Background: an optimization exercise with open tools, aiming at small area, a short achievable clock period and few clock cycles per item. Do not read the settings as production practice. Only simulation tests tie the RTL to the original design; equivalence was not proved. Not every run is shown, and edits may drop behaviour that the tests do not exercise.

==> run_1/cell_classes.png <==
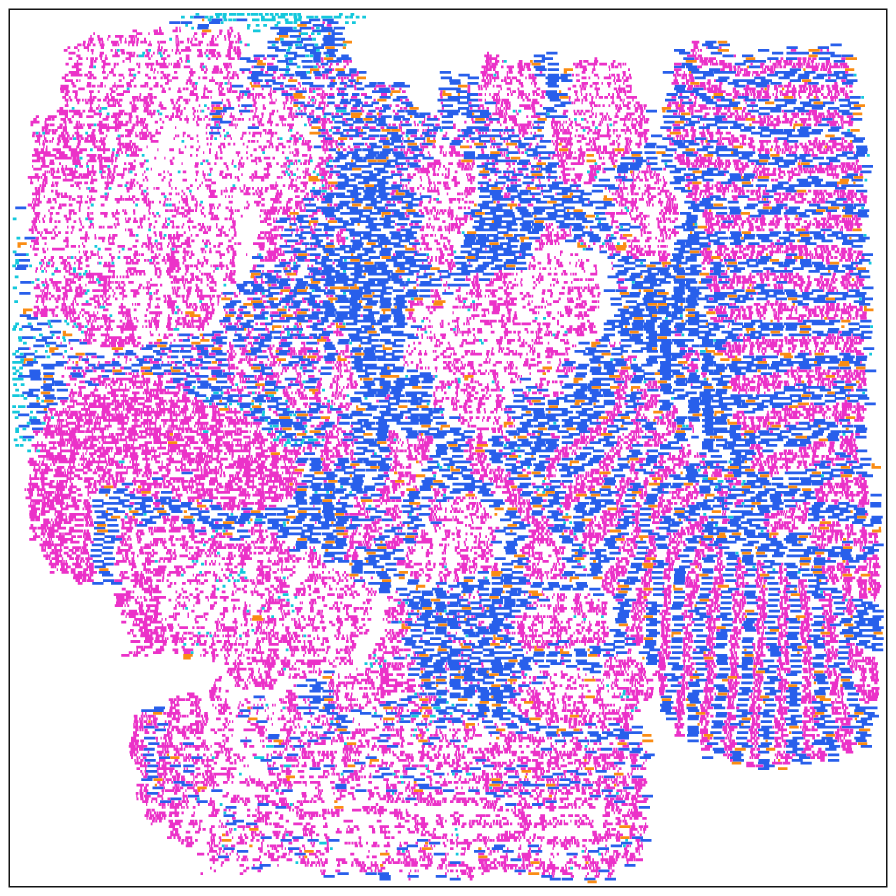
==> run_1/final_all.png <==
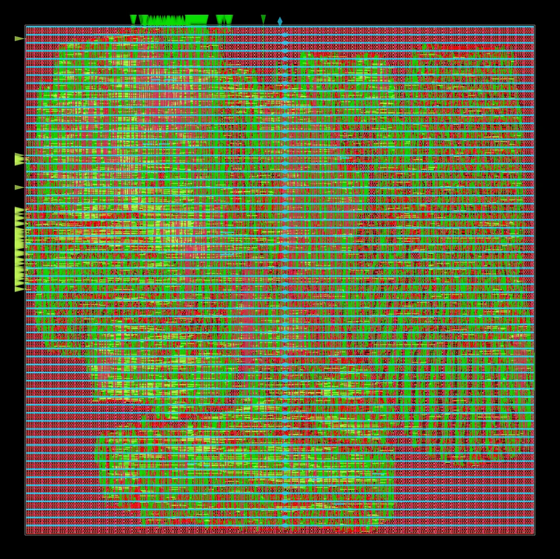
==> run_1/final_worst_path.png <==
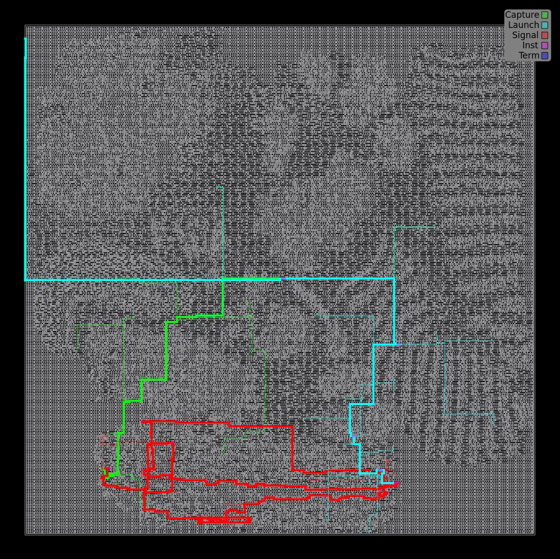
==> flow/design.v, too long to show whole: its modules and the start of the top module <==
// module fpu_s: 38 lines
// module mkFBox_Core: 2624 lines
// module mkFPU: 5039 lines
// module FIFO2: 67 lines
// module FIFO20: 47 lines
// module FIFOL1: 53 lines
module fpu_s (
  input         clk,
  input         rst_n,
  input         req_valid,
  input  [6:0]  req_opcode,
  input  [6:0]  req_f7,
  input  [2:0]  req_rm,
  input  [4:0]  req_rs2,
  input  [31:0] req_v1,
  input  [31:0] req_v2,
  input  [31:0] req_v3,
  output        resp_valid,
  output [31:0] resp_value,
  output [4:0]  resp_fflags
);
  // ...
==> flow/run.sh <==
#!/bin/bash
# synth_recipe.tcl (not shown) runs the flow's synth.tcl, then flattens the netlist and writes it again
# the make line also repeats each setting of config.mk as NAME=value (left out here)
make -C /OpenROAD-flow-scripts/flow DESIGN_CONFIG=/design/flow/config.mk WORK_HOME=/design/flow/orfs CLKGATE_MAP_FILE= SYNTH_SCRIPT=/design/flow/synth_recipe.tcl finish
==> flow/config.mk <==
export PLATFORM = sky130hd
export DESIGN_NAME = fpu_s
export DESIGN_NICKNAME = fpu_s
export VERILOG_FILES = /design/flow/design.v
export SDC_FILE = /design/flow/constraint.sdc
export NUM_CORES = 8
export LEC_CHECK = 0
export CAP_MARGIN = 20
export CORE_MARGIN = 2
export CORE_UTILIZATION = 40
export SLEW_MARGIN = 20
==> flow/constraint.sdc <==
create_clock -name core_clock -period 20.0 [get_ports {clk}]
set_input_delay 4.0000 -clock core_clock [delete_from_list [all_inputs] [get_ports {clk}]]
set_output_delay 4.0000 -clock core_clock [all_outputs]
set_load 0.01 [all_outputs]
==> run summary, run 1 <==
- Initial DRC Count: 23600
- Setup Viol. Count Final: 0
- Fmax: 56.3 MHz
- Avg WL per Cell: 25.5 um
- Max cap viols: 0
- CP endpoint kind: flop
- H-tree depth: 5
- CTS tree: yes
- Crit-path slowest cell: o21ai_0
- Max incr delay on CP: 0.76 ns
- Status: finished clean
- Remaining antenna violation count: 0
- Fraction of registers with async set/reset: 0%
- HP Class: reg2reg
- Clock root buffer: clkbuf_16
- Via total after detailed routing: 229000
- Worst EP arrival: 18.55 ns
- Clk Latency, worst-skew pair: 1.12 ns
- Max_slew headroom: 14.6%
- Flop2flop setup slack: 2.22 ns
- Number of global-route vias before repair: 219000
- Number of synthesized flops with an enable pin: 4293
- DRT Pass-1 Iters: 9
- DP Cell Count: 38000
- Initial antenna violation count: 78
- Worst path buffer plus inverter count: 3
- Most used cell along the critical path: o21ai_0
- Hold Fails Final Rpt: 0
- CTS Buffer Depth: 4
- Crit share post-route: 88.9%
- Final Skew: 0.139 ns
- Cell count after synthesis: 28800
- DPL Wire Length: 747000 um
- Layout area overhead: 10.3%
- Startpoint Class: flop
- Critical path class: reg2reg
- Top_reg_cell synth: edfxtp_1
Testbench counts for the RTL of run 1, summed over its fixed seeds: cycles 22,930, ops 2,400.
About cell_classes.png:
- cyan: other buffers and delay cells (cells 692)
- orange: clock drivers and dummy loads (cells 905)
- blue: flip-flops (cells 4532)
- magenta: all other logic (cells 22910)

About final_all.png:
post-route cell area: 325000 um2
final core utilization: 44.2%
number of cell rows: 315
Die Area: 744000 um2

About final_worst_path.png:
Post-Route Setup TNS: 0 ns
Final min period: 17.78 ns
Post-Layout Cell Count: 38900
final worst slack: 2.22 ns

run 1: worst reg2reg max path, delay by kind of cell, from the launching register on:
kind	cells	cell delay, ns
AO/OA/AOI/OAI	41	10.60
XOR/XNOR	2	0.28
adder cells (fa/ha/maj)	5	1.64
buffers and inverters	3	0.77
flip-flops	1	0.59
AND/OR/NAND/NOR	18	3.60
run 1: metrics by stage:
| step | hold WS, ns | utilization, % | area (um2) |
|---|---|---|---|
| after floorplan | 0.400 | - | 295000 |
| after global placement | 0.400 | 42.0 | 308000 |
| after global routing | 0.317 | 44.2 | 325000 |
| after CTS | 0.295 | 44.2 | 325000 |
| after detailed placement | 0.405 | 42.0 | 308000 |
| final | 0.329 | 44.2 | 325000 |
run 1: cells in the final DEF (no fill, tap or decap), drive strengths merged, types with 209 or more instances in the layout:
cell | synthesis | final
a31oi | 274 | 274
nand2 | 2616 | 2616
a21o | 437 | 437
clkbuf | 1144 | 579
nor3 | 746 | 746
nor2 | 2239 | 2239
a211oi | 275 | 275
a21oi | 2297 | 2297
dfxtp | 239 | 239
nand2b | 209 | 209
mux2i | 690 | 690
xor2 | 834 | 834
mux2 | 307 | 307
o21a | 209 | 209
xnor2 | 1176 | 1176
fa | 538 | 538
inv | 1752 | 1786
clkinv | 17 | 221
o21ai | 1436 | 1436
buf | 190 | 535
ha | 1537 | 1537
edfxtp | 4293 | 4293
nor2b | 297 | 297
and2 | 464 | 464
nor4 | 307 | 307
nand3 | 590 | 590
o21bai | 479 | 479
and3 | 321 | 321
run 1: layer usage:
layer	global-route usage (%)	vias up	wire [um]
li1	-	106000	-
met5	0	-	177
met2	41.1	8707	449000
met4	11.8	24	53700
met1	34.6	113000	418000
met3	3.93	1875	70400
run 1: kinds of logic (layout without fill, tap and decap cells):
group                    count (synthesis)  after routing  synth area share, %
buffers and inverters                 3103           3366                 4.00
other                                    1             49              0.00127
flip-flops                            4532           4532                 45.4
AO/OA/AOI/OAI                         7324           7324                 16.0
multiplexers                          1143           1143                 4.64
adder cells (fa/ha/maj)               2079           2079                 10.2
XOR/XNOR                              2015           2015                 6.01
AND/OR/NAND/NOR                       8578           8578                 13.8
run 1: layout make-up:
class	instances	area, um2
tap	9827	12300
timing repair buffer	692	5750
sequential	4532	134000
multi-input combinational	21100	150000
antenna	47	118
clock inverter	327	3570
clock buffer	578	12700
fill	69100	410000
inverter	1769	6640
==> run_1/pdn.png <==
Pins as bars on the die edge. Tap cells in gray.
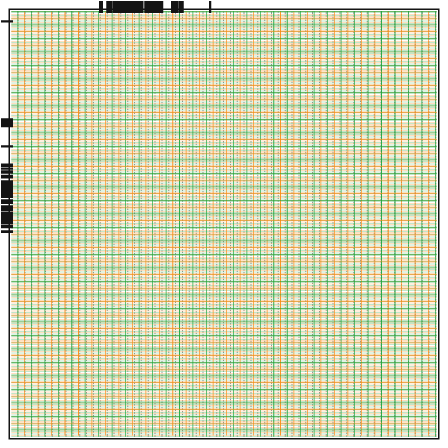

## Run 2: large edit since run 1, in outline
flow/design.v: 7868 -> 2095 lines; modules unchanged: 0
  fpu_s: edited, 38 -> 150 lines
  fma_spec: new, 33 lines
  fma_pre: new, 33 lines
  fp_round: new, 26 lines
  fma_add: new, 78 lines
  fpu_misc: new, 54 lines
  fpu_cvt: new, 90 lines
  f2i_post: new, 15 lines
  divsqrt_step: new, 19 lines
  mul24: new, 1597 lines
  removed: mkFBox_Core, mkFPU, FIFO2, FIFO20, FIFOL1
==> module fp_round as of run 2 <==
module fp_round (
  input  [2:0]  rmode,
  input         sgn,
  input  [7:0]  ein,
  input  [22:0] sin,
  input  [1:0]  guard,
  output [30:0] res
);
  wire [24:0] s1 = {1'b0, ein != 0, sin} + 25'd1;
  reg [30:0] inc;
  always @* begin
    if (s1[24]) inc = (ein == 8'd254) ? 31'h7f800000 : {ein + 8'd1, s1[23:1]};
    else inc = {(ein == 0) ? {7'd0, s1[23]} : ein, s1[22:0]};
  end
  reg up;
  always @* begin
    case (rmode)
      3'd0: up = guard[1] & (guard[0] | sin[0]);
      3'd1: up = guard != 0;
      3'd2: up = (guard != 0) & ~sgn;
      3'd3: up = (guard != 0) & sgn;
      default: up = 1'b0;
    endcase
  end
  assign res = up ? inc : {ein, sin};
endmodule
==> module fma_spec as of run 2 <==
module fma_spec (
  input  [31:0] a,           
  input  [31:0] b,           
  input  [31:0] c,           
  input         acc,         
  output [9:0]  exp_ab,      
  output        sgn_ab,
  output        spec,        
  output [1:0]  spec_kind,   
  output        spec_sgn,
  output        spec_nv
);
  wire [7:0] ea = a[30:23], eb = b[30:23], ec = c[30:23];
  wire a_max = &ea, b_max = &eb, c_max = acc & (&ec);
  wire a_mz = a[22:0] == 0, b_mz = b[22:0] == 0, c_mz = c[22:0] == 0;
  wire a_nan = a_max & ~a_mz, b_nan = b_max & ~b_mz, c_nan = c_max & ~c_mz;
  wire a_inf = a_max & a_mz,  b_inf = b_max & b_mz,  c_inf = c_max & c_mz;
  wire a_zero = (ea == 0) & a_mz, b_zero = (eb == 0) & b_mz;
  wire c_zero = (ec == 0) & c_mz;
  wire sc = c[31];
  assign sgn_ab = a[31] ^ b[31];
  wire inf_ab = a_inf | b_inf;
  wire zero_ab = a_zero | b_zero;
  wire any_nan = a_nan | b_nan | c_nan;
  wire inv = (a_inf & b_zero) | (a_zero & b_inf) | (c_inf & inf_ab & (sc != sgn_ab));
  assign spec_nv = (a_nan & ~a[22]) | (b_nan & ~b[22]) | (c_nan & ~c[22]) | (~any_nan & inv);
  assign spec = any_nan | inv | c_inf | inf_ab | (c_zero & zero_ab & (sc == sgn_ab));
  assign spec_kind = (any_nan | inv) ? 2'd2 : (c_inf | inf_ab) ? 2'd1 : 2'd0;
  assign spec_sgn = c_inf ? sc : inf_ab ? sgn_ab : sc;
  wire [9:0] xa = {2'b00, ea | {7'd0, ea == 0}};
  wire [9:0] xb = {2'b00, eb | {7'd0, eb == 0}};
  assign exp_ab = xa + xb - 10'd254;
endmodule
==> module f2i_post as of run 2 <==
module f2i_post (
  input  [31:0] ip,
  input         inc,
  input         s,
  input         uns,
  input  [4:0]  fl,
  output [31:0] res,
  output [4:0]  flags
);
  wire [31:0] maxv = uns ? 32'hffffffff : 32'h7fffffff;
  wire ovr = ~s & inc & (ip == maxv);
  wire [31:0] sum = (s ? ~ip : ip) + {31'd0, s ? ~inc : inc};
  assign res = ovr ? maxv : sum;
  assign flags = ovr ? 5'b10001 : fl;
endmodule
==> module fpu_cvt as of run 2 <==
module fpu_cvt (
  input  [31:0] a,
  input  [2:0]  rm,
  input         uns,
  input         f2i,         
  input         i2f,         
  output reg [31:0] f2i_res,    
  output reg [4:0]  f2i_fl,
  output reg        f2i_rnd,    
  output            f2i_inc,
  output [31:0] norm,        
  output [5:0]  lz,          
  output        i2f_neg
);
  function [31:0] rev32(input [31:0] v);
    integer k;
    for (k = 0; k < 32; k = k + 1) rev32[k] = v[31-k];
  endfunction
  wire s = a[31];
  wire [7:0] e = a[30:23];
  assign i2f_neg = ~uns & s;
  wire [31:0] v = i2f ? (i2f_neg ? -a : a) : {a[22:0], 9'd0};
  integer i;
  reg [5:0] lzc;
  always @* begin
    lzc = 6'd32;
    for (i = 0; i < 32; i = i + 1) if (v[i]) lzc = 6'd31 - i[5:0];
  end
  assign lz = lzc;
  wire [23:0] sig = {e != 0, a[22:0]};
  wire [8:0] rsh = 9'd158 - {1'b0, e};          
  wire [5:0] sh = f2i ? ((rsh > 9'd33) ? 6'd33 : rsh[5:0]) : lzc;
  wire [31:0] xin = f2i ? {sig, 8'd0} : rev32(v);
  wire [31:0] y = (sh >= 6'd32) ? 32'd0 : xin >> sh[4:0];
  assign norm = rev32(y);
  wire [63:0] xw = {32'd0, xin};
  wire [5:0] shm1 = sh - 6'd1;
  wire g1 = (sh != 0) & xw[shm1];
  integer j;
  reg [5:0] tz;       
  always @* begin
    tz = 6'd32;
    for (j = 31; j >= 0; j = j - 1) if (xin[j]) tz = j[5:0];
  end
  wire g0 = (sh > 6'd1) & (tz < shm1);
  wire [31:0] ip = y;
  wire inexact = g1 | g0;
  reg minc;
  always @* begin
    case (rm)
      3'd1: minc = 1'b0;
      3'd2: minc = ~uns & s & inexact;
      3'd3: minc = ~s & inexact;
      3'd4: minc = ~uns & s & inexact;
      default: minc = g1 & (g0 | ip[0]);
    endcase
  end
  assign f2i_inc = minc;
  wire nan = (e == 8'hff) & (a[22:0] != 0);
  wire inf = (e == 8'hff) & (a[22:0] == 0);
  wire zero = (a[30:0] == 0);
  wire signed [8:0] sx = {1'b0, e} - 9'd127;
  always @* begin
    f2i_rnd = 1'b0;
    if (!uns) begin
      if (nan | (inf & ~s)) begin f2i_res = 32'h7fffffff; f2i_fl = 5'b10000; end
      else if (inf) begin f2i_res = 32'h80000000; f2i_fl = 5'b10000; end
      else if (zero) begin f2i_res = 32'd0; f2i_fl = 5'd0; end
      else if (sx == 9'sd31) begin
        if (s & (a[22:0] == 0)) begin f2i_res = 32'h80000000; f2i_fl = 5'd0; end
        else begin f2i_res = s ? 32'h80000000 : 32'h7fffffff; f2i_fl = 5'b10000; end
      end
      else if (sx > 9'sd31) begin f2i_res = s ? 32'h80000000 : 32'h7fffffff; f2i_fl = 5'b10000; end
      else if (sx < -9'sd2) begin f2i_res = 32'd0; f2i_fl = 5'b00001; end
      else begin f2i_res = ip; f2i_fl = {4'd0, inexact}; f2i_rnd = 1'b1; end
    end else begin
      if (nan | (inf & ~s)) begin f2i_res = 32'hffffffff; f2i_fl = 5'b10000; end
      else if (s) begin
        f2i_res = 32'd0;
        if (inf | zero | (sx > 9'sd31)) f2i_fl = 5'b10000;
        else if (sx < -9'sd1) f2i_fl = 5'b00001;
        else f2i_fl = inexact ? 5'b00001 : 5'b10000;
      end
      else if (zero) begin f2i_res = 32'd0; f2i_fl = 5'd0; end
      else if (sx > 9'sd31) begin f2i_res = 32'hffffffff; f2i_fl = 5'b10000; end
      else if (sx < -9'sd1) begin f2i_res = 32'd0; f2i_fl = 5'b00001; end
      else begin f2i_res = ip; f2i_fl = {4'd0, inexact}; f2i_rnd = 1'b1; end
    end
  end
endmodule
==> module fpu_misc as of run 2 <==
module fpu_misc (
  input  [2:0]  sel,
  input  [2:0]  rm,
  input  [31:0] a,
  input  [31:0] b,
  output reg [31:0] res,
  output reg [4:0]  flags
);
  wire [7:0] ea = a[30:23], eb = b[30:23];
  wire a_max = &ea, b_max = &eb;
  wire a_nan = a_max & (a[22:0] != 0);
  wire b_nan = b_max & (b[22:0] != 0);
  wire a_q = a_max & a[22];
  wire b_q = b_max & b[22];
  wire a_snan = a_nan & ~a[22], b_snan = b_nan & ~b[22];
  wire a_inf = a_max & (a[22:0] == 0);
  wire a_zero = (a[30:0] == 0), b_zero = (b[30:0] == 0);
  wire [31:0] df = {1'b0, a[30:0]} - {1'b0, b[30:0]};
  wire mag_lt = df[31];
  wire mag_eq = a[30:0] == b[30:0];
  wire mag_gt = ~mag_lt & ~mag_eq;
  wire lt = ~(a_zero & b_zero) & ((a[31] & ~b[31]) | ((a[31] == b[31]) & (a[31] ? mag_gt : mag_lt)));
  wire eq = (mag_eq & (a[31] == b[31])) | (a_zero & b_zero);
  wire a_neg0 = a_zero & a[31], b_neg0 = b_zero & b[31];
  wire zz = a_zero & b_zero & (a[31] ^ b[31]);      
  reg [31:0] mm;
  always @* begin
    if (a_snan & b_snan) mm = 32'h7fc00000;
    else if (a_snan) mm = b;
    else if (b_snan) mm = a;
    else if (a_q & b_q) mm = 32'h7fc00000;
    else if (a_q) mm = b;
    else if (b_q) mm = a;
    else if (zz) mm = (a_neg0 ^ rm[0]) ? a : b;
    else mm = (lt ^ rm[0]) ? a : b;
  end
  wire [9:0] cls;
  wire a_sub = (ea == 0) & ~a_zero;
  wire a_nrm = (ea != 0) & ~a_max;
  assign cls = {a_q, a_nan & ~a[22], ~a[31] & a_inf, ~a[31] & a_nrm, ~a[31] & a_sub, ~a[31] & a_zero,
                a[31] & a_zero, a[31] & a_sub, a[31] & a_nrm, a[31] & a_inf};
  always @* begin
    res = 32'd0; flags = 5'd0;
    case (sel)
      3'd0: res = {rm[1] ? a[31] ^ b[31] : rm[0] ^ b[31], a[30:0]};
      3'd1: begin res = mm; flags = {a_snan | b_snan, 4'd0}; end
      3'd2: begin
        if (rm[1]) begin res = {31'd0, ~a_nan & ~b_nan & eq}; flags = {a_snan | b_snan, 4'd0}; end
        else begin res = {31'd0, ~a_nan & ~b_nan & (lt | (~rm[0] & eq))}; flags = {a_nan | b_nan, 4'd0}; end
      end
      default: res = rm[0] ? {22'd0, cls} : a;
    endcase
  end
endmodule
==> module divsqrt_step as of run 2 <==
module divsqrt_step #(parameter W = 30, N = 27) (
  input          sq,
  input  [W-1:0] r,      
  input  [N-1:0] q,      
  input  [N-1:0] m,      
  input  [23:0]  d,      
  output [W-1:0] r_n,
  output [N-1:0] q_n,
  output [N-1:0] m_n
);
  wire [W-1:0] r2 = {r[W-2:0], 1'b0};
  wire [W-1:0] s = sq ? ({{(W-N-1){1'b0}}, q, 1'b0} | {{(W-N){1'b0}}, m})
                      : ({{(W-26){1'b0}}, d, 2'b00} << (N - 26));
  wire [W:0] t = {1'b0, r2} - {1'b0, s};
  wire ge = ~t[W];
  assign r_n = ge ? t[W-1:0] : r2;
  assign q_n = ge ? (q | m) : q;
  assign m_n = {1'b0, m[N-1:1]};
endmodule
==> module fma_pre as of run 2 <==
module fma_pre (
  input  [9:0]  exp_ab,
  input  [7:0]  ec,
  input         acc,
  output [47:0] dec,         
  output        ovf47, ovf46, tiny,
  output        gt126,       
  output        r47, r46     
);
  wire signed [9:0] x = exp_ab;
  assign ovf47 = x >= 10'sd127;
  assign ovf46 = x > 10'sd127;
  assign tiny  = x < -10'sd151;
  assign gt126 = x > -10'sd126;
  assign r47 = ~tiny & (x < -10'sd127);
  assign r46 = ~tiny & (x < -10'sd126);
  wire [7:0] ec1 = ec | {7'd0, ec == 0};
  wire [7:0] e47 = ovf47 ? 8'd254 : tiny ? 8'd1 : x[7:0] + 8'd128;
  wire [7:0] e46 = ovf46 ? 8'd254 : tiny ? 8'd1 : x[7:0] + 8'd127;
  wire [7:0] e00 = ovf46 ? 8'd254 : 8'd1;
  function [15:0] cmp(input [7:0] ea1);
    reg [8:0] d1, d2; reg gt, eq; reg [7:0] sh;
    begin
      d1 = {1'b0, ea1} - {1'b0, ec1};
      d2 = {1'b0, ec1} - {1'b0, ea1};
      eq = ea1 == ec1;
      gt = ~d1[8] & ~eq;
      sh = gt ? d1[7:0] : d2[7:0];
      cmp = {~acc | gt, eq & acc, sh >= 8'd28, sh[4:0], gt ? ea1 : ec1};
    end
  endfunction
  assign dec = {cmp(e47), cmp(e46), cmp(e00)};
endmodule
==> module fma_add as of run 2 <==
module fma_add (
  input  [47:0] prod,
  input  [47:0] dec,
  input         ovf47, ovf46, tiny,
  input         sgn_ab,
  input  [31:0] c,           
  input         acc,
  input  [2:0]  rmode,
  input         negres,
  input         spec,
  input  [1:0]  spec_kind,
  input         spec_sgn,
  input         spec_nv,
  output [31:0] res,
  output [4:0]  flags
);
  wire p47 = prod[47], p46 = prod[46];
  wire [15:0] dk = p47 ? dec[47:32] : p46 ? dec[31:16] : dec[15:0];
  wire ab_gt = dk[15], e_eq = dk[14], big = dk[13];
  wire [4:0] shamt = dk[12:8];
  wire [7:0] xe = dk[7:0];
  wire ovf = p47 ? ovf47 : ovf46;
  wire pnz = prod != 0;
  wire [27:0] sab_p = p47 ? {1'b0, 1'b1, prod[46:24], prod[23], |prod[22:0], 1'b0}
                          : {1'b0, p46, prod[45:23], prod[22], |prod[21:0], 1'b0};
  wire [27:0] sab = ovf ? {2'b01, 23'h7fffff, 2'b11, 1'b0} : tiny ? {26'd0, pnz, 1'b0} : sab_p;
  wire ab0 = ~ovf & (tiny | (~p47 & ~p46));
  wire [2:0] abfl = ovf ? 3'b101 : tiny ? {1'b0, pnz, pnz} : {1'b0, ab0 & (sab[2] | sab[1]), 1'b0};
  wire [7:0] ec = c[30:23];
  wire [27:0] sc = {1'b0, ec != 0, c[22:0], 3'b000};
  wire sub = c[31] ^ sgn_ab;
  wire [27:0] x  = ab_gt ? sab : sc;
  wire [27:0] y0 = ab_gt ? sc : sab;
  wire [27:0] ysh = y0 >> shamt;
  wire yst = |(y0 & ~(28'hfffffff << shamt));
  wire [27:0] y = big ? {27'd0, y0 != 0} : {ysh[27:1], ysh[0] | yst};
  wire [28:0] mainsum = sub ? {1'b0, x} - {1'b0, y} : {1'b0, x} + {1'b0, y};
  wire [27:0] alt = sab - sc;             
  wire swap = e_eq & sub & mainsum[28];
  wire [27:0] sum = swap ? alt : mainsum[27:0];
  wire xsgn = (ab_gt | swap) ? sgn_ab : c[31];
  integer i;
  reg [4:0] z;
  always @* begin
    z = 5'd28;
    for (i = 0; i < 28; i = i + 1) if (sum[i]) z = 5'd27 - i[4:0];
  end
  wire [7:0] zm1 = {3'd0, z} - 8'd1;
  wire [7:0] maxsh = xe - 8'd1;
  wire fits = zm1 <= maxsh;
  wire [7:0] lsh = fits ? zm1 : maxsh;
  wire [27:0] sl = sum << lsh[4:0];
  reg [7:0] ne; reg [22:0] ns; reg [1:0] ng; reg novf;
  always @* begin
    novf = 1'b0;
    if (sum[27]) begin
      novf = xe == 8'd254;
      ne = novf ? 8'd254 : xe + 8'd1;
      ns = novf ? 23'h7fffff : sum[26:4];
      ng = novf ? 2'b11 : {sum[3], |sum[2:0]};
    end else if (sum[26]) begin
      ne = xe; ns = sum[25:3]; ng = {sum[2], |sum[1:0]};
    end else begin
      ne = (z == 5'd28) ? 8'd0 : fits ? xe - zm1 : 8'd0;
      ns = sl[25:3]; ng = {sl[2], |sl[1:0]};
    end
  end
  wire [30:0] rr;
  fp_round rnd (.rmode(rmode), .sgn(xsgn), .ein(ne), .sin(ns), .guard(ng), .res(rr));
  wire nx = abfl[0] | novf | (ng != 0);
  wire is_inf = rr[30:23] == 8'hff;
  wire [4:0] fl = {2'b00, abfl[2] | novf | is_inf, abfl[1] | ((ne == 0) & (ng != 0)), nx};
  wire zsgn = (acc & (rr == 31'd0) & ~nx & sub) ? (rmode == 3'd3) : xsgn;
  wire [31:0] sres = (spec_kind == 2'd2) ? 32'h7fc00000 :
                     {spec_sgn ^ negres, (spec_kind == 2'd1) ? 31'h7f800000 : 31'd0};
  assign res   = spec ? sres : {zsgn ^ negres, rr};
  assign flags = spec ? {spec_nv, 4'd0} : fl;
endmodule
==> run_2/pdn.png <==
Pins as bars on the die edge. Tap cells in gray.
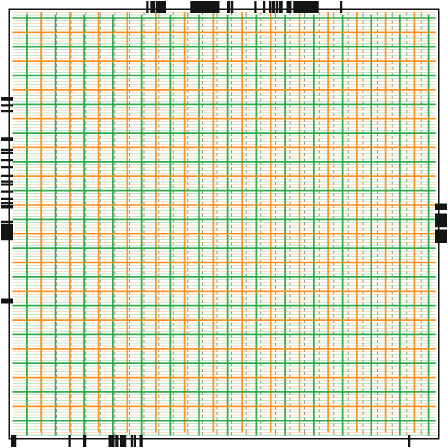
- green: VSS
- orange: VDD
- met5 straps: 29
- rows: 147
- met1 rails: 148
- tap cells: 2086
- signal pins: 159

==> run_2/cell_classes.png <==
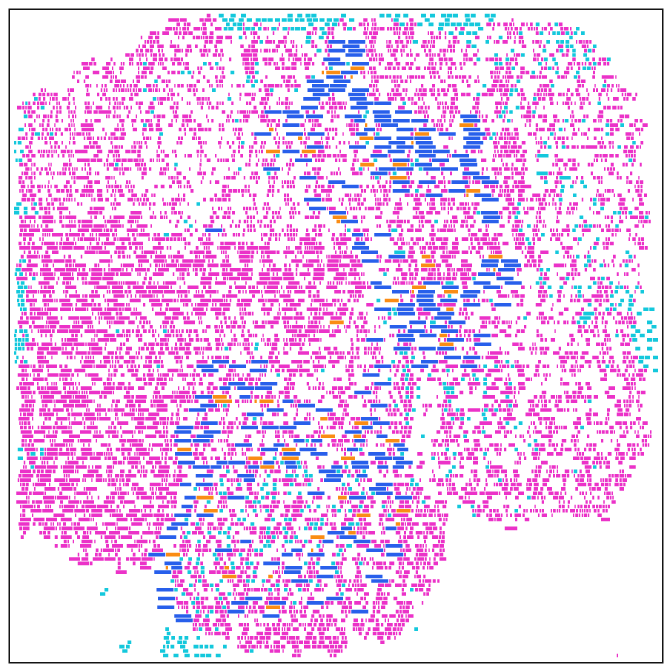
- magenta: all other logic (cells 7565)
- cyan: other buffers and delay cells (cells 679)
- blue: flip-flops (cells 299)
- orange: clock drivers and dummy loads (cells 62)

==> run_2/final_all.png <==
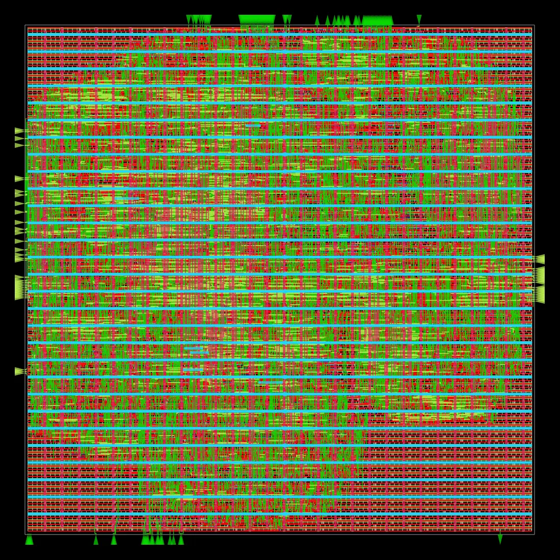
Die Area: 164000 um2
final core utilization: 45.0%
Post-Layout Cell Count: 10700
post-route cell area: 72000 um2
I/O Pins: 159

==> run 2 against run 1 <==
Against the previous run:
- still clean
- setup slack got worse by 1.5 ns
- die area down 78%
- clock skew shrank 0.091 ns
- count of clock-buffer cells in the layout decreased by 533
- register-to-register slack got worse by 0.96 ns
- utilization is 0.80 points higher
- worst hold slack improved by 0.17 ns
==> run summary, run 2 <==
- Status: finished clean (unchanged)
- Cell count after synthesis: 8378 (was 28800)
- Met2 Wirelength: 128000 um (was 449000 um)
- Most common cell after layout, fill and taps aside: inv_1 (was edfxtp_1)
- CTS tree: yes (unchanged)
- Critical path class: reg2out (was reg2reg)
- Met3 WL: 24200 um (was 70400 um)
- Worst EP arrival: 15.30 ns (was 18.55 ns)
- Flop2flop setup slack: 1.26 ns (was 2.22 ns)
- Clk Latency, worst-skew pair: 0.58 ns (was 1.12 ns)
- Final min period: 19.30 ns (was 17.78 ns)
- Avg WL per Cell: 26.4 um (was 25.5 um)
- Remaining antenna violation count: 0 (unchanged)
- Top_reg_cell synth: edfxtp_1 (unchanged)
- DPL Wire Length: 212000 um (was 747000 um)
- Crit-path slowest cell: clkdlybuf4s50_1 (was o21ai_0)
- Number of cell rows: 147 (was 315)
- Initial DRC Count: 7490 (was 23600)
- Most frequent cells in the layout: inv_1, nand2_1, nor2_1, a21oi_1, buf_4 (was edfxtp_1, nand2_1, a21oi_1, nor2_1, inv_1)
- H-tree depth: 2 (was 5)
- Final worst slack: 0.702 ns (was 2.22 ns)
- Max_slew headroom: 11.3% (was 14.6%)
- Layout area overhead: 12.2% (was 10.3%)
- Initial antenna violation count: 15 (was 78)
- Startpoint Class: flop (unchanged)
- Clock root buffer: clkbuf_16 (unchanged)
- Multi-input logic area: 51000 um2 (was 150000 um2)
- Most used cell along the critical path: buf_4 (was o21ai_0)
- Setup Viol. Count Final: 0 (unchanged)
- HP Class: reg2reg (unchanged)
Testbench counts for the RTL of run 2, summed over its fixed seeds: cycles 3,379, ops 2,400.
[run 2: through the flow]
step,hold slack [ns],cell area [um2],std cells
floorplan,0.435,64200,8378
global placement,0.476,70100,10600
detailed placement,0.486,70100,10600
CTS,0.500,71400,10600
global route,0.533,72000,10700
finish,0.502,72000,10700
[run 2: cell type report]
| cell class | count | share of cell area [%] |
|---|---|---|
| repair buffers | 679 | 7.62 |
| multi-input cells | 6733 | 70.8 |
| clock inverters | 17 | 0.316 |
| inverters | 832 | 4.35 |
| well taps | 2086 | 3.62 |
| diodes | 2 | 0.00695 |
| clock buffers | 45 | 1.34 |
| flip-flops and latches | 299 | 11.9 |
[run 2: kinds of logic (layout without fill, tap and decap cells)]
family          count (synthesis)  count (layout)  share of synthesized area, %
simple gates                 2853            2853                          21.7
compound gates               2270            2271                          22.4
buf+inv                      1347            1573                          8.05
fa+ha+maj                     899             899                          23.4
mux                           405             405                          7.04
xor+xnor                      304             304                          4.15
flops                         299             299                          13.3
other cells                     1               3                       0.00584
[run 2: layer usage]
| layer | GRT usage [%] | up-vias |
|---|---|---|
| li1 | - | 29700 |
| met1 | 43.6 | 32400 |
| met2 | 53.8 | 3414 |
| met3 | 4.95 | 727 |
| met4 | 16.5 | 12 |
| met5 | 0 | - |
[run 2: what timing repair did]
action / in CTS / in global routing
pin swaps: 1 / 16
setup buffers: 4 / 41
endpoints found under the setup margin: 46 / 77
gates cloned: 0 / 1
resized for setup: 23 / 90
[run 2: critical path: cells and delay by family, from the launching register on]
family          cells  cell delay [ns]
buf+inv            11             2.51
mux                 6             1.29
simple gates       18             3.61
compound gates     26             5.94
fa+ha+maj           3             0.89
flops               1             0.47
==> run_2/gate_families.png <==
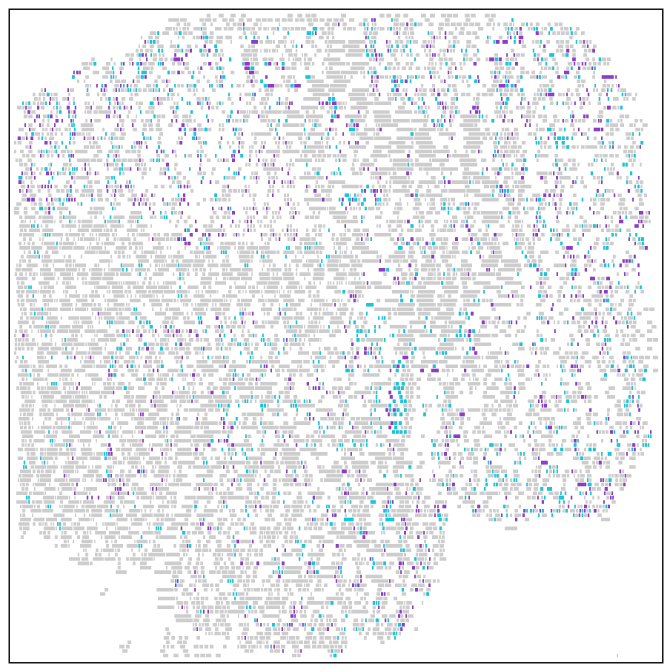

## Run 3: large edit since run 2, in outline
flow/design.v: 2095 -> 2194 lines; modules unchanged: 5
  fpu_s: edited, 150 -> 185 lines
  fma_spec: edited, 33 -> 36 lines
  fma_pre: edited, 33 -> 39 lines
  fma_align: new, 29 lines
  lzc32: new, 24 lines
  fma_add: edited, 78 -> 74 lines
  srt_step: new, 25 lines
  removed: divsqrt_step
==> module fma_pre as of run 3 <==
module fma_pre (
  input  [7:0]  xa, xb,
  input  [7:0]  ec,
  input         acc,
  output [47:0] dec,         
  output        ovf47, ovf46, tiny,
  output        gt126,       
  output        r47, r46     
);
  wire [8:0] s = {1'b0, xa} + {1'b0, xb};         
  assign ovf47 = s >= 9'd381;
  assign ovf46 = s > 9'd381;
  assign tiny  = s < 9'd103;
  assign gt126 = s > 9'd128;
  assign r47 = ~tiny & (s < 9'd127);
  assign r46 = ~tiny & (s < 9'd128);
  wire [7:0] ec1 = ec | {7'd0, ec == 0};
  wire [9:0] d47 = {2'b00, xa} + {2'b00, xb} - {2'b00, ec1} - 10'd126;
  wire [9:0] n47 = {2'b00, ec1} + 10'd126 - {2'b00, xa} - {2'b00, xb};
  wire [9:0] d46 = {2'b00, xa} + {2'b00, xb} - {2'b00, ec1} - 10'd127;
  wire [9:0] n46 = {2'b00, ec1} + 10'd127 - {2'b00, xa} - {2'b00, xb};
  wire [9:0] dhi = 10'd254 - {2'b00, ec1};
  wire [9:0] nhi = {2'b00, ec1} - 10'd254;
  wire [9:0] dlo = 10'd1 - {2'b00, ec1};
  wire [9:0] nlo = {2'b00, ec1} - 10'd1;
  function [15:0] cmp(input [7:0] ea1, input [9:0] d, input [9:0] n);
    reg gt, eq; reg [9:0] sh;
    begin
      eq = d == 0;
      gt = ~d[9] & ~eq;
      sh = gt ? d : n;
      cmp = {~acc | gt, eq & acc, sh >= 10'd28, sh[4:0], gt ? ea1 : ec1};
    end
  endfunction
  wire [15:0] c47 = ovf47 ? cmp(8'd254, dhi, nhi) : tiny ? cmp(8'd1, dlo, nlo) : cmp(s[7:0] - 8'd126, d47, n47);
  wire [15:0] c46 = ovf46 ? cmp(8'd254, dhi, nhi) : tiny ? cmp(8'd1, dlo, nlo) : cmp(s[7:0] - 8'd127, d46, n46);
  wire [15:0] c00 = ovf46 ? cmp(8'd254, dhi, nhi) : cmp(8'd1, dlo, nlo);
  assign dec = {c47, c46, c00};
endmodule
==> module fpu_s as of run 3 <==
module fpu_s (
  input         clk,
  input         rst_n,
  input         req_valid,
  input  [6:0]  req_opcode,
  input  [6:0]  req_f7,
  input  [2:0]  req_rm,
  input  [4:0]  req_rs2,
  input  [31:0] req_v1,
  input  [31:0] req_v2,
  input  [31:0] req_v3,
  output        resp_valid,
  output [31:0] resp_value,
  output [4:0]  resp_fflags
);
  localparam K = 4;                  
  localparam NC = 7;                 
  localparam N = K * NC;             
  localparam F = N + 2;              
  localparam WD = F + 3;
  wire [31:0] a = req_v1, b = req_v2, c = req_v3;
  wire op53 = req_opcode == 7'h53;
  wire is_fmadd = ~op53;
  wire d_add  = op53 & (req_f7 == 7'h00);
  wire d_sub  = op53 & (req_f7 == 7'h04);
  wire d_mul  = op53 & (req_f7 == 7'h08);
  wire d_div  = op53 & (req_f7 == 7'h0c);
  wire d_sqrt = op53 & (req_f7 == 7'h2c);
  wire d_i2f  = op53 & (req_f7 == 7'h68);
  wire d_f2i  = op53 & (req_f7 == 7'h60);
  wire d_addsub = d_add | d_sub;
  wire d_fma  = d_addsub | d_mul | is_fmadd | d_i2f;
  wire d_ds   = d_div | d_sqrt;
  wire d_misc = ~d_fma & ~d_ds;
  wire start = req_valid & rst_n;
  reg [2:0] brm;
  always @* case (req_rm) 3'd0: brm = 0; 3'd1: brm = 4; 3'd2: brm = 3; 3'd3: brm = 2; 3'd4: brm = 1; default: brm = 0; endcase
  reg        pend;           
  reg        slowm;          
  reg        replay;         
  reg        v_misc;         
  reg [31:0] misc_res; reg [4:0] misc_fl; reg m_rnd, m_inc, m_s, m_uns;
  reg [27:0] f_x, f_y; reg [4:0] f_sh; reg f_big, f_abgt, f_eeq;
  reg [7:0]  f_xe; reg [2:0] f_abfl; reg f_sgn, f_sgnc, f_acc, f_neg, f_spec, f_ssgn, f_snv;
  reg [1:0]  f_skind; reg [2:0] f_rm; reg [9:0] f_exp;
  reg        busy; reg [2:0] cnt; reg f_dmode;
  reg [WD-1:0] ds_ws, ds_wc; reg [N:0] ds_q, ds_qm, ds_m; reg [23:0] ds_d; reg ds_sq; reg [9:0] ds_e; reg ds_s;
  wire [31:0] oa = d_addsub ? {b[31] ^ d_sub, b[30:0]} : a;
  wire [31:0] ob = d_addsub ? 32'h3f800000 : b;
  wire acc = ~d_mul & ~d_i2f;
  wire [31:0] oc = d_addsub ? a : ~acc ? 32'd0 : {c[31] ^ req_opcode[2] ^ req_opcode[3], c[30:0]};
  wire neg = is_fmadd & req_opcode[3];
  wire [9:0] m_exp; wire m_sgn, m_spec, m_ssgn, m_snv, m_subab, m_zab; wire [1:0] m_skind;
  fma_spec u_spec (.a(oa), .b(ob), .c(oc), .acc(acc), .exp_ab(m_exp), .sgn_ab(m_sgn),
                   .spec(m_spec), .spec_kind(m_skind), .spec_sgn(m_ssgn), .spec_nv(m_snv),
                   .sub_ab(m_subab), .zero_ab(m_zab));
  wire [47:0] prod;
  mul24 u_prod (.a({a[30:23] != 0, a[22:0]}), .b({b[30:23] != 0, b[22:0]}), .p(prod));
  wire [31:0] cv_res, cv_norm; wire [4:0] cv_fl; wire [5:0] cv_lz; wire cv_neg, cv_rnd, cv_inc;
  fpu_cvt u_cvt (.a(a), .rm(req_rm), .uns(req_rs2[0]), .f2i(d_f2i), .i2f(d_i2f),
                 .f2i_res(cv_res), .f2i_fl(cv_fl), .f2i_rnd(cv_rnd), .f2i_inc(cv_inc),
                 .norm(cv_norm), .lz(cv_lz), .i2f_neg(cv_neg));
  wire [47:0] p_src = replay ? {f_x, f_y[27:8]} : d_i2f ? {1'b0, cv_norm, 15'd0}
                    : d_addsub ? {1'b0, b[30:23] != 0, b[22:0], 23'd0} : prod;
  wire [7:0]  xa_r = oa[30:23] | {7'd0, oa[30:23] == 0};
  wire [7:0]  xb_r = ob[30:23] | {7'd0, ob[30:23] == 0};
  wire [9:0]  e_i2f = 10'd31 - {4'd0, cv_lz};
  wire [9:0]  e_sl = replay ? f_exp : e_i2f;
  wire [7:0]  xa_src = (replay | d_i2f) ? e_sl[7:0] + 8'd127 : xa_r;
  wire [7:0]  xb_src = (replay | d_i2f) ? 8'd127 : xb_r;
  wire [9:0]  e_src = replay ? f_exp : d_i2f ? e_i2f : m_exp;
  wire [31:0] c_src = replay ? misc_res : oc;
  wire        a_src = replay ? f_acc : acc;
  wire [47:0] pr_dec; wire pr_ovf47, pr_ovf46, pr_tiny, pr_gt126, pr_r47, pr_r46;
  fma_pre u_pre (.xa(xa_src), .xb(xb_src), .ec(c_src[30:23]), .acc(a_src), .dec(pr_dec), .ovf47(pr_ovf47), .ovf46(pr_ovf46),
                 .tiny(pr_tiny), .gt126(pr_gt126), .r47(pr_r47), .r46(pr_r46));
  wire [27:0] al_x, al_y0; wire [4:0] al_sh; wire al_big, al_abgt, al_eeq; wire [7:0] al_xe; wire [2:0] al_abfl;
  fma_align u_align (.prod(p_src), .dec(pr_dec), .ovf47(pr_ovf47), .ovf46(pr_ovf46), .tiny(pr_tiny), .c(c_src),
                     .x(al_x), .y0(al_y0), .shamt(al_sh), .big(al_big), .ab_gt(al_abgt), .e_eq(al_eeq),
                     .xe(al_xe), .abfl(al_abfl));
  wire fma_go = (start & d_fma) | replay;
  wire go_slow = start & (d_mul | is_fmadd) & ~m_spec & ~m_zab & ~pr_tiny & (m_subab | pr_r46);
  reg [2:0] msel;
  always @* begin
    case (req_f7)
      7'h10: msel = 3'd0;
      7'h14: msel = 3'd1;
      7'h50: msel = 3'd2;
      default: msel = 3'd4;
    endcase
  end
  wire [31:0] mi_res; wire [4:0] mi_fl;
  fpu_misc u_misc (.sel(msel), .rm(req_rm), .a(a), .b(b), .res(mi_res), .flags(mi_fl));
  wire [7:0] ea = a[30:23], eb = b[30:23];
  wire [23:0] sq_sig = (ea == 0) ? cv_norm[31:8] : {1'b1, a[22:0]};
  wire [9:0]  sq_e   = (ea == 0) ? -10'd127 - {4'd0, cv_lz} : {2'd0, ea} - 10'd127;
  wire        sq_odd = sq_e[0];
  wire [9:0]  sq_eh  = {sq_e[9], sq_e[9:1]};     
  wire        dv_lt  = a[22:0] < b[22:0];        
  wire [WD-1:0] ds_w0 = d_sqrt ? (({{(WD-24){1'b0}}, sq_sig} << (F - 26 + (sq_odd ? 1 : 0))) - ({{(WD-1){1'b0}}, 1'b1} << (F - 1)))
                               : ({{(WD-24){1'b0}}, 1'b1, a[22:0]} << (F - 25 + (dv_lt ? 1 : 0)));
  wire [WD-1:0] dd = {{(WD-24){1'b0}}, ds_d} << (F - 24);
  wire [WD-1:0] sws [0:K]; wire [WD-1:0] swc [0:K]; wire [N:0] qq [0:K]; wire [N:0] qm [0:K]; wire [N:0] mm [0:K];
  assign sws[0] = ds_ws; assign swc[0] = ds_wc; assign qq[0] = ds_q; assign qm[0] = ds_qm; assign mm[0] = ds_m;
  genvar g;
  generate for (g = 0; g < K; g = g + 1) begin : st
    srt_step #(.F(F), .N(N)) u (.sq(ds_sq), .ws(sws[g]), .wc(swc[g]), .q(qq[g]), .qm(qm[g]), .m(mm[g]), .d(dd),
                                .ws_n(sws[g+1]), .wc_n(swc[g+1]), .q_n(qq[g+1]), .qm_n(qm[g+1]), .m_n(mm[g+1]));
  end endgenerate
  wire ds_last = busy & (cnt == NC - 1);
  wire [WD-1:0] fw = ds_ws + ds_wc;
  wire [WD-1:0] tend = ds_sq ? (({{(WD-N-1){1'b0}}, ds_qm} << (F - N)) | ({{(WD-1){1'b0}}, 1'b1} << (F - N - 1))) : dd;
  wire [WD-1:0] fw2 = ds_ws + ds_wc + tend;
  wire fneg = fw[WD-1];
  wire [N:0] fq = fneg ? ds_qm : ds_q;
  wire ds_sticky = fneg ? (fw2 != 0) : (fw != 0);
  wire [47:0] pd = {1'b0, fq[N-1:0], ds_sticky, {(47-N-1){1'b0}}};
  wire [47:0] sp = {f_x, f_y[27:8]};
  wire signed [9:0] sx = f_exp;
  wire s_ovf46 = sx > 10'sd127;
  wire s_tiny = sx < -10'sd151;
  wire s_l = ~sp[47] & ~sp[46] & (sp != 0) & (sx > -10'sd126) & ~s_ovf46;
  wire s_r = (sp != 0) & ~s_tiny & (sp[47] ? (sx < -10'sd127) : (sx < -10'sd126));
  always @(posedge clk) begin
    if (!rst_n) begin
      pend <= 1'b0; v_misc <= 1'b0; busy <= 1'b0; slowm <= 1'b0; replay <= 1'b0;
    end else begin
      v_misc <= start & d_misc;
      pend   <= (fma_go & ~go_slow) | ds_last;
      slowm  <= go_slow | (slowm & (s_l | s_r));
      replay <= slowm & ~s_l & ~s_r;
      if (start & d_ds) busy <= 1'b1;
      else if (ds_last) busy <= 1'b0;
    end
    if (start & ~d_fma) begin
      misc_res <= d_f2i ? cv_res : mi_res;
      misc_fl  <= d_f2i ? cv_fl : mi_fl;
      m_rnd <= d_f2i & cv_rnd; m_inc <= cv_inc; m_s <= a[31]; m_uns <= req_rs2[0];
    end
    if (start & d_fma) begin
      f_sgn  <= d_i2f ? cv_neg : m_sgn;
      f_spec <= ~d_i2f & m_spec;
      f_skind <= m_skind; f_ssgn <= m_ssgn; f_snv <= m_snv;
      f_sgnc <= oc[31]; f_acc <= acc; f_neg <= neg; f_rm <= brm;
      misc_res <= oc;
    end
    if (fma_go) begin
      if (go_slow) begin
        f_x <= p_src[47:20]; f_y <= {p_src[19:0], 8'd0}; f_exp <= e_src;
      end else begin
        f_x <= al_x; f_y <= al_y0; f_sh <= al_sh; f_big <= al_big;
        f_abgt <= al_abgt; f_eeq <= al_eeq; f_xe <= al_xe; f_abfl <= al_abfl;
      end
    end else if (slowm) begin
      if (s_l) begin {f_x, f_y[27:8]} <= {sp[46:0], 1'b0}; f_exp <= f_exp - 10'd1; end
      else if (s_r) begin {f_x, f_y[27:8]} <= {1'b0, sp[47:2], sp[1] | sp[0]}; f_exp <= f_exp + 10'd1; end
    end
    if (start) begin
      cnt <= 3'd0;
      ds_ws <= ds_w0; ds_wc <= {WD{1'b0}};
      ds_q <= d_sqrt ? {1'b1, {N{1'b0}}} : {(N+1){1'b0}}; ds_qm <= {(N+1){1'b0}}; ds_m <= {2'b01, {(N-1){1'b0}}};
      ds_d <= {1'b1, b[22:0]}; ds_sq <= d_sqrt;
      ds_e <= d_sqrt ? sq_eh : {2'd0, ea} - {2'd0, eb} - {9'd0, dv_lt};
      ds_s <= d_sqrt ? 1'b0 : a[31] ^ b[31];
      f_dmode <= d_ds;
      if (d_ds) begin
        f_rm <= brm; f_abfl <= 3'd0; f_acc <= 1'b0; f_neg <= 1'b0; f_spec <= 1'b0;
      end
    end else if (busy) begin
      cnt <= cnt + 3'd1;
      ds_ws <= sws[K]; ds_wc <= swc[K]; ds_q <= qq[K]; ds_qm <= qm[K]; ds_m <= mm[K];
    end
  end
  wire [31:0] f_res; wire [4:0] f_fl;
  fma_add u_add (.x(f_x), .y0(f_y), .shamt(f_sh), .big(f_big), .ab_gt(f_abgt), .e_eq(f_eeq),
                 .xe(f_xe), .abfl(f_abfl), .sgn_ab(f_sgn), .sgn_c(f_sgnc), .acc(f_acc), .rmode(f_rm),
                 .negres(f_neg), .spec(f_spec), .spec_kind(f_skind), .spec_sgn(f_ssgn), .spec_nv(f_snv),
                 .dmode(f_dmode), .d_e(ds_e[7:0] + 8'd127), .d_s(pd[45:23]), .d_g({pd[22], |pd[21:0]}), .d_sgn(ds_s),
                 .res(f_res), .flags(f_fl));
  wire [31:0] pf_res; wire [4:0] pf_fl;
  f2i_post u_post (.ip(misc_res), .inc(m_inc), .s(m_s), .uns(m_uns), .fl(misc_fl), .res(pf_res), .flags(pf_fl));
  assign resp_valid  = v_misc | pend;
  assign resp_value  = v_misc ? (m_rnd ? pf_res : misc_res) : f_res;
  assign resp_fflags = v_misc ? (m_rnd ? pf_fl : misc_fl) : f_fl;
endmodule
==> module srt_step as of run 3 <==
module srt_step #(parameter F = 30, N = 28) (
  input             sq,
  input  [F+2:0]    ws, wc,
  input  [N:0]      q, qm, m,
  input  [F+2:0]    d,
  output [F+2:0]    ws_n, wc_n,
  output [N:0]      q_n, qm_n, m_n
);
  localparam WD = F + 3;
  wire [WD-1:0] a = {ws[WD-2:0], 1'b0};
  wire [WD-1:0] b = {wc[WD-2:0], 1'b0};
  wire [3:0] v = a[WD-1:WD-4] + b[WD-1:WD-4];
  wire pos = ~v[3];                  
  wire neg = v[3] & (v != 4'hf);     
  wire [WD-1:0] mf = {{(WD-N-1){1'b0}}, m} << (F - N);
  wire [WD-1:0] tq = ({{(WD-N-1){1'b0}}, pos ? q : qm} << (F - N)) | (mf >> 1) | (pos ? {WD{1'b0}} : mf);
  wire [WD-1:0] t = sq ? tq : d;
  wire [WD-1:0] c = pos ? ~t : neg ? t : {WD{1'b0}};
  assign ws_n = a ^ b ^ c;
  wire [WD-1:0] mj = (a & b) | (a & c) | (b & c);
  assign wc_n = {mj[WD-2:0], pos};
  assign q_n  = neg ? (qm | m) : pos ? (q | m) : q;
  assign qm_n = pos ? q : neg ? qm : (qm | m);
  assign m_n  = {1'b0, m[N:1]};
endmodule
==> module fma_align as of run 3 <==
module fma_align (
  input  [47:0] prod,
  input  [47:0] dec,
  input         ovf47, ovf46, tiny,
  input  [31:0] c,           
  output [27:0] x,           
  output [27:0] y0,          
  output [4:0]  shamt,
  output        big,         
  output        ab_gt, e_eq,
  output [7:0]  xe,
  output [2:0]  abfl         
);
  wire p47 = prod[47], p46 = prod[46];
  wire [15:0] dk = p47 ? dec[47:32] : p46 ? dec[31:16] : dec[15:0];
  assign ab_gt = dk[15]; assign e_eq = dk[14]; assign big = dk[13];
  assign shamt = dk[12:8];
  assign xe = dk[7:0];
  wire ovf = p47 ? ovf47 : ovf46;
  wire pnz = prod != 0;
  wire [27:0] sab_p = p47 ? {1'b0, 1'b1, prod[46:24], prod[23], |prod[22:0], 1'b0}
                          : {1'b0, p46, prod[45:23], prod[22], |prod[21:0], 1'b0};
  wire [27:0] sab = ovf ? {2'b01, 23'h7fffff, 2'b11, 1'b0} : tiny ? {26'd0, pnz, 1'b0} : sab_p;
  wire ab0 = ~ovf & (tiny | (~p47 & ~p46));
  assign abfl = ovf ? 3'b101 : tiny ? {1'b0, pnz, pnz} : {1'b0, ab0 & (sab[2] | sab[1]), 1'b0};
  wire [27:0] sc = {1'b0, c[30:23] != 0, c[22:0], 3'b000};
  assign x = ab_gt ? sab : sc;
  assign y0 = ab_gt ? sc : sab;
endmodule
==> module lzc32 as of run 3 <==
module lzc32 (input [31:0] v, output [5:0] z);
  wire [15:0] v1; wire [15:0] z1;      
  genvar i;
  generate for (i = 0; i < 16; i = i + 1) begin : l1
    assign v1[i] = v[2*i+1] | v[2*i];
    assign z1[i] = ~v[2*i+1];
  end endgenerate
  wire [7:0] v2; wire [15:0] z2;       
  generate for (i = 0; i < 8; i = i + 1) begin : l2
    assign v2[i] = v1[2*i+1] | v1[2*i];
    assign z2[2*i+1 -: 2] = v1[2*i+1] ? {1'b0, z1[2*i+1]} : {1'b1, z1[2*i]};
  end endgenerate
  wire [3:0] v3; wire [11:0] z3;       
  generate for (i = 0; i < 4; i = i + 1) begin : l3
    assign v3[i] = v2[2*i+1] | v2[2*i];
    assign z3[3*i+2 -: 3] = v2[2*i+1] ? {1'b0, z2[4*i+3 -: 2]} : {1'b1, z2[4*i+1 -: 2]};
  end endgenerate
  wire [1:0] v4; wire [7:0] z4;        
  generate for (i = 0; i < 2; i = i + 1) begin : l4
    assign v4[i] = v3[2*i+1] | v3[2*i];
    assign z4[4*i+3 -: 4] = v3[2*i+1] ? {1'b0, z3[6*i+5 -: 3]} : {1'b1, z3[6*i+2 -: 3]};
  end endgenerate
  assign z = ~v4[1] & ~v4[0] ? 6'd32 : v4[1] ? {2'b00, z4[7:4]} : {2'b01, z4[3:0]};
endmodule
==> run_3/gate_families.png <==
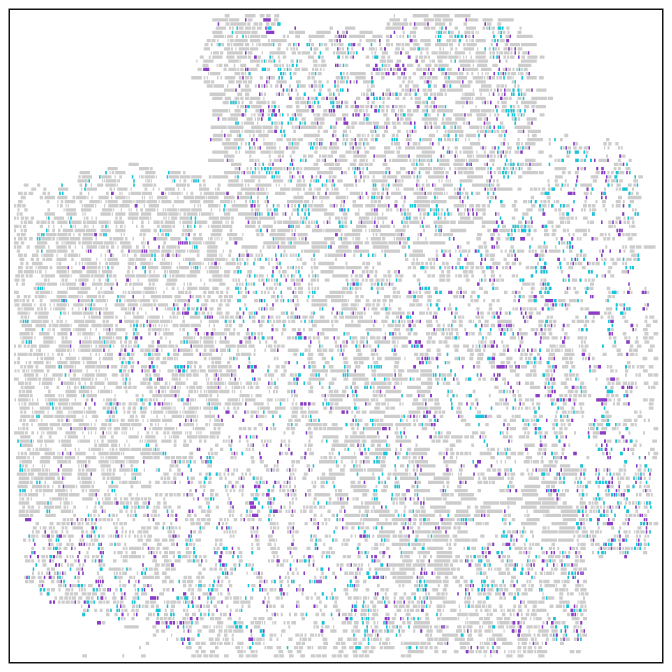
- cyan: NAND gates (cells 1382; most used nand2_1; where all over the die)
- purple: NOR gates (cells 1268; most used nor2_1; where all over the die)

==> run_3/cell_classes.png <==
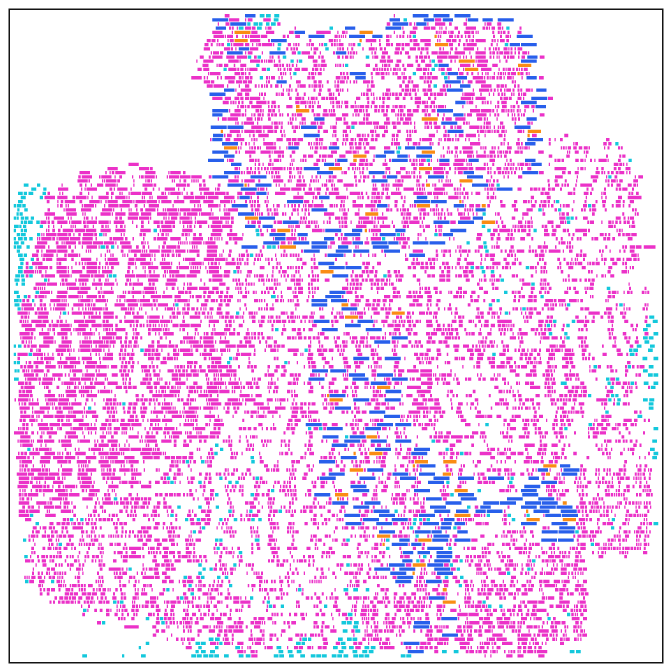
- cyan: other buffers and delay cells (cells 449)
- magenta: all other logic (cells 8768)
- orange: clock drivers and dummy loads (cells 66)
- blue: flip-flops (cells 306)

==> run_3/pdn.png <==
Pins as bars on the die edge. Tap cells in gray.
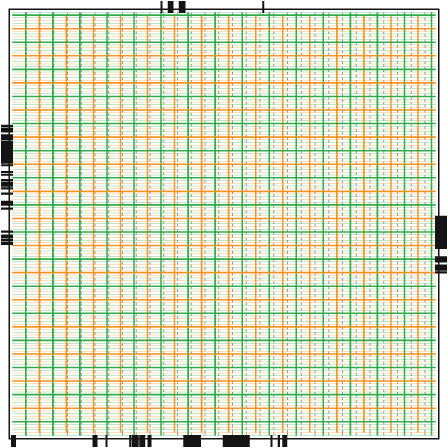
- orange: VDD
- green: VSS
- met4 straps: 31
- tap cells: 2370
- rows: 156
- signal pins: 159
- met1 rails: 157

==> run 3 against run 2 <==
Against the previous run:
- still clean
- sequential share of layout area shrank 1.2 points
- via count grew 16%
- first-iteration DRC count grew 41%
- worst hold slack gained 0.0080 ns
- count of clock-buffer cells in the layout shrank 1
- sequential cell count grew 7
- utilization shrank 1.7 points
- global-route usage grew 3.4 points
- die area grew 13%
- critical path type unchanged
==> run summary, run 3 <==
- Status: finished clean (unchanged)
- FILL cells: 18500 (was 16100)
- CP delay by family, top: compound AO/OA/AOI/OAI gates (unchanged)
- Most used cell along the critical path: buf_4 (unchanged)
- Most common cell after layout, fill and taps aside: nand2_1 (was inv_1)
- Remaining antenna violation count: 0 (unchanged)
- CTS tree: yes (unchanged)
- Final Skew: 0.0499 ns (was 0.0486 ns)
- Worst path buffer plus inverter count: 11 (unchanged)
- Top_reg_cell synth: edfxtp_1 (unchanged)
- Number of cell rows: 156 (was 147)
- H-tree depth: 2 (unchanged)
- Initial antenna violation count: 29 (was 15)
- Avg WL per Cell: 29.2 um (was 26.4 um)
- Setup Viol. Count Final: 0 (unchanged)
- DRT Pass-1 Iters: 7 (was 6)
- Post-synthesis simple-gate area fraction: 21.1% (was 21.7%)
- CTS-repair resized insts: 0 (was 23)
- Post-synthesis xor/xnor area fraction: 3.93% (was 4.15%)
- I/O Pins: 159 (unchanged)
- Final min period: 18.97 ns (was 19.30 ns)
- Multiplexer share of the synthesized area: 6.57% (was 7.04%)
- Post-Route Setup TNS: 0 ns (unchanged)
- Flop2flop setup slack: 4.82 ns (was 1.26 ns)
- Clock root buffer: clkbuf_16 (unchanged)
- Max_slew headroom: 15.3% (was 11.3%)
- Layout area overhead: 7.87% (was 12.2%)
- Post-route cell area: 78100 um2 (was 72000 um2)
- Compound-Gate Fraction of Synth Area: 24.7% (was 22.4%)
- Worst EP arrival: 14.97 ns (was 15.30 ns)
- Crit-path slowest cell: edfxtp_1 (was clkdlybuf4s50_1)
- Cell count after synthesis: 9706 (was 8378)
- Max cap viols: 0 (unchanged)
- Crit share post-route: 94.8% (was 96.5%)
- DPL Wire Length: 264000 um (was 212000 um)
- Clk Latency, worst-skew pair: 0.62 ns (was 0.58 ns)
- Initial DRC Count: 10500 (was 7490)
- Placed Area: 76800 um2 (was 70100 um2)
Testbench counts for the RTL of run 3, summed over its fixed seeds: cycles 3,389, ops 2,400.
[run 3: kinds of logic after synthesis]
family | count (synthesis)
buffers and inverters | 1623
xor gates and xnor gates | 323
DFF | 306
adders and majority gates | 995
and+or+nand+nor | 3227
AOI/OAI and AO/OA | 2796
muxes | 435
other | 1
[run 3: layer usage]
metal | global-route usage, % | routed length [um]
met1 | 48.3 | 136000
met2 | 54.4 | 145000
met3 | 9.40 | 42600
met4 | 21.5 | 24800
met5 | 0 | 179
[run 3: per-stage QoR]
step           hold WS, ns  util [%]  std cells
2_1_floorplan        0.435         -       9706
3_3_place_gp         0.467      42.6      11900
3_5_place_dp         0.480      42.6      11900
4_1_cts              0.504      43.3      12000
5_1_grt              0.518      43.3      12000
6_report             0.510      43.3      12000
[run 3: layout make-up]
type | instances | area, um2 | share of cell area (%)
diodes | 15 | 37.5 | 0.0481
clock buffers | 44 | 941 | 1.20
clock inverters | 22 | 282 | 0.360
inverters | 991 | 3730 | 4.78
multi-input cells | 7777 | 58200 | 74.5
flip-flops and latches | 306 | 8350 | 10.7
well taps | 2370 | 2970 | 3.80
repair buffers | 449 | 3650 | 4.68
==> run_3/registers.png <==
The bar under the picture is 100 um long. Other sequential cells in the stronger gray, the rest of the logic in the fainter gray.
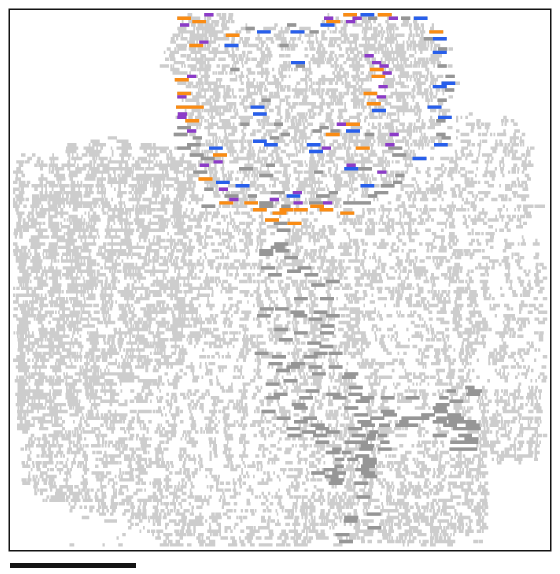

==> run 3 -> run 4 <==
--- a/flow/design.v
+++ b/flow/design.v
@@ -40,7 +40,7 @@
   reg        replay;         
   reg        v_misc;         
   reg [31:0] misc_res; reg [4:0] misc_fl; reg m_rnd, m_inc, m_s, m_uns;
-  reg [27:0] f_x, f_y; reg [4:0] f_sh; reg f_big, f_abgt, f_eeq;
+  reg [27:0] f_x, f_y; reg f_abgt, f_eeq;
   reg [7:0]  f_xe; reg [2:0] f_abfl; reg f_sgn, f_sgnc, f_acc, f_neg, f_spec, f_ssgn, f_snv;
   reg [1:0]  f_skind; reg [2:0] f_rm; reg [9:0] f_exp;
   reg        busy; reg [2:0] cnt; reg f_dmode;
@@ -64,19 +64,18 @@
                     : d_addsub ? {1'b0, b[30:23] != 0, b[22:0], 23'd0} : prod;
   wire [7:0]  xa_r = oa[30:23] | {7'd0, oa[30:23] == 0};
   wire [7:0]  xb_r = ob[30:23] | {7'd0, ob[30:23] == 0};
-  wire [9:0]  e_i2f = 10'd31 - {4'd0, cv_lz};
-  wire [9:0]  e_sl = replay ? f_exp : e_i2f;
-  wire [7:0]  xa_src = (replay | d_i2f) ? e_sl[7:0] + 8'd127 : xa_r;
-  wire [7:0]  xb_src = (replay | d_i2f) ? 8'd127 : xb_r;
-  wire [9:0]  e_src = replay ? f_exp : d_i2f ? e_i2f : m_exp;
+  wire [7:0]  xa_src = replay ? f_exp[7:0] + 8'd127 : xa_r;
+  wire [7:0]  xb_src = replay ? 8'd127 : xb_r;
+  wire [9:0]  e_src = replay ? f_exp : m_exp;
   wire [31:0] c_src = replay ? misc_res : oc;
   wire        a_src = replay ? f_acc : acc;
   wire [47:0] pr_dec; wire pr_ovf47, pr_ovf46, pr_tiny, pr_gt126, pr_r47, pr_r46;
   fma_pre u_pre (.xa(xa_src), .xb(xb_src), .ec(c_src[30:23]), .acc(a_src), .dec(pr_dec), .ovf47(pr_ovf47), .ovf46(pr_ovf46),
                  .tiny(pr_tiny), .gt126(pr_gt126), .r47(pr_r47), .r46(pr_r46));
-  wire [27:0] al_x, al_y0; wire [4:0] al_sh; wire al_big, al_abgt, al_eeq; wire [7:0] al_xe; wire [2:0] al_abfl;
-  fma_align u_align (.prod(p_src), .dec(pr_dec), .ovf47(pr_ovf47), .ovf46(pr_ovf46), .tiny(pr_tiny), .c(c_src),
-                     .x(al_x), .y0(al_y0), .shamt(al_sh), .big(al_big), .ab_gt(al_abgt), .e_eq(al_eeq),
+  wire [27:0] al_x, al_y; wire al_abgt, al_eeq; wire [7:0] al_xe; wire [2:0] al_abfl;
+  wire i2f_now = start & d_i2f;
+  fma_align u_align (.prod(p_src), .dec(pr_dec), .ovf47(pr_ovf47 & ~i2f_now), .ovf46(pr_ovf46 & ~i2f_now), .tiny(pr_tiny & ~i2f_now), .c(c_src),
+                     .x(al_x), .y(al_y), .ab_gt(al_abgt), .e_eq(al_eeq),
                      .xe(al_xe), .abfl(al_abfl));
   wire fma_go = (start & d_fma) | replay;
   wire go_slow = start & (d_mul | is_fmadd) & ~m_spec & ~m_zab & ~pr_tiny & (m_subab | pr_r46);
@@ -110,10 +109,15 @@
   wire ds_last = busy & (cnt == NC - 1);
   wire [WD-1:0] fw = ds_ws + ds_wc;
   wire [WD-1:0] tend = ds_sq ? (({{(WD-N-1){1'b0}}, ds_qm} << (F - N)) | ({{(WD-1){1'b0}}, 1'b1} << (F - N - 1))) : dd;
-  wire [WD-1:0] fw2 = ds_ws + ds_wc + tend;
+  wire [WD-1:0] t3s = ds_ws ^ ds_wc ^ tend;
+  wire [WD-1:0] t3c = {((ds_ws & ds_wc) | (ds_ws & tend) | (ds_wc & tend)), 1'b0};
+  wire [WD-1:0] o2 = {(ds_ws[WD-2:0] | ds_wc[WD-2:0]), 1'b0};
+  wire [WD-1:0] o3 = {(t3s[WD-2:0] | t3c[WD-2:0]), 1'b0};
+  wire fw_z  = (ds_ws ^ ds_wc) == o2;
+  wire fw2_z = (t3s ^ t3c) == o3;
   wire fneg = fw[WD-1];
   wire [N:0] fq = fneg ? ds_qm : ds_q;
-  wire ds_sticky = fneg ? (fw2 != 0) : (fw != 0);
+  wire ds_sticky = fneg ? ~fw2_z : ~fw_z;
   wire [47:0] pd = {1'b0, fq[N-1:0], ds_sticky, {(47-N-1){1'b0}}};
   wire [47:0] sp = {f_x, f_y[27:8]};
   wire signed [9:0] sx = f_exp;
@@ -148,8 +152,8 @@
       if (go_slow) begin
         f_x <= p_src[47:20]; f_y <= {p_src[19:0], 8'd0}; f_exp <= e_src;
       end else begin
-        f_x <= al_x; f_y <= al_y0; f_sh <= al_sh; f_big <= al_big;
-        f_abgt <= al_abgt; f_eeq <= al_eeq; f_xe <= al_xe; f_abfl <= al_abfl;
+        f_x <= al_x; f_y <= al_y;
+        f_abgt <= al_abgt; f_eeq <= al_eeq; f_xe <= (start & d_i2f) ? 8'd158 - {2'd0, cv_lz} : al_xe; f_abfl <= al_abfl;
       end
     end else if (slowm) begin
       if (s_l) begin {f_x, f_y[27:8]} <= {sp[46:0], 1'b0}; f_exp <= f_exp - 10'd1; end
@@ -172,7 +176,7 @@
     end
   end
   wire [31:0] f_res; wire [4:0] f_fl;
-  fma_add u_add (.x(f_x), .y0(f_y), .shamt(f_sh), .big(f_big), .ab_gt(f_abgt), .e_eq(f_eeq),
+  fma_add u_add (.x(f_x), .y(f_y), .ab_gt(f_abgt), .e_eq(f_eeq),
                  .xe(f_xe), .abfl(f_abfl), .sgn_ab(f_sgn), .sgn_c(f_sgnc), .acc(f_acc), .rmode(f_rm),
                  .negres(f_neg), .spec(f_spec), .spec_kind(f_skind), .spec_sgn(f_ssgn), .spec_nv(f_snv),
                  .dmode(f_dmode), .d_e(ds_e[7:0] + 8'd127), .d_s(pd[45:23]), .d_g({pd[22], |pd[21:0]}), .d_sgn(ds_s),
@@ -264,17 +268,16 @@
   input         ovf47, ovf46, tiny,
   input  [31:0] c,           
   output [27:0] x,           
-  output [27:0] y0,          
-  output [4:0]  shamt,
-  output        big,         
+  output [27:0] y,           
   output        ab_gt, e_eq,
   output [7:0]  xe,
   output [2:0]  abfl         
 );
   wire p47 = prod[47], p46 = prod[46];
   wire [15:0] dk = p47 ? dec[47:32] : p46 ? dec[31:16] : dec[15:0];
-  assign ab_gt = dk[15]; assign e_eq = dk[14]; assign big = dk[13];
-  assign shamt = dk[12:8];
+  assign ab_gt = dk[15]; assign e_eq = dk[14];
+  wire big = dk[13];
+  wire [4:0] shamt = dk[12:8];
   assign xe = dk[7:0];
   wire ovf = p47 ? ovf47 : ovf46;
   wire pnz = prod != 0;
@@ -285,7 +288,10 @@
   assign abfl = ovf ? 3'b101 : tiny ? {1'b0, pnz, pnz} : {1'b0, ab0 & (sab[2] | sab[1]), 1'b0};
   wire [27:0] sc = {1'b0, c[30:23] != 0, c[22:0], 3'b000};
   assign x = ab_gt ? sab : sc;
-  assign y0 = ab_gt ? sc : sab;
+  wire [27:0] y0 = ab_gt ? sc : sab;
+  wire [27:0] ysh = y0 >> shamt;
+  wire yst = |(y0 & ~(28'hfffffff << shamt));
+  assign y = big ? {27'd0, y0 != 0} : {ysh[27:1], ysh[0] | yst};
 endmodule
 module lzc32 (input [31:0] v, output [5:0] z);
   wire [15:0] v1; wire [15:0] z1;      
@@ -339,9 +345,7 @@
 endmodule
 module fma_add (
   input  [27:0] x,
-  input  [27:0] y0,
-  input  [4:0]  shamt,
-  input         big,
+  input  [27:0] y,
   input         ab_gt, e_eq,
   input  [7:0]  xe,
   input  [2:0]  abfl,
@@ -363,12 +367,9 @@
   output [4:0]  flags
 );
   wire sub = sgn_c ^ sgn_ab;
-  wire [27:0] ysh = y0 >> shamt;
-  wire yst = |(y0 & ~(28'hfffffff << shamt));
-  wire [27:0] y = big ? {27'd0, y0 != 0} : {ysh[27:1], ysh[0] | yst};
   wire [28:0] mainsum = {1'b0, x} + {1'b0, sub ? ~y : y} + {28'd0, sub};
   wire borrow = sub & ~mainsum[28];
-  wire [27:0] alt = y0 - x;               
+  wire [27:0] alt = y - x;                
   wire swap = e_eq & borrow;
   wire [27:0] sum = swap ? alt : mainsum[27:0];
   wire xsgn = (ab_gt | swap) ? sgn_ab : sgn_c;
==> run_4/registers.png <==
The bar under the picture is 100 um long. Other sequential cells in the stronger gray, the rest of the logic in the fainter gray.
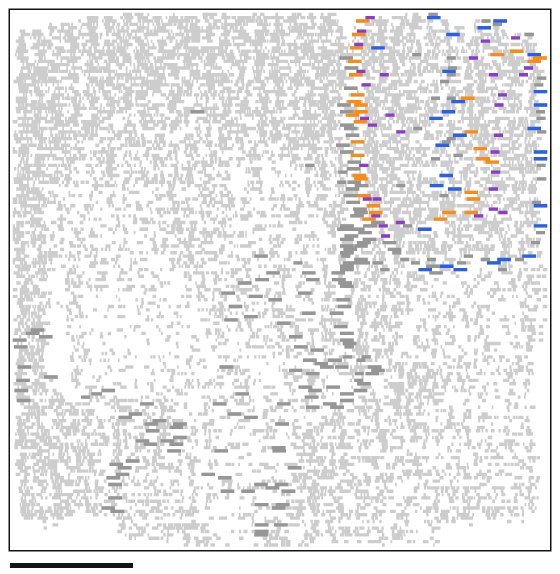
- purple: `ds_wc` (placed flops 32)
- orange: `ds_ws` (placed flops 33)
- blue: `ds_q` (placed flops 29)

==> run_4/cell_classes.png <==
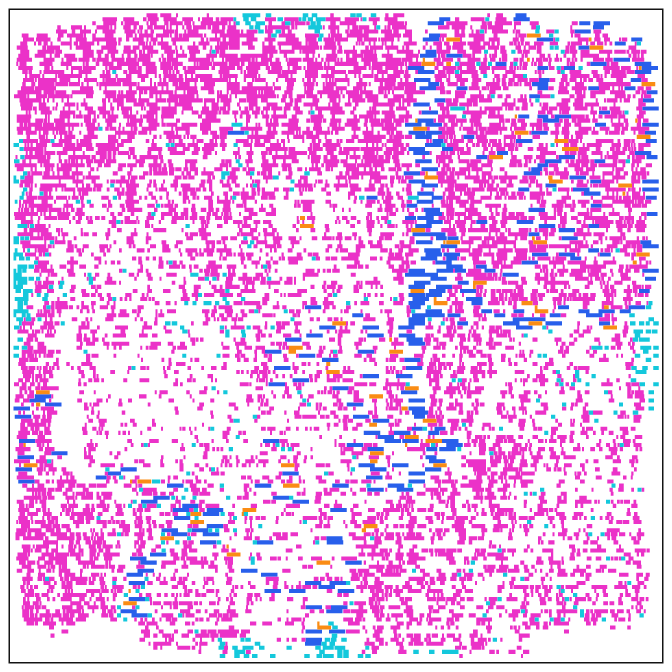
- magenta: all other logic (cells 9102)
- cyan: other buffers and delay cells (cells 482)
- orange: clock drivers and dummy loads (cells 85)
- blue: flip-flops (cells 301)

==> run_4/pdn.png <==
Pins as bars on the die edge. Tap cells in gray.
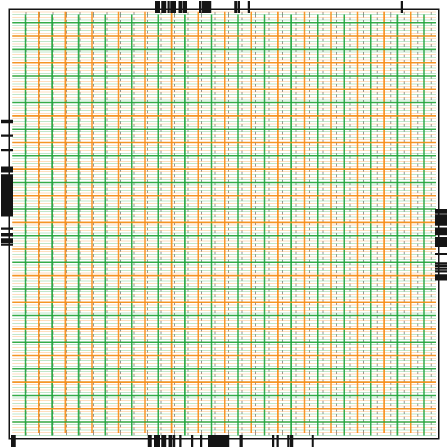
- green: VSS
- orange: VDD
- met1 rails: 160
- rows: 159
- met4 straps: 31

==> run 4 against run 3 <==
Against the previous run:
- design area is 4.3% higher
- non-clock buffer count is 33 higher
- setup slack better by 0.65 ns
- fmax is 3.6% higher
- area after synthesis is 3.7% higher
- synthesized cell count is 3.6% higher
- clock skew is 0.053 ns higher
- count of clock-buffer cells in the layout is 9 higher
- sequential share of layout area is 0.62 points lower
- sequential cell count is 5 lower
- critical path type unchanged
- highest routed layer unchanged
==> run summary, run 4 <==
- Max incr delay on CP: 0.78 ns (was 0.74 ns)
- CP delay by family, top: compound AO/OA/AOI/OAI gates (unchanged)
- Crit share post-route: 91.6% (was 94.8%)
- Most used cell along the critical path: ha_1 (was buf_4)
- Worst EP arrival: 14.32 ns (was 14.97 ns)
- CP endpoint kind: output pin (unchanged)
- Final worst slack: 1.68 ns (was 1.03 ns)
- Post-Route Setup TNS: 0 ns (unchanged)
- Met1 Use GR: 54.8% (was 48.3%)
- Number of synthesized flops with an enable pin: 216 (was 221)
- Number of cells on the critical path: 34 (was 47)
- Cell count after synthesis: 10100 (was 9706)
- CTS tree: yes (unchanged)
- Multi-input logic area: 60500 um2 (was 58200 um2)
- Busiest layer in global routing: met2 (unchanged)
- Met2 usage: 62.9% (was 54.4%)
- Startpoint Class: flop (unchanged)
- Final Skew: 0.103 ns (was 0.0499 ns)
- Crit-path slowest cell: nor2_4 (was edfxtp_1)
- CTS-repair resized insts: 0 (unchanged)
- Number of cell rows: 159 (was 156)
- Top_reg_cell synth: edfxtp_1 (unchanged)
- I/O Pins: 159 (unchanged)
- Avg WL per Cell: 33.0 um (was 29.2 um)
- Via total after detailed routing: 81200 (was 77000)
- Hold Fails Final Rpt: 0 (unchanged)
- Clock root buffer: clkbuf_16 (unchanged)
- Most frequent cells in the layout: inv_1, nand2_1, nor2_1, a21oi_1, fa_1 (was nand2_1, inv_1, nor2_1, a21oi_1, o21ai_0)
- Placed Area: 79900 um2 (was 76800 um2)
- Status: finished clean (unchanged)
- Die Area: 191000 um2 (was 184000 um2)
- HP Class: reg2reg (unchanged)
- Worst path buffer plus inverter count: 4 (was 11)
- Fraction of registers with async set/reset: 0% (unchanged)
- FF+latch area: 8200 um2 (was 8350 um2)
- H-tree depth: 2 (unchanged)
- Most common cell after layout, fill and taps aside: inv_1 (was nand2_1)
Testbench counts for the RTL of run 4, summed over its fixed seeds: cycles 3,389, ops 2,400.
[run 4: worst reg2reg max path: cells and delay by family (launching register included)]
kind                     cells  cell delay (ns)
buffers and inverters       15             5.07
adder cells (fa/ha/maj)      8             3.05
AO/OA/AOI/OAI               14             2.58
AND/OR/NAND/NOR              6             2.51
XOR/XNOR                     7             1.26
multiplexers                 2             0.42
flip-flops                   1             0.39
[run 4: area by class of cell]
type / count / area share [%]
diodes: 14 / 0.0430
clock buffers: 53 / 1.48
clock inverters: 32 / 0.349
inverters: 1096 / 5.06
well taps: 2495 / 3.83
multi-input cells: 8006 / 74.3
flip-flops and latches: 301 / 10.1
repair buffers: 482 / 4.87
[run 4: through the flow]
stage / std cells
floorplan: 10100
global placement: 12400
detailed placement: 12400
CTS: 12500
global route: 12500
finish: 12500
[run 4: routing by layer]
metal,wire [um],vias to the layer above,share of wire [%]
li1,-,35100,-
met1,164000,39900,40
met2,176000,5136,43
met3,40600,1093,9.9
met4,31300,2,7.6
met5,13,-,0.0032
[run 4: kinds of logic after synthesis]
family,count (synthesis),synth area share (%)
and+or+nand+nor,3329,21.2
AOI/OAI and AO/OA,2859,25.1
buffers and inverters,1753,8.93
adders and majority gates,1062,24.2
muxes,404,5.53
xor gates and xnor gates,351,4.12
DFF,301,10.9
other,1,0.00499
==> run_4/final_worst_path.png <==
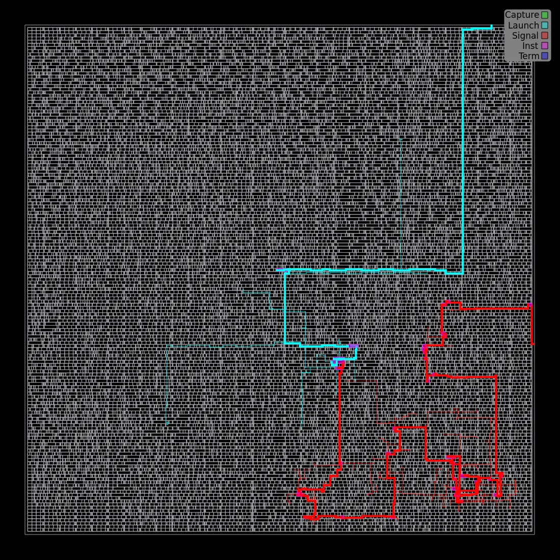

==> run 4 -> run 5 <==
--- a/flow/design.v
+++ b/flow/design.v
@@ -40,7 +40,7 @@
   reg        replay;         
   reg        v_misc;         
   reg [31:0] misc_res; reg [4:0] misc_fl; reg m_rnd, m_inc, m_s, m_uns;
-  reg [27:0] f_x, f_y; reg f_abgt, f_eeq;
+  reg [27:0] f_x, f_y; reg f_abgt, f_eeq, f_sub;
   reg [7:0]  f_xe; reg [2:0] f_abfl; reg f_sgn, f_sgnc, f_acc, f_neg, f_spec, f_ssgn, f_snv;
   reg [1:0]  f_skind; reg [2:0] f_rm; reg [9:0] f_exp;
   reg        busy; reg [2:0] cnt; reg f_dmode;
@@ -73,9 +73,10 @@
   fma_pre u_pre (.xa(xa_src), .xb(xb_src), .ec(c_src[30:23]), .acc(a_src), .dec(pr_dec), .ovf47(pr_ovf47), .ovf46(pr_ovf46),
                  .tiny(pr_tiny), .gt126(pr_gt126), .r47(pr_r47), .r46(pr_r46));
   wire [27:0] al_x, al_y; wire al_abgt, al_eeq; wire [7:0] al_xe; wire [2:0] al_abfl;
+  wire sub_src = replay ? (f_sgnc ^ f_sgn) : (oc[31] ^ m_sgn);
   wire i2f_now = start & d_i2f;
   fma_align u_align (.prod(p_src), .dec(pr_dec), .ovf47(pr_ovf47 & ~i2f_now), .ovf46(pr_ovf46 & ~i2f_now), .tiny(pr_tiny & ~i2f_now), .c(c_src),
-                     .x(al_x), .y(al_y), .ab_gt(al_abgt), .e_eq(al_eeq),
+                     .x(al_x), .y(al_y), .sub(sub_src), .ab_gt(al_abgt), .e_eq(al_eeq),
                      .xe(al_xe), .abfl(al_abfl));
   wire fma_go = (start & d_fma) | replay;
   wire go_slow = start & (d_mul | is_fmadd) & ~m_spec & ~m_zab & ~pr_tiny & (m_subab | pr_r46);
@@ -152,7 +153,7 @@
       if (go_slow) begin
         f_x <= p_src[47:20]; f_y <= {p_src[19:0], 8'd0}; f_exp <= e_src;
       end else begin
-        f_x <= al_x; f_y <= al_y;
+        f_x <= al_x; f_y <= al_y; f_sub <= sub_src;
         f_abgt <= al_abgt; f_eeq <= al_eeq; f_xe <= (start & d_i2f) ? 8'd158 - {2'd0, cv_lz} : al_xe; f_abfl <= al_abfl;
       end
     end else if (slowm) begin
@@ -176,7 +177,7 @@
     end
   end
   wire [31:0] f_res; wire [4:0] f_fl;
-  fma_add u_add (.x(f_x), .y(f_y), .ab_gt(f_abgt), .e_eq(f_eeq),
+  fma_add u_add (.x(f_x), .y(f_y), .sub(f_sub), .ab_gt(f_abgt), .e_eq(f_eeq),
                  .xe(f_xe), .abfl(f_abfl), .sgn_ab(f_sgn), .sgn_c(f_sgnc), .acc(f_acc), .rmode(f_rm),
                  .negres(f_neg), .spec(f_spec), .spec_kind(f_skind), .spec_sgn(f_ssgn), .spec_nv(f_snv),
                  .dmode(f_dmode), .d_e(ds_e[7:0] + 8'd127), .d_s(pd[45:23]), .d_g({pd[22], |pd[21:0]}), .d_sgn(ds_s),
@@ -269,6 +270,7 @@
   input  [31:0] c,           
   output [27:0] x,           
   output [27:0] y,           
+  input         sub,
   output        ab_gt, e_eq,
   output [7:0]  xe,
   output [2:0]  abfl         
@@ -291,7 +293,8 @@
   wire [27:0] y0 = ab_gt ? sc : sab;
   wire [27:0] ysh = y0 >> shamt;
   wire yst = |(y0 & ~(28'hfffffff << shamt));
-  assign y = big ? {27'd0, y0 != 0} : {ysh[27:1], ysh[0] | yst};
+  wire [27:0] ya = big ? {27'd0, y0 != 0} : {ysh[27:1], ysh[0] | yst};
+  assign y = sub ? ~ya : ya;
 endmodule
 module lzc32 (input [31:0] v, output [5:0] z);
   wire [15:0] v1; wire [15:0] z1;      
@@ -343,9 +346,37 @@
   end
   assign res = up ? inc : {ein, sin};
 endmodule
+module fp_round2 (
+  input  [2:0]  rmode,
+  input         sgn,
+  input  [7:0]  ein,
+  input  [7:0]  ein1,        
+  input  [22:0] sin,
+  input  [1:0]  guard,
+  output [30:0] res
+);
+  wire [24:0] s1 = {1'b0, ein != 0, sin} + 25'd1;
+  reg [30:0] inc;
+  always @* begin
+    if (s1[24]) inc = (ein == 8'd254) ? 31'h7f800000 : {ein1, s1[23:1]};
+    else inc = {(ein == 0) ? {7'd0, s1[23]} : ein, s1[22:0]};
+  end
+  reg up;
+  always @* begin
+    case (rmode)
+      3'd0: up = guard[1] & (guard[0] | sin[0]);
+      3'd1: up = guard != 0;
+      3'd2: up = (guard != 0) & ~sgn;
+      3'd3: up = (guard != 0) & sgn;
+      default: up = 1'b0;
+    endcase
+  end
+  assign res = up ? inc : {ein, sin};
+endmodule
 module fma_add (
   input  [27:0] x,
-  input  [27:0] y,
+  input  [27:0] y,           
+  input         sub,
   input         ab_gt, e_eq,
   input  [7:0]  xe,
   input  [2:0]  abfl,
@@ -366,42 +397,44 @@
   output [31:0] res,
   output [4:0]  flags
 );
-  wire sub = sgn_c ^ sgn_ab;
-  wire [28:0] mainsum = {1'b0, x} + {1'b0, sub ? ~y : y} + {28'd0, sub};
+  wire [28:0] mainsum = {1'b0, x} + {1'b0, y} + {28'd0, sub};
   wire borrow = sub & ~mainsum[28];
-  wire [27:0] alt = y - x;                
+  wire [27:0] alt = ~(x + y);             
   wire swap = e_eq & borrow;
   wire [27:0] sum = swap ? alt : mainsum[27:0];
   wire xsgn = (ab_gt | swap) ? sgn_ab : sgn_c;
   wire [7:0] maxsh = xe - 8'd1;
+  wire [7:0] xe1 = xe + 8'd1;
   wire [27:0] sent = (maxsh > 8'd26) ? 28'd0 : (28'd1 << (5'd26 - maxsh[4:0]));
   wire [5:0] zs;
   lzc32 u_lzc (.v({sum | sent, 4'b1111}), .z(zs));
-  wire [4:0] lsh = (zs[4:0] == 5'd0) ? 5'd0 : zs[4:0] - 5'd1;
-  wire [27:0] sl = sum << lsh;
+  wire [28:0] slw = {1'b0, sum} << zs[4:0];
+  wire [27:0] sl = slw[28:1];             
   wire szero = sum == 0;
-  reg [7:0] ne; reg [22:0] ns; reg [1:0] ng; reg novf;
+  reg [7:0] ne, ne1; reg [22:0] ns; reg [1:0] ng; reg novf;
   always @* begin
     novf = 1'b0;
     if (sum[27]) begin
       novf = xe == 8'd254;
-      ne = novf ? 8'd254 : xe + 8'd1;
+      ne = novf ? 8'd254 : xe1; ne1 = xe1 + 8'd1;
       ns = novf ? 23'h7fffff : sum[26:4];
       ng = novf ? 2'b11 : {sum[3], |sum[2:0]};
     end else if (sum[26]) begin
-      ne = xe; ns = sum[25:3]; ng = {sum[2], |sum[1:0]};
+      ne = xe; ne1 = xe1; ns = sum[25:3]; ng = {sum[2], |sum[1:0]};
     end else begin
-      ne = (sl[26] & ~szero) ? xe - {3'd0, lsh} : 8'd0;
+      ne = (sl[26] & ~szero) ? xe1 - {2'd0, zs} : 8'd0;
+      ne1 = (sl[26] & ~szero) ? xe1 + 8'd1 - {2'd0, zs} : 8'd1;
       ns = sl[25:3]; ng = {sl[2], |sl[1:0]};
     end
   end
   wire [7:0] re = dmode ? d_e : ne;
+  wire [7:0] re1 = dmode ? d_e + 8'd1 : ne1;
   wire [22:0] rs = dmode ? d_s : ns;
   wire [1:0] rg = dmode ? d_g : ng;
   wire rsgn = dmode ? d_sgn : xsgn;
   wire rovf = ~dmode & novf;
   wire [30:0] rr;
-  fp_round rnd (.rmode(rmode), .sgn(rsgn), .ein(re), .sin(rs), .guard(rg), .res(rr));
+  fp_round2 rnd (.rmode(rmode), .sgn(rsgn), .ein(re), .ein1(re1), .sin(rs), .guard(rg), .res(rr));
   wire nx = abfl[0] | rovf | (rg != 0);
   wire is_inf = rr[30:23] == 8'hff;
   wire [4:0] fl = {2'b00, abfl[2] | rovf | is_inf, abfl[1] | ((re == 0) & (rg != 0)), nx};
==> run_5/final_worst_path.png <==
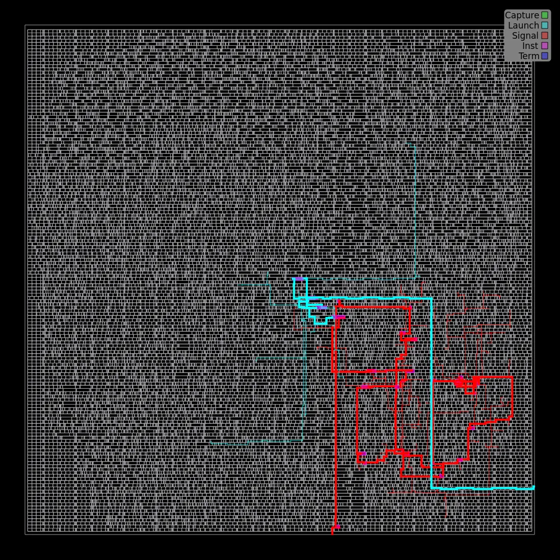
final worst slack: 3.24 ns
final core utilization: 43.5%

==> run_5/gate_families.png <==
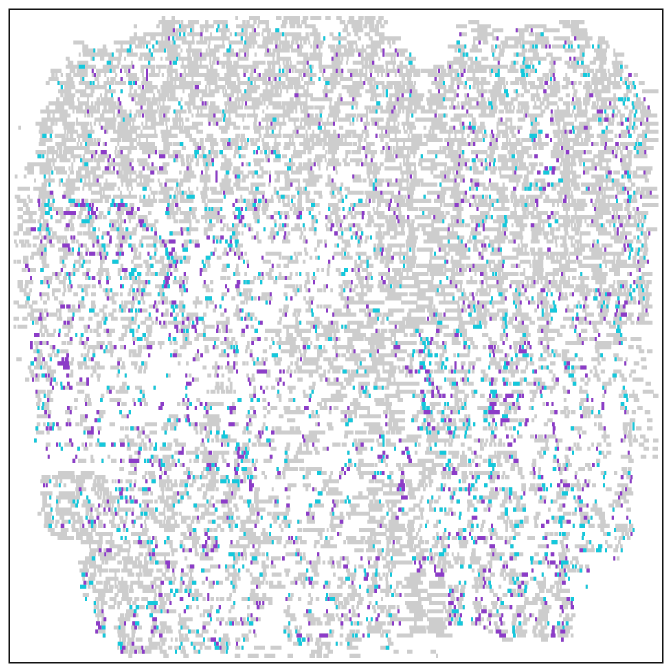
- cyan: NAND gates (cells 1415; most used nand2_1; where all over the die)
- purple: NOR gates (cells 1370; most used nor2_1; where all over the die)

==> run 5 against run 4 <==
Against the previous run:
- critical path type unchanged
- final cell count fell by 0.50%
- via count rose by 0.68%
- count of clock-buffer cells in the layout fell by 5
- highest routed layer unchanged
- clock skew fell by 0.063 ns
==> run summary, run 5 <==
- DRT Pass-1 Iters: 9 (was 7)
- Worst path buffer plus inverter count: 5 (was 4)
- Critical path class: reg2out (unchanged)
- Number of global-route vias before repair: 77300 (was 77500)
- Number of cell rows: 158 (was 159)
- CP delay by family, top: simple AND/OR/NAND/NOR gates (was compound AO/OA/AOI/OAI gates)
- CTS tree: yes (unchanged)
- Worst EP arrival: 12.76 ns (was 14.32 ns)
- Most used cell along the critical path: nor2_1 (was ha_1)
- DPL Wire Length: 294000 um (was 318000 um)
- CP endpoint kind: output pin (unchanged)
- Status: finished clean (unchanged)
- Fmax: 59.7 MHz (was 54.6 MHz)
- Initial DRC Count: 11100 (was 11400)
- Fraction of registers with async set/reset: 0% (unchanged)
- I/O Pins: 159 (unchanged)
- Clock root buffer: clkbuf_16 (unchanged)
- Post-Route Setup TNS: 0 ns (unchanged)
- Most frequent cells in the layout: inv_1, nand2_1, nor2_1, a21oi_1, o21ai_0 (was inv_1, nand2_1, nor2_1, a21oi_1, fa_1)
- Number of cells on the critical path: 28 (was 34)
- CTS Buffer Depth: 3 (unchanged)
- Avg WL per Cell: 31.6 um (was 33.0 um)
- Setup Viol. Count Final: 0 (unchanged)
- Top_reg_cell synth: edfxtp_1 (unchanged)
- Initial antenna violation count: 28 (unchanged)
- Multiplexer share of the synthesized area: 5.27% (was 5.53%)
- # Post-CTS Setup Buffers: 0 (unchanged)
- Die Area: 191000 um2 (about the same)
- CTS-repair resized insts: 0 (unchanged)
Testbench counts for the RTL of run 5, summed over its fixed seeds: cycles 3,389, ops 2,400.
==> run_5/pdn.png <==
Pins as bars on the die edge. Tap cells in gray.
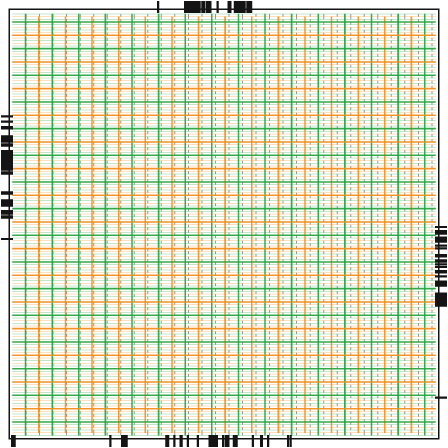
- orange: VDD
- green: VSS
- met1 rails: 159
- rows: 158
- signal pins: 159
- met4 straps: 31

==> run 5: tightest hold or removal path, delay by kind of cell (launching register included) <==
kind / cells / cell delay (ns)
flip-flops: 1 / 0.31
AND/OR/NAND/NOR: 2 / 0.09
==> run 5: area by class of cell <==
cell class,instances,area [um2]
repair buffers,432,3560
fillers,18900,105000
clock inverters,36,455
multi-input cells,8076,60400
diodes,18,45.0
flip-flops and latches,302,8230
well taps,2480,3100
clock buffers,48,1140
inverters,1024,3850
==> run 5: logic make-up after synthesis <==
kind of cell	count (synthesis)
and+or+nand+nor	3393
AOI/OAI and AO/OA	2940
buffers and inverters	1712
adders and majority gates	1035
muxes	382
xor gates and xnor gates	325
DFF	302
other	1
==> run 5: per-stage QoR <==
stage	worst slack, ns	cell area (um2)	instances	hold WS, ns
final	3.24	80800	12400	0.438
after global routing	2.85	80800	12400	0.466
after CTS	3.61	80700	12400	0.437
after detailed placement	3.03	79100	12300	0.427
after global placement	3.13	79100	12300	0.420
after floorplan	5.17	74800	10100	0.417
==> run 5: layer usage <==
metal | track usage (%) | share of wire, % | routed length (um)
met2 | 58.7 | 42 | 164000
met3 | 9.39 | 11 | 44500
met4 | 26.9 | 8.3 | 32500
met1 | 51.0 | 38 | 150000
met5 | 0 | 0.045 | 175
==> run_5/registers.png <==
The bar under the picture is 100 um long. Other sequential cells in the stronger gray, the rest of the logic in the fainter gray.
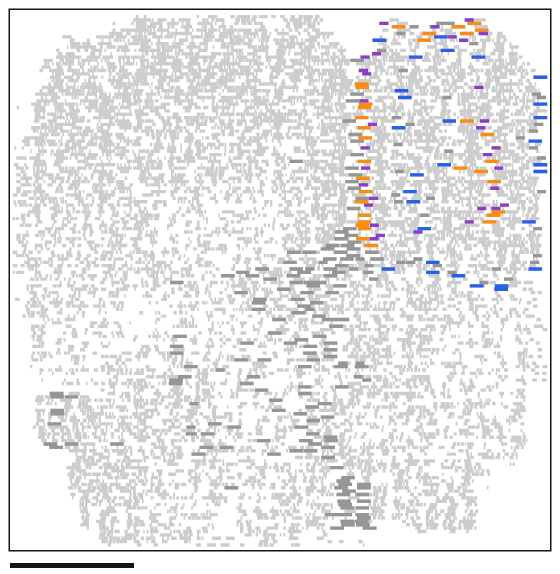

==> run 5 -> run 6 <==
--- a/flow/config.mk
+++ b/flow/config.mk
@@ -8,4 +8,5 @@
 export CAP_MARGIN = 20
 export CORE_MARGIN = 2
 export CORE_UTILIZATION = 40
+export SETUP_SLACK_MARGIN = 5
 export SLEW_MARGIN = 20
==> run_6/registers.png <==
The bar under the picture is 100 um long. Other sequential cells in the stronger gray, the rest of the logic in the fainter gray.
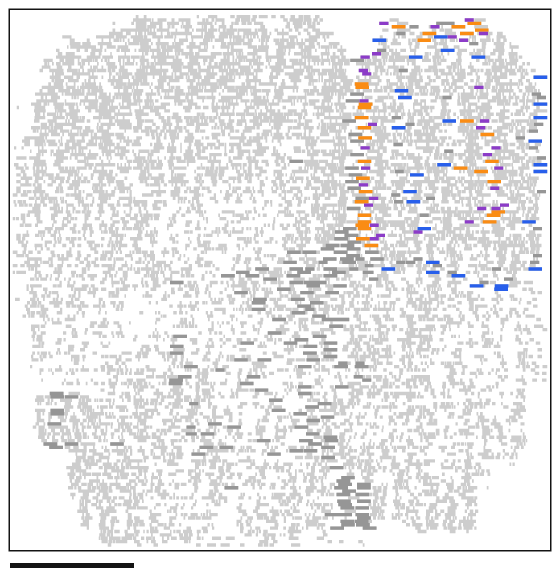
- orange: `ds_ws` (placed flops 33)
- blue: `ds_q` (placed flops 29)
- purple: `ds_wc` (placed flops 32)
- not colored: 208

==> run_6/final_worst_path.png <==
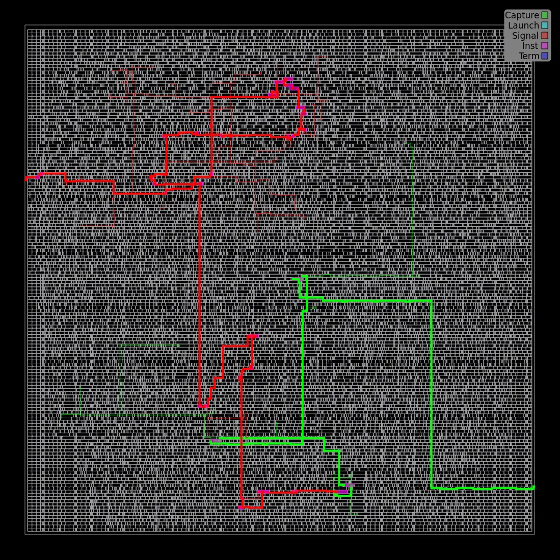
final worst slack: 5.01 ns
Final min period: 14.99 ns

==> run_6/final_all.png <==
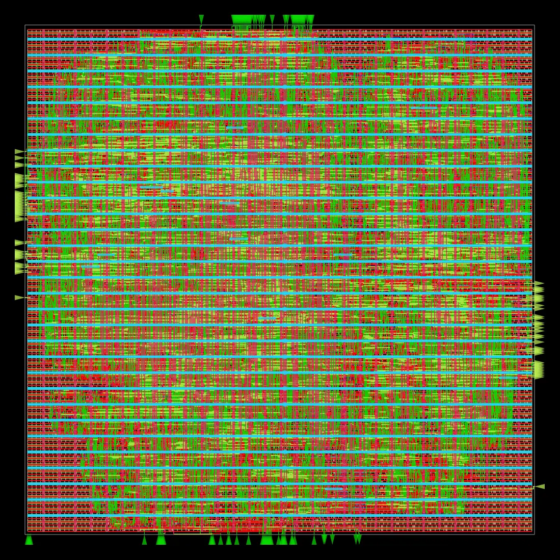
Die X-Extent: 437 um
final core utilization: 43.8%

==> run 6 against run 5 <==
Against the previous run:
- still clean
- clock skew rose by 0.0094 ns
- global-route usage is essentially flat
- via count up 0.29%
- synthesized cell count is the same
- fmax is 12% higher
- sequential cell count unchanged
- non-clock buffer count increased by 10
- register-to-register slack improved by 0.22 ns
- critical path type is now in2reg
==> run summary, run 6 <==
- Status: finished clean (unchanged)
- Fmax: 66.7 MHz (was 59.7 MHz)
- Placed Area: 79100 um2 (unchanged)
- Number of synthesized flops with an enable pin: 217 (unchanged)
- Initial DRC Count: 11300 (was 11100)
- Via total after detailed routing: 82000 (was 81800)
- HP Class: reg2reg (unchanged)
- Worst EP arrival: 15.48 ns (was 12.76 ns)
- Most common cell after layout, fill and taps aside: nand2_1
- Most frequent cells in the layout: nand2_1, inv_1, nor2_1, a21oi_1, o21ai_0 (was inv_1, nand2_1, nor2_1, a21oi_1, o21ai_0)
- Crit-path slowest cell: o21ai_0 (was nor2_1)
- Remaining antenna violation count: 0 (unchanged)
- H-tree depth: 2 (unchanged)
- Die Area: 191000 um2 (unchanged)
- Final Skew: 0.0487 ns (was 0.0393 ns)
- Flop2flop setup slack: 5.60 ns (was 5.38 ns)
- CTS Buffer Depth: 3 (unchanged)
- Hold Fails Final Rpt: 0 (unchanged)
- Clk Latency, worst-skew pair: 0.67 ns (was 0.68 ns)
- Crit share post-route: 75.0% (was 83.8%)
==> run 6: what timing repair did <==
action / 4_1_cts / 5_1_grt
gates resized for setup: 41 / 67
pin swaps: 0 / 10
setup buffers: 1 / 11
setup endpoints to repair: 58 / 63
cloned: 0 / 2
==> run 6: routing by layer <==
layer,vias up,track usage [%]
li1,35200,-
met1,40000,51.1
met2,5478,58.8
met3,1304,9.32
met4,24,26.7
met5,-,0
==> run 6: cell type report <==
cell class / count / area (um2)
Sequential cell: 302 / 8230
Clock inverter: 36 / 455
Fill cell: 18800 / 104000
Timing Repair inverter: 1 / 5.00
Clock buffer: 48 / 1140
Antenna cell: 15 / 37.5
Inverter: 1024 / 3870
Multi-Input combinational cell: 8077 / 60800
Tap cell: 2480 / 3100
Timing Repair Buffer: 442 / 3710
==> run 6: stage by stage <==
| stage | setup WS, ns | util, % |
|---|---|---|
| 6_report | 5.01 | 43.8 |
| 5_1_grt | 4.90 | 43.8 |
| 4_1_cts | 5.02 | 43.6 |
| 3_5_place_dp | 3.03 | 42.6 |
| 3_3_place_gp | 3.13 | 42.6 |
| 2_1_floorplan | 5.17 | - |
==> run 6: kinds of logic (layout without fill, tap and decap cells) <==
logic type / Yosys count / count (layout) / synth area share [%]
muxes: 382 / 382 / 5.27
buffers and inverters: 1712 / 1551 / 8.75
AOI/OAI and AO/OA: 2940 / 2941 / 25.6
and+or+nand+nor: 3393 / 3393 / 21.6
DFF: 302 / 302 / 11.0
adders and majority gates: 1035 / 1035 / 23.9
xor gates and xnor gates: 325 / 325 / 3.80
other: 1 / 16 / 0.00501
==> run 6: critical path, delay by kind of cell <==
family                   cells  cell delay, ns
buffers and inverters        7            2.20
AO/OA/AOI/OAI               14            4.14
adder cells (fa/ha/maj)      7            3.18
XOR/XNOR                     1            0.19
AND/OR/NAND/NOR              6            1.73
==> run_6/gate_families.png <==
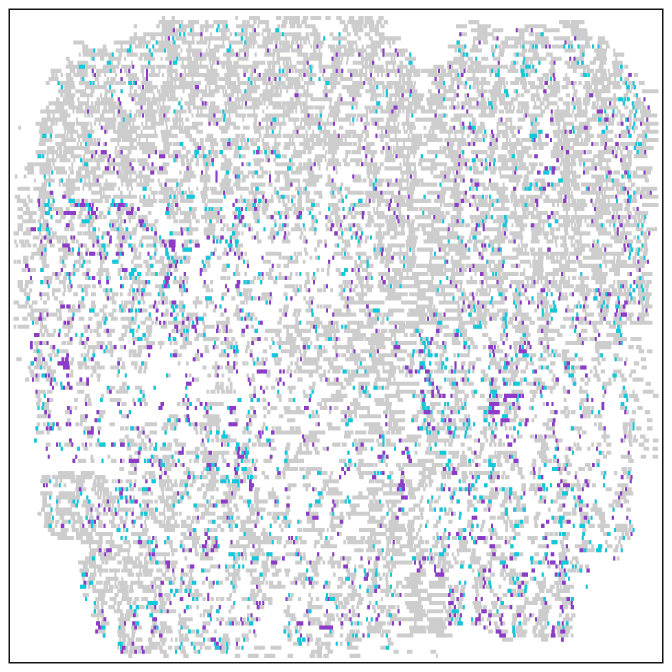

==> run 6 -> run 7 <==
--- a/flow/design.v
+++ b/flow/design.v
@@ -44,7 +44,9 @@
   reg [7:0]  f_xe; reg [2:0] f_abfl; reg f_sgn, f_sgnc, f_acc, f_neg, f_spec, f_ssgn, f_snv;
   reg [1:0]  f_skind; reg [2:0] f_rm; reg [9:0] f_exp;
   reg        busy; reg [2:0] cnt; reg f_dmode;
-  reg [WD-1:0] ds_ws, ds_wc; reg [N:0] ds_q, ds_qm, ds_m; reg [23:0] ds_d; reg ds_sq; reg [9:0] ds_e; reg ds_s;
+  reg [WD-1:0] ds_ws, ds_wc; reg [N:0] ds_q, ds_qm, ds_m; reg ds_sq; reg ds_s;
+  wire [23:0] ds_d = misc_res[23:0];    
+  wire [9:0]  ds_e = f_exp;             
   wire [31:0] oa = d_addsub ? {b[31] ^ d_sub, b[30:0]} : a;
   wire [31:0] ob = d_addsub ? 32'h3f800000 : b;
   wire acc = ~d_mul & ~d_i2f;
@@ -164,8 +166,11 @@
       cnt <= 3'd0;
       ds_ws <= ds_w0; ds_wc <= {WD{1'b0}};
       ds_q <= d_sqrt ? {1'b1, {N{1'b0}}} : {(N+1){1'b0}}; ds_qm <= {(N+1){1'b0}}; ds_m <= {2'b01, {(N-1){1'b0}}};
-      ds_d <= {1'b1, b[22:0]}; ds_sq <= d_sqrt;
-      ds_e <= d_sqrt ? sq_eh : {2'd0, ea} - {2'd0, eb} - {9'd0, dv_lt};
+      ds_sq <= d_sqrt;
+      if (d_ds) begin
+        misc_res <= {8'd0, 1'b1, b[22:0]};
+        f_exp <= d_sqrt ? sq_eh : {2'd0, ea} - {2'd0, eb} - {9'd0, dv_lt};
+      end
       ds_s <= d_sqrt ? 1'b0 : a[31] ^ b[31];
       f_dmode <= d_ds;
       if (d_ds) begin
@@ -241,10 +246,10 @@
   assign r47 = ~tiny & (s < 9'd127);
   assign r46 = ~tiny & (s < 9'd128);
   wire [7:0] ec1 = ec | {7'd0, ec == 0};
-  wire [9:0] d47 = {2'b00, xa} + {2'b00, xb} - {2'b00, ec1} - 10'd126;
-  wire [9:0] n47 = {2'b00, ec1} + 10'd126 - {2'b00, xa} - {2'b00, xb};
   wire [9:0] d46 = {2'b00, xa} + {2'b00, xb} - {2'b00, ec1} - 10'd127;
   wire [9:0] n46 = {2'b00, ec1} + 10'd127 - {2'b00, xa} - {2'b00, xb};
+  wire [9:0] d47 = d46 + 10'd1;
+  wire [9:0] n47 = n46 - 10'd1;
   wire [9:0] dhi = 10'd254 - {2'b00, ec1};
   wire [9:0] nhi = {2'b00, ec1} - 10'd254;
   wire [9:0] dlo = 10'd1 - {2'b00, ec1};
@@ -320,32 +325,6 @@
   end endgenerate
   assign z = ~v4[1] & ~v4[0] ? 6'd32 : v4[1] ? {2'b00, z4[7:4]} : {2'b01, z4[3:0]};
 endmodule
-module fp_round (
-  input  [2:0]  rmode,
-  input         sgn,
-  input  [7:0]  ein,
-  input  [22:0] sin,
-  input  [1:0]  guard,
-  output [30:0] res
-);
-  wire [24:0] s1 = {1'b0, ein != 0, sin} + 25'd1;
-  reg [30:0] inc;
-  always @* begin
-    if (s1[24]) inc = (ein == 8'd254) ? 31'h7f800000 : {ein + 8'd1, s1[23:1]};
-    else inc = {(ein == 0) ? {7'd0, s1[23]} : ein, s1[22:0]};
-  end
-  reg up;
-  always @* begin
-    case (rmode)
-      3'd0: up = guard[1] & (guard[0] | sin[0]);
-      3'd1: up = guard != 0;
-      3'd2: up = (guard != 0) & ~sgn;
-      3'd3: up = (guard != 0) & sgn;
-      default: up = 1'b0;
-    endcase
-  end
-  assign res = up ? inc : {ein, sin};
-endmodule
 module fp_round2 (
   input  [2:0]  rmode,
   input         sgn,
@@ -521,12 +500,8 @@
   wire [7:0] e = a[30:23];
   assign i2f_neg = ~uns & s;
   wire [31:0] v = i2f ? (i2f_neg ? -a : a) : {a[22:0], 9'd0};
-  integer i;
-  reg [5:0] lzc;
-  always @* begin
-    lzc = 6'd32;
-    for (i = 0; i < 32; i = i + 1) if (v[i]) lzc = 6'd31 - i[5:0];
-  end
+  wire [5:0] lzc;
+  lzc32 u_lz (.v(v), .z(lzc));
   assign lz = lzc;
   wire [23:0] sig = {e != 0, a[22:0]};
   wire [8:0] rsh = 9'd158 - {1'b0, e};          
@@ -537,12 +512,8 @@
   wire [63:0] xw = {32'd0, xin};
   wire [5:0] shm1 = sh - 6'd1;
   wire g1 = (sh != 0) & xw[shm1];
-  integer j;
-  reg [5:0] tz;       
-  always @* begin
-    tz = 6'd32;
-    for (j = 31; j >= 0; j = j - 1) if (xin[j]) tz = j[5:0];
-  end
+  wire [5:0] tz;      
+  lzc32 u_tz (.v(rev32(xin)), .z(tz));
   wire g0 = (sh > 6'd1) & (tz < shm1);
   wire [31:0] ip = y;
   wire inexact = g1 | g0;
==> run_7/gate_families.png <==
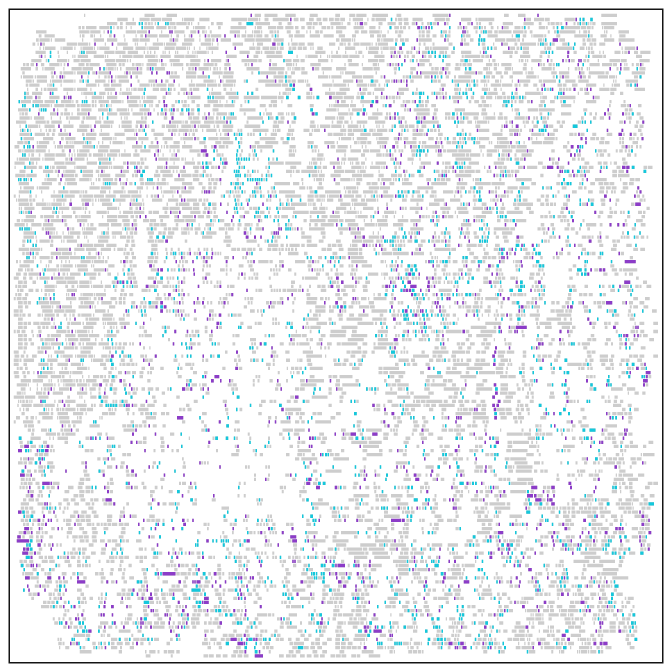
- purple: NOR gates (cells 1298; most used nor2_1; where all over the die)
- cyan: NAND gates (cells 1532; most used nand2_1; where all over the die)

==> run_7/cell_classes.png <==
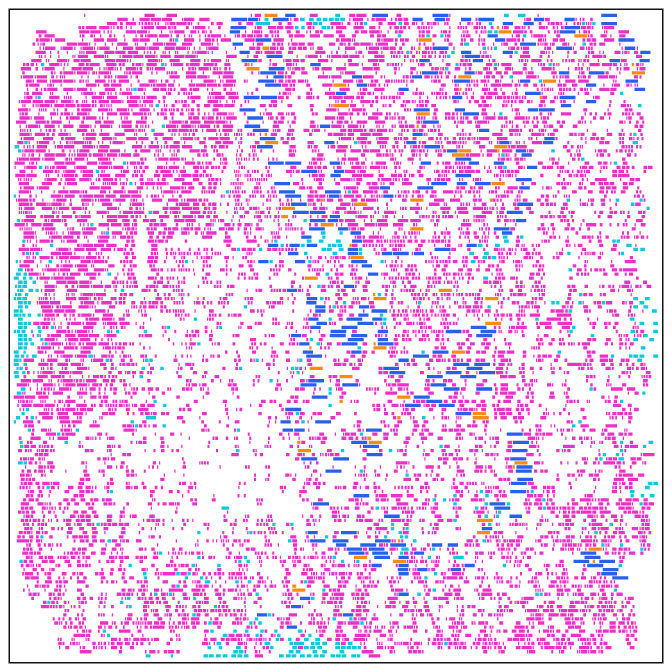
- cyan: other buffers and delay cells (cells 503)
- orange: clock drivers and dummy loads (cells 68)
- magenta: all other logic (cells 8993)
- blue: flip-flops (cells 271)

==> run 7 against run 6 <==
Against the previous run:
- first-iteration DRC count down 2.8%
- sequential cell count is 31 lower
- register-to-register slack lost 0.06 ns
- utilization decreased by 0.071 points
- sequential share of layout area decreased by 1.5 points
- design area down 1.8%
- still clean on timing, DRC and antenna
- critical endpoint is now f_y[9]$_DFFE_PP_
- highest routed layer unchanged
- critical path depth up 1
- largest cell class unchanged
- synthesized cell count is 1.1% lower
==> run summary, run 7 <==
- Status: finished clean (unchanged)
- Max_slew headroom: 15.6% (was 8.05%)
- Adder-cell area share of the yosys netlist: 23.9% (about the same)
- Worst EP arrival: 15.34 ns (was 15.48 ns)
- CTS tree: yes (unchanged)
- Layout area overhead: 9.01% (was 8.74%)
- DPL Wire Length: 325000 um (was 294000 um)
- CTS Buffer Depth: 3 (unchanged)
- Top_reg_cell synth: edfxtp_1 (unchanged)
- Compound-Gate Fraction of Synth Area: 25.6% (about the same)
- Die X-Extent: 432 um (was 437 um)
- Clock root buffer: clkbuf_16 (unchanged)
- CP endpoint kind: flop (unchanged)
- Number of synthesized flops with an enable pin: 144 (was 217)
- Clk Latency, worst-skew pair: 0.61 ns (was 0.67 ns)
- Flop2flop setup slack: 5.54 ns (was 5.60 ns)
- Initial antenna violation count: 37 (was 26)
- DRT Pass-1 Iters: 7 (unchanged)
- Critical path class: in2reg (unchanged)
- Most used cell along the critical path: fa_1 (unchanged)
- Initial DRC Count: 11000 (was 11300)
- Crit-path slowest cell: clkinv_1 (was o21ai_0)
- Fmax: 66.4 MHz (was 66.7 MHz)
- Number of cell rows: 157 (was 158)
- Max incr delay on CP: 0.76 ns (was 0.56 ns)
- Crit share post-route: 75.3% (was 75.0%)
- Avg WL per Cell: 34.5 um (was 31.6 um)
Testbench counts for the RTL of run 7, summed over its fixed seeds: cycles 3,389, ops 2,400.
==> run_7/final_worst_path.png <==
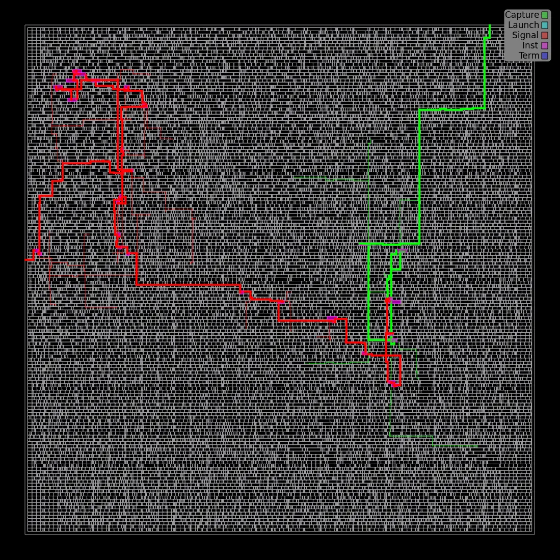
Post-Layout Cell Count: 12200
final core utilization: 43.8%
Final min period: 15.05 ns
final worst slack: 4.95 ns

[run 7: worst max-delay path: cells and delay by family]
| kind | cells | cell delay [ns] |
|---|---|---|
| fa+ha+maj | 7 | 3.03 |
| simple gates | 5 | 0.91 |
| xor+xnor | 1 | 0.12 |
| compound gates | 12 | 4.15 |
| buf+inv | 8 | 1.91 |
| mux | 3 | 1.14 |
[run 7: cell families (layout without fill, tap and decap cells)]
kind of cell / Yosys count / after routing
adders and majority gates: 1010 / 1010
DFF: 271 / 271
and+or+nand+nor: 3306 / 3311
buffers and inverters: 1703 / 1549
other: 1 / 17
xor gates and xnor gates: 334 / 334
muxes: 476 / 476
AOI/OAI and AO/OA: 2882 / 2883
[run 7: area by class of cell]
| cell class | count | area share [%] |
|---|---|---|
| antenna | 16 | 0.0501 |
| clock buffer | 51 | 1.30 |
| clock inverter | 17 | 0.244 |
| inverter | 978 | 4.65 |
| multi-input combinational | 8015 | 76.2 |
| sequential | 271 | 8.61 |
| tap | 2385 | 3.74 |
| timing repair buffer | 503 | 5.23 |
[run 7: metrics by stage]
step	setup WS [ns]	std cells	hold WS [ns]	area, um2
after floorplan	5.32	9983	0.436	73300
after global placement	2.54	12100	0.485	77300
after detailed placement	2.30	12100	0.498	77300
after CTS	5.00	12200	0.507	79100
after global routing	4.90	12200	0.525	79800
final	4.95	12200	0.505	79900
[run 7: what timing repair did]
item                                   CTS  global route
gates cloned                             3             3
setup endpoints to repair               62            92
buffers inserted                        14            31
hold buffers                             0             0
endpoints found under the hold margin    0             0
pin swaps                                8            12
resized for setup                      102            94
[run 7: metal layers]
metal | wire (um) | vias up | GRT usage (%)
met5 | 126 | - | 0
met4 | 36000 | 18 | 29.7
met1 | 163000 | 39600 | 56.9
li1 | - | 34700 | -
met3 | 47400 | 1277 | 9.61
met2 | 175000 | 5742 | 64.5
==> run_7/final_all.png <==
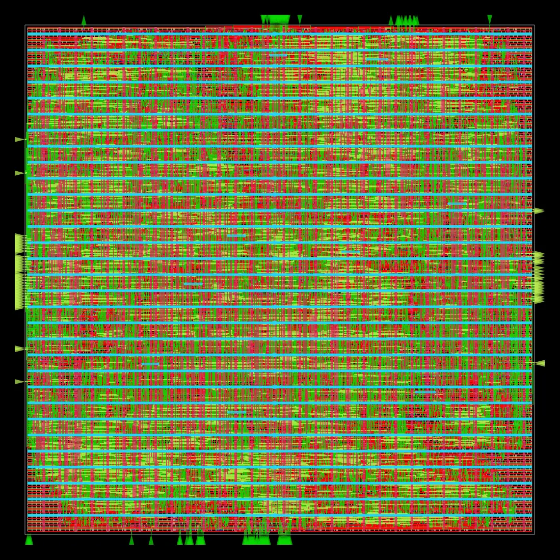

==> run 7 -> run 8 <==
--- a/flow/design.v
+++ b/flow/design.v
@@ -14,8 +14,8 @@
   output [4:0]  resp_fflags
 );
   localparam K = 4;                  
-  localparam NC = 7;                 
-  localparam N = K * NC;             
+  localparam NC = 6;                 
+  localparam N = K * NC + 1;         
   localparam F = N + 2;              
   localparam WD = F + 3;
   wire [31:0] a = req_v1, b = req_v2, c = req_v3;
@@ -110,16 +110,18 @@
                                 .ws_n(sws[g+1]), .wc_n(swc[g+1]), .q_n(qq[g+1]), .qm_n(qm[g+1]), .m_n(mm[g+1]));
   end endgenerate
   wire ds_last = busy & (cnt == NC - 1);
-  wire [WD-1:0] fw = ds_ws + ds_wc;
-  wire [WD-1:0] tend = ds_sq ? (({{(WD-N-1){1'b0}}, ds_qm} << (F - N)) | ({{(WD-1){1'b0}}, 1'b1} << (F - N - 1))) : dd;
-  wire [WD-1:0] t3s = ds_ws ^ ds_wc ^ tend;
-  wire [WD-1:0] t3c = {((ds_ws & ds_wc) | (ds_ws & tend) | (ds_wc & tend)), 1'b0};
-  wire [WD-1:0] o2 = {(ds_ws[WD-2:0] | ds_wc[WD-2:0]), 1'b0};
+  wire [WD-1:0] lws = sws[1], lwc = swc[1];      
+  wire [N:0] lq = qq[1], lqm = qm[1];
+  wire [WD-1:0] fw = lws + lwc;
+  wire [WD-1:0] tend = ds_sq ? (({{(WD-N-1){1'b0}}, lqm} << (F - N)) | ({{(WD-1){1'b0}}, 1'b1} << (F - N - 1))) : dd;
+  wire [WD-1:0] t3s = lws ^ lwc ^ tend;
+  wire [WD-1:0] t3c = {((lws & lwc) | (lws & tend) | (lwc & tend)), 1'b0};
+  wire [WD-1:0] o2 = {(lws[WD-2:0] | lwc[WD-2:0]), 1'b0};
   wire [WD-1:0] o3 = {(t3s[WD-2:0] | t3c[WD-2:0]), 1'b0};
-  wire fw_z  = (ds_ws ^ ds_wc) == o2;
+  wire fw_z  = (lws ^ lwc) == o2;
   wire fw2_z = (t3s ^ t3c) == o3;
   wire fneg = fw[WD-1];
-  wire [N:0] fq = fneg ? ds_qm : ds_q;
+  wire [N:0] fq = fneg ? lqm : lq;
   wire ds_sticky = fneg ? ~fw2_z : ~fw_z;
   wire [47:0] pd = {1'b0, fq[N-1:0], ds_sticky, {(47-N-1){1'b0}}};
   wire [47:0] sp = {f_x, f_y[27:8]};
==> run_8/final_all.png <==
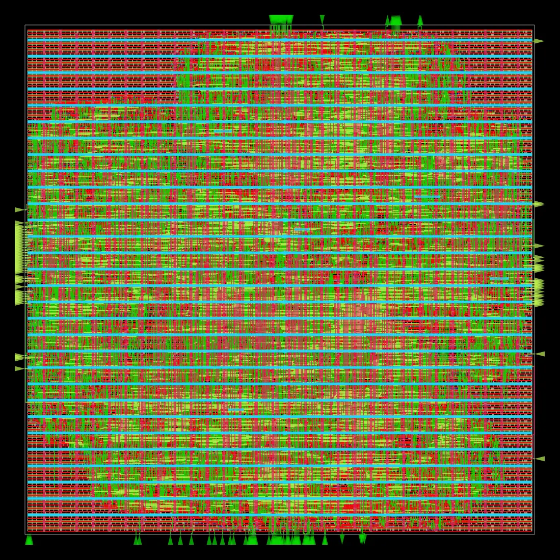
Post-Layout Cell Count: 11800
Die H: 423 um
number of cell rows: 153
post-route cell area: 76700 um2

==> run_8/cell_classes.png <==
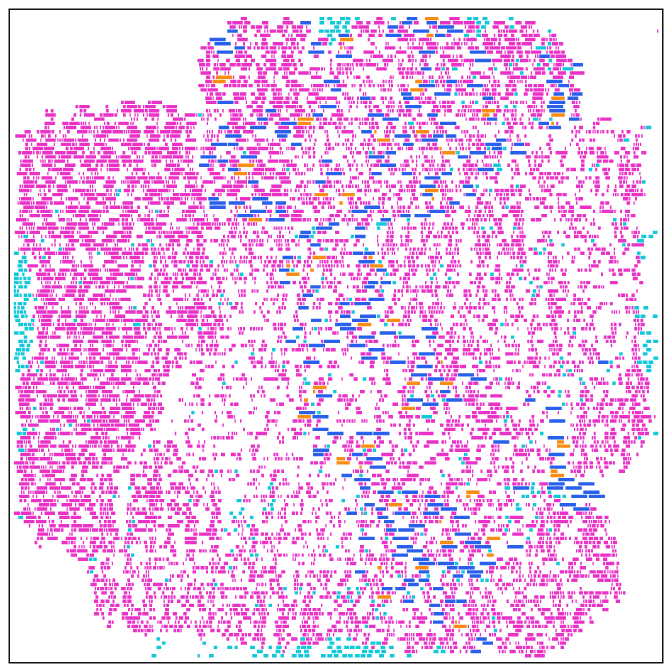
- orange: clock drivers and dummy loads (cells 65)
- cyan: other buffers and delay cells (cells 476)
- blue: flip-flops (cells 257)
- magenta: all other logic (cells 8633)

==> run_8/gate_families.png <==
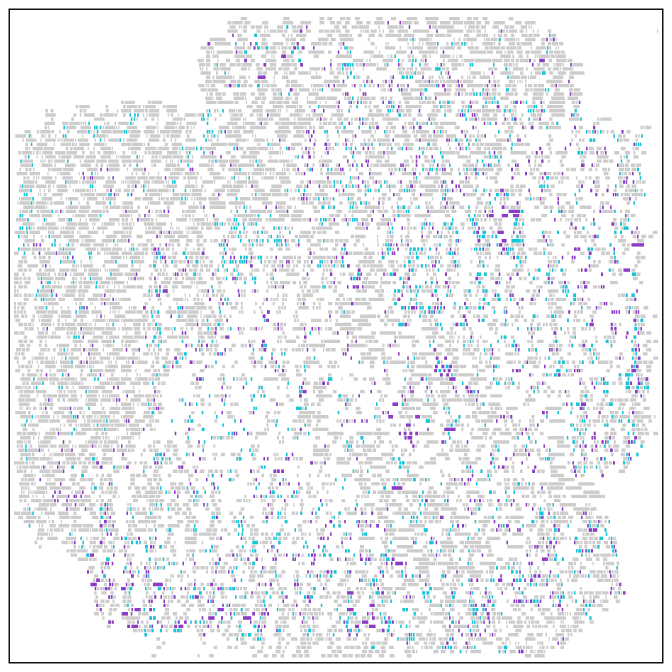
- cyan: NAND gates (cells 1445; most used nand2_1; where all over the die)
- purple: NOR gates (cells 1260; most used nor2_1; where all over the die)

==> run 8 against run 7 <==
Against the previous run:
- setup slack better by 0.042 ns
- fmax rose by 0.28%
- die area fell by 4.1%
- first-iteration DRC count is 1.3% higher
- highest routed layer unchanged
==> run summary, run 8 <==
- Status: finished clean (unchanged)
- DRT met1 WL: 142000 um (was 163000 um)
- Met1 Use GR: 52.1% (was 56.9%)
- CTS Hold Buffers Added: 0 (unchanged)
- Die Area: 179000 um2 (was 187000 um2)
- CLK BUF: 47 (was 51)
- Main combinational cell family by area after synthesis: compound AO/OA/AOI/OAI gates (unchanged)
- Post-Route Setup TNS: 0 ns (unchanged)
- N_diodes: 16 (unchanged)
- Met2 Wirelength: 154000 um (was 175000 um)
- Multi-input logic area: 58600 um2 (was 60800 um2)
- Fmax: 66.6 MHz (was 66.4 MHz)
- Final min period: 15.01 ns (was 15.05 ns)
- NonClk Buf Share: 5.18% (was 5.23%)
Testbench counts for the RTL of run 8, summed over its fixed seeds: cycles 3,255, ops 2,400.
[run 8: cell count changes after synthesis, moves of 27 or more]
cell	previous run	this run
xnor2_1	187	214
inv_1	944	886
mux2_2	87	57
nand3_1	219	192
a211oi_1	152	103
clkbuf_1	571	534
o31ai_1	80	47
and2_1	287	345
nor3_1	198	164
nand2_1	1098	1063
o21ai_0	641	577
[run 8: through the flow]
step	util, %	hold WS (ns)
2_1_floorplan	-	0.436
3_3_place_gp	42.6	0.481
3_5_place_dp	42.6	0.490
4_1_cts	43.7	0.497
5_1_grt	44.0	0.519
6_report	44.1	0.503
[run 8: what timing repair did]
item	4_1_cts	5_1_grt
gates cloned	1	2
gates resized for setup	106	96
setup buffers	14	23
setup endpoints to repair	88	87
pin swaps	17	21

==> notes/layouts.md <==
Pictures saved along the way, in no particular order.

Sequential cells grouped by signal name.
The bar under the picture is 100 um long. Other sequential cells in the stronger gray, the rest of the logic in the fainter gray.
(a)
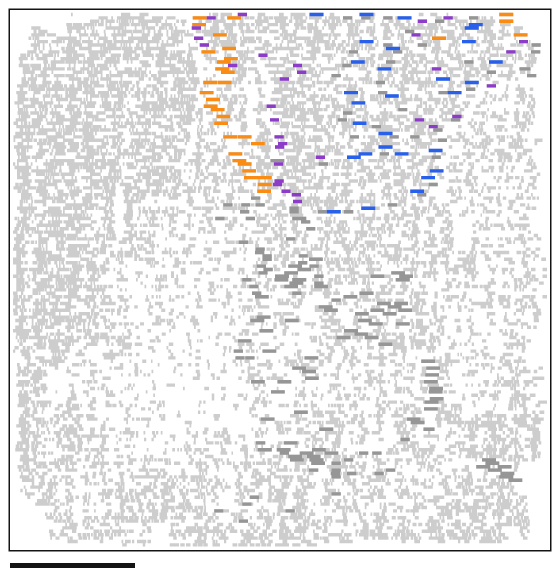
(b)
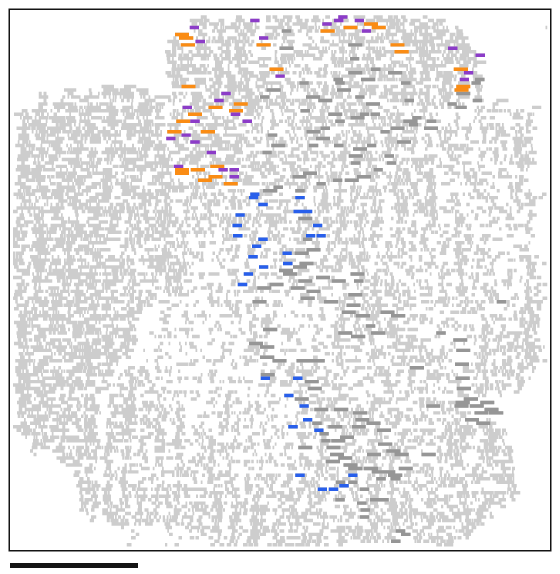
(c)
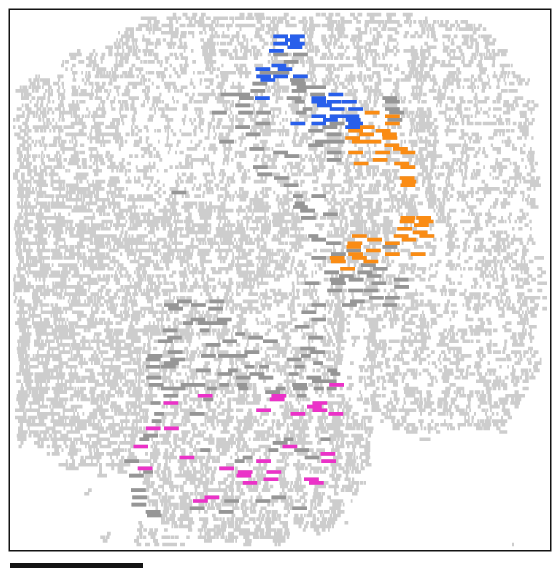
(c): run 2
(a): run 7
(b): run 8

Key to (b):
- purple: `ds_wc` (placed flops 28)
- blue: `misc_res` (placed flops 32)
- orange: `ds_ws` (placed flops 29)

-- re-timing with driven ports --
No port has a modelled driver above. Below, the same layouts with a new extraction and two added sets of constraints.
Step 1, drivers: a clkbuf_16 drives clk and a buf_2 each remaining input, both assumed.
Step 2 adds t to the input delays and takes it off the output delays; t is the mean of the earliest and latest rising clock arrival at the registers after step 1. Input paths then give back, and output paths get back, about the clock's delay inside the block.
Slacks: ideal / step 1 / step 2; pairs: ideal / step 1.
run	shift t [ns]	slack for setup (ns)	worst register clock-pin slew, ns
run 1	1.188	2.224 / 2.224 / 2.224	0.07 / 0.07
run 2	0.637	0.702 / 0.620 / 1.258	0.08 / 0.08
run 3	0.673	1.030 / 0.952 / 1.625	0.08 / 0.08
run 4	0.770	1.683 / 1.589 / 2.152	0.08 / 0.08
run 5	0.749	3.236 / 3.144 / 2.733	0.07 / 0.07
run 6	0.744	5.007 / 5.010 / 4.329	0.07 / 0.07
run 7	0.670	4.948 / 4.904 / 4.325	0.07 / 0.07
run 8	0.678	4.990 / 4.910 / 4.608	0.07 / 0.07
After both steps setup and hold are still met in every run listed. For run 6, which loses most, drivers alone change the setup slack by +0.003 ns; drivers and shift together by -0.678 ns.
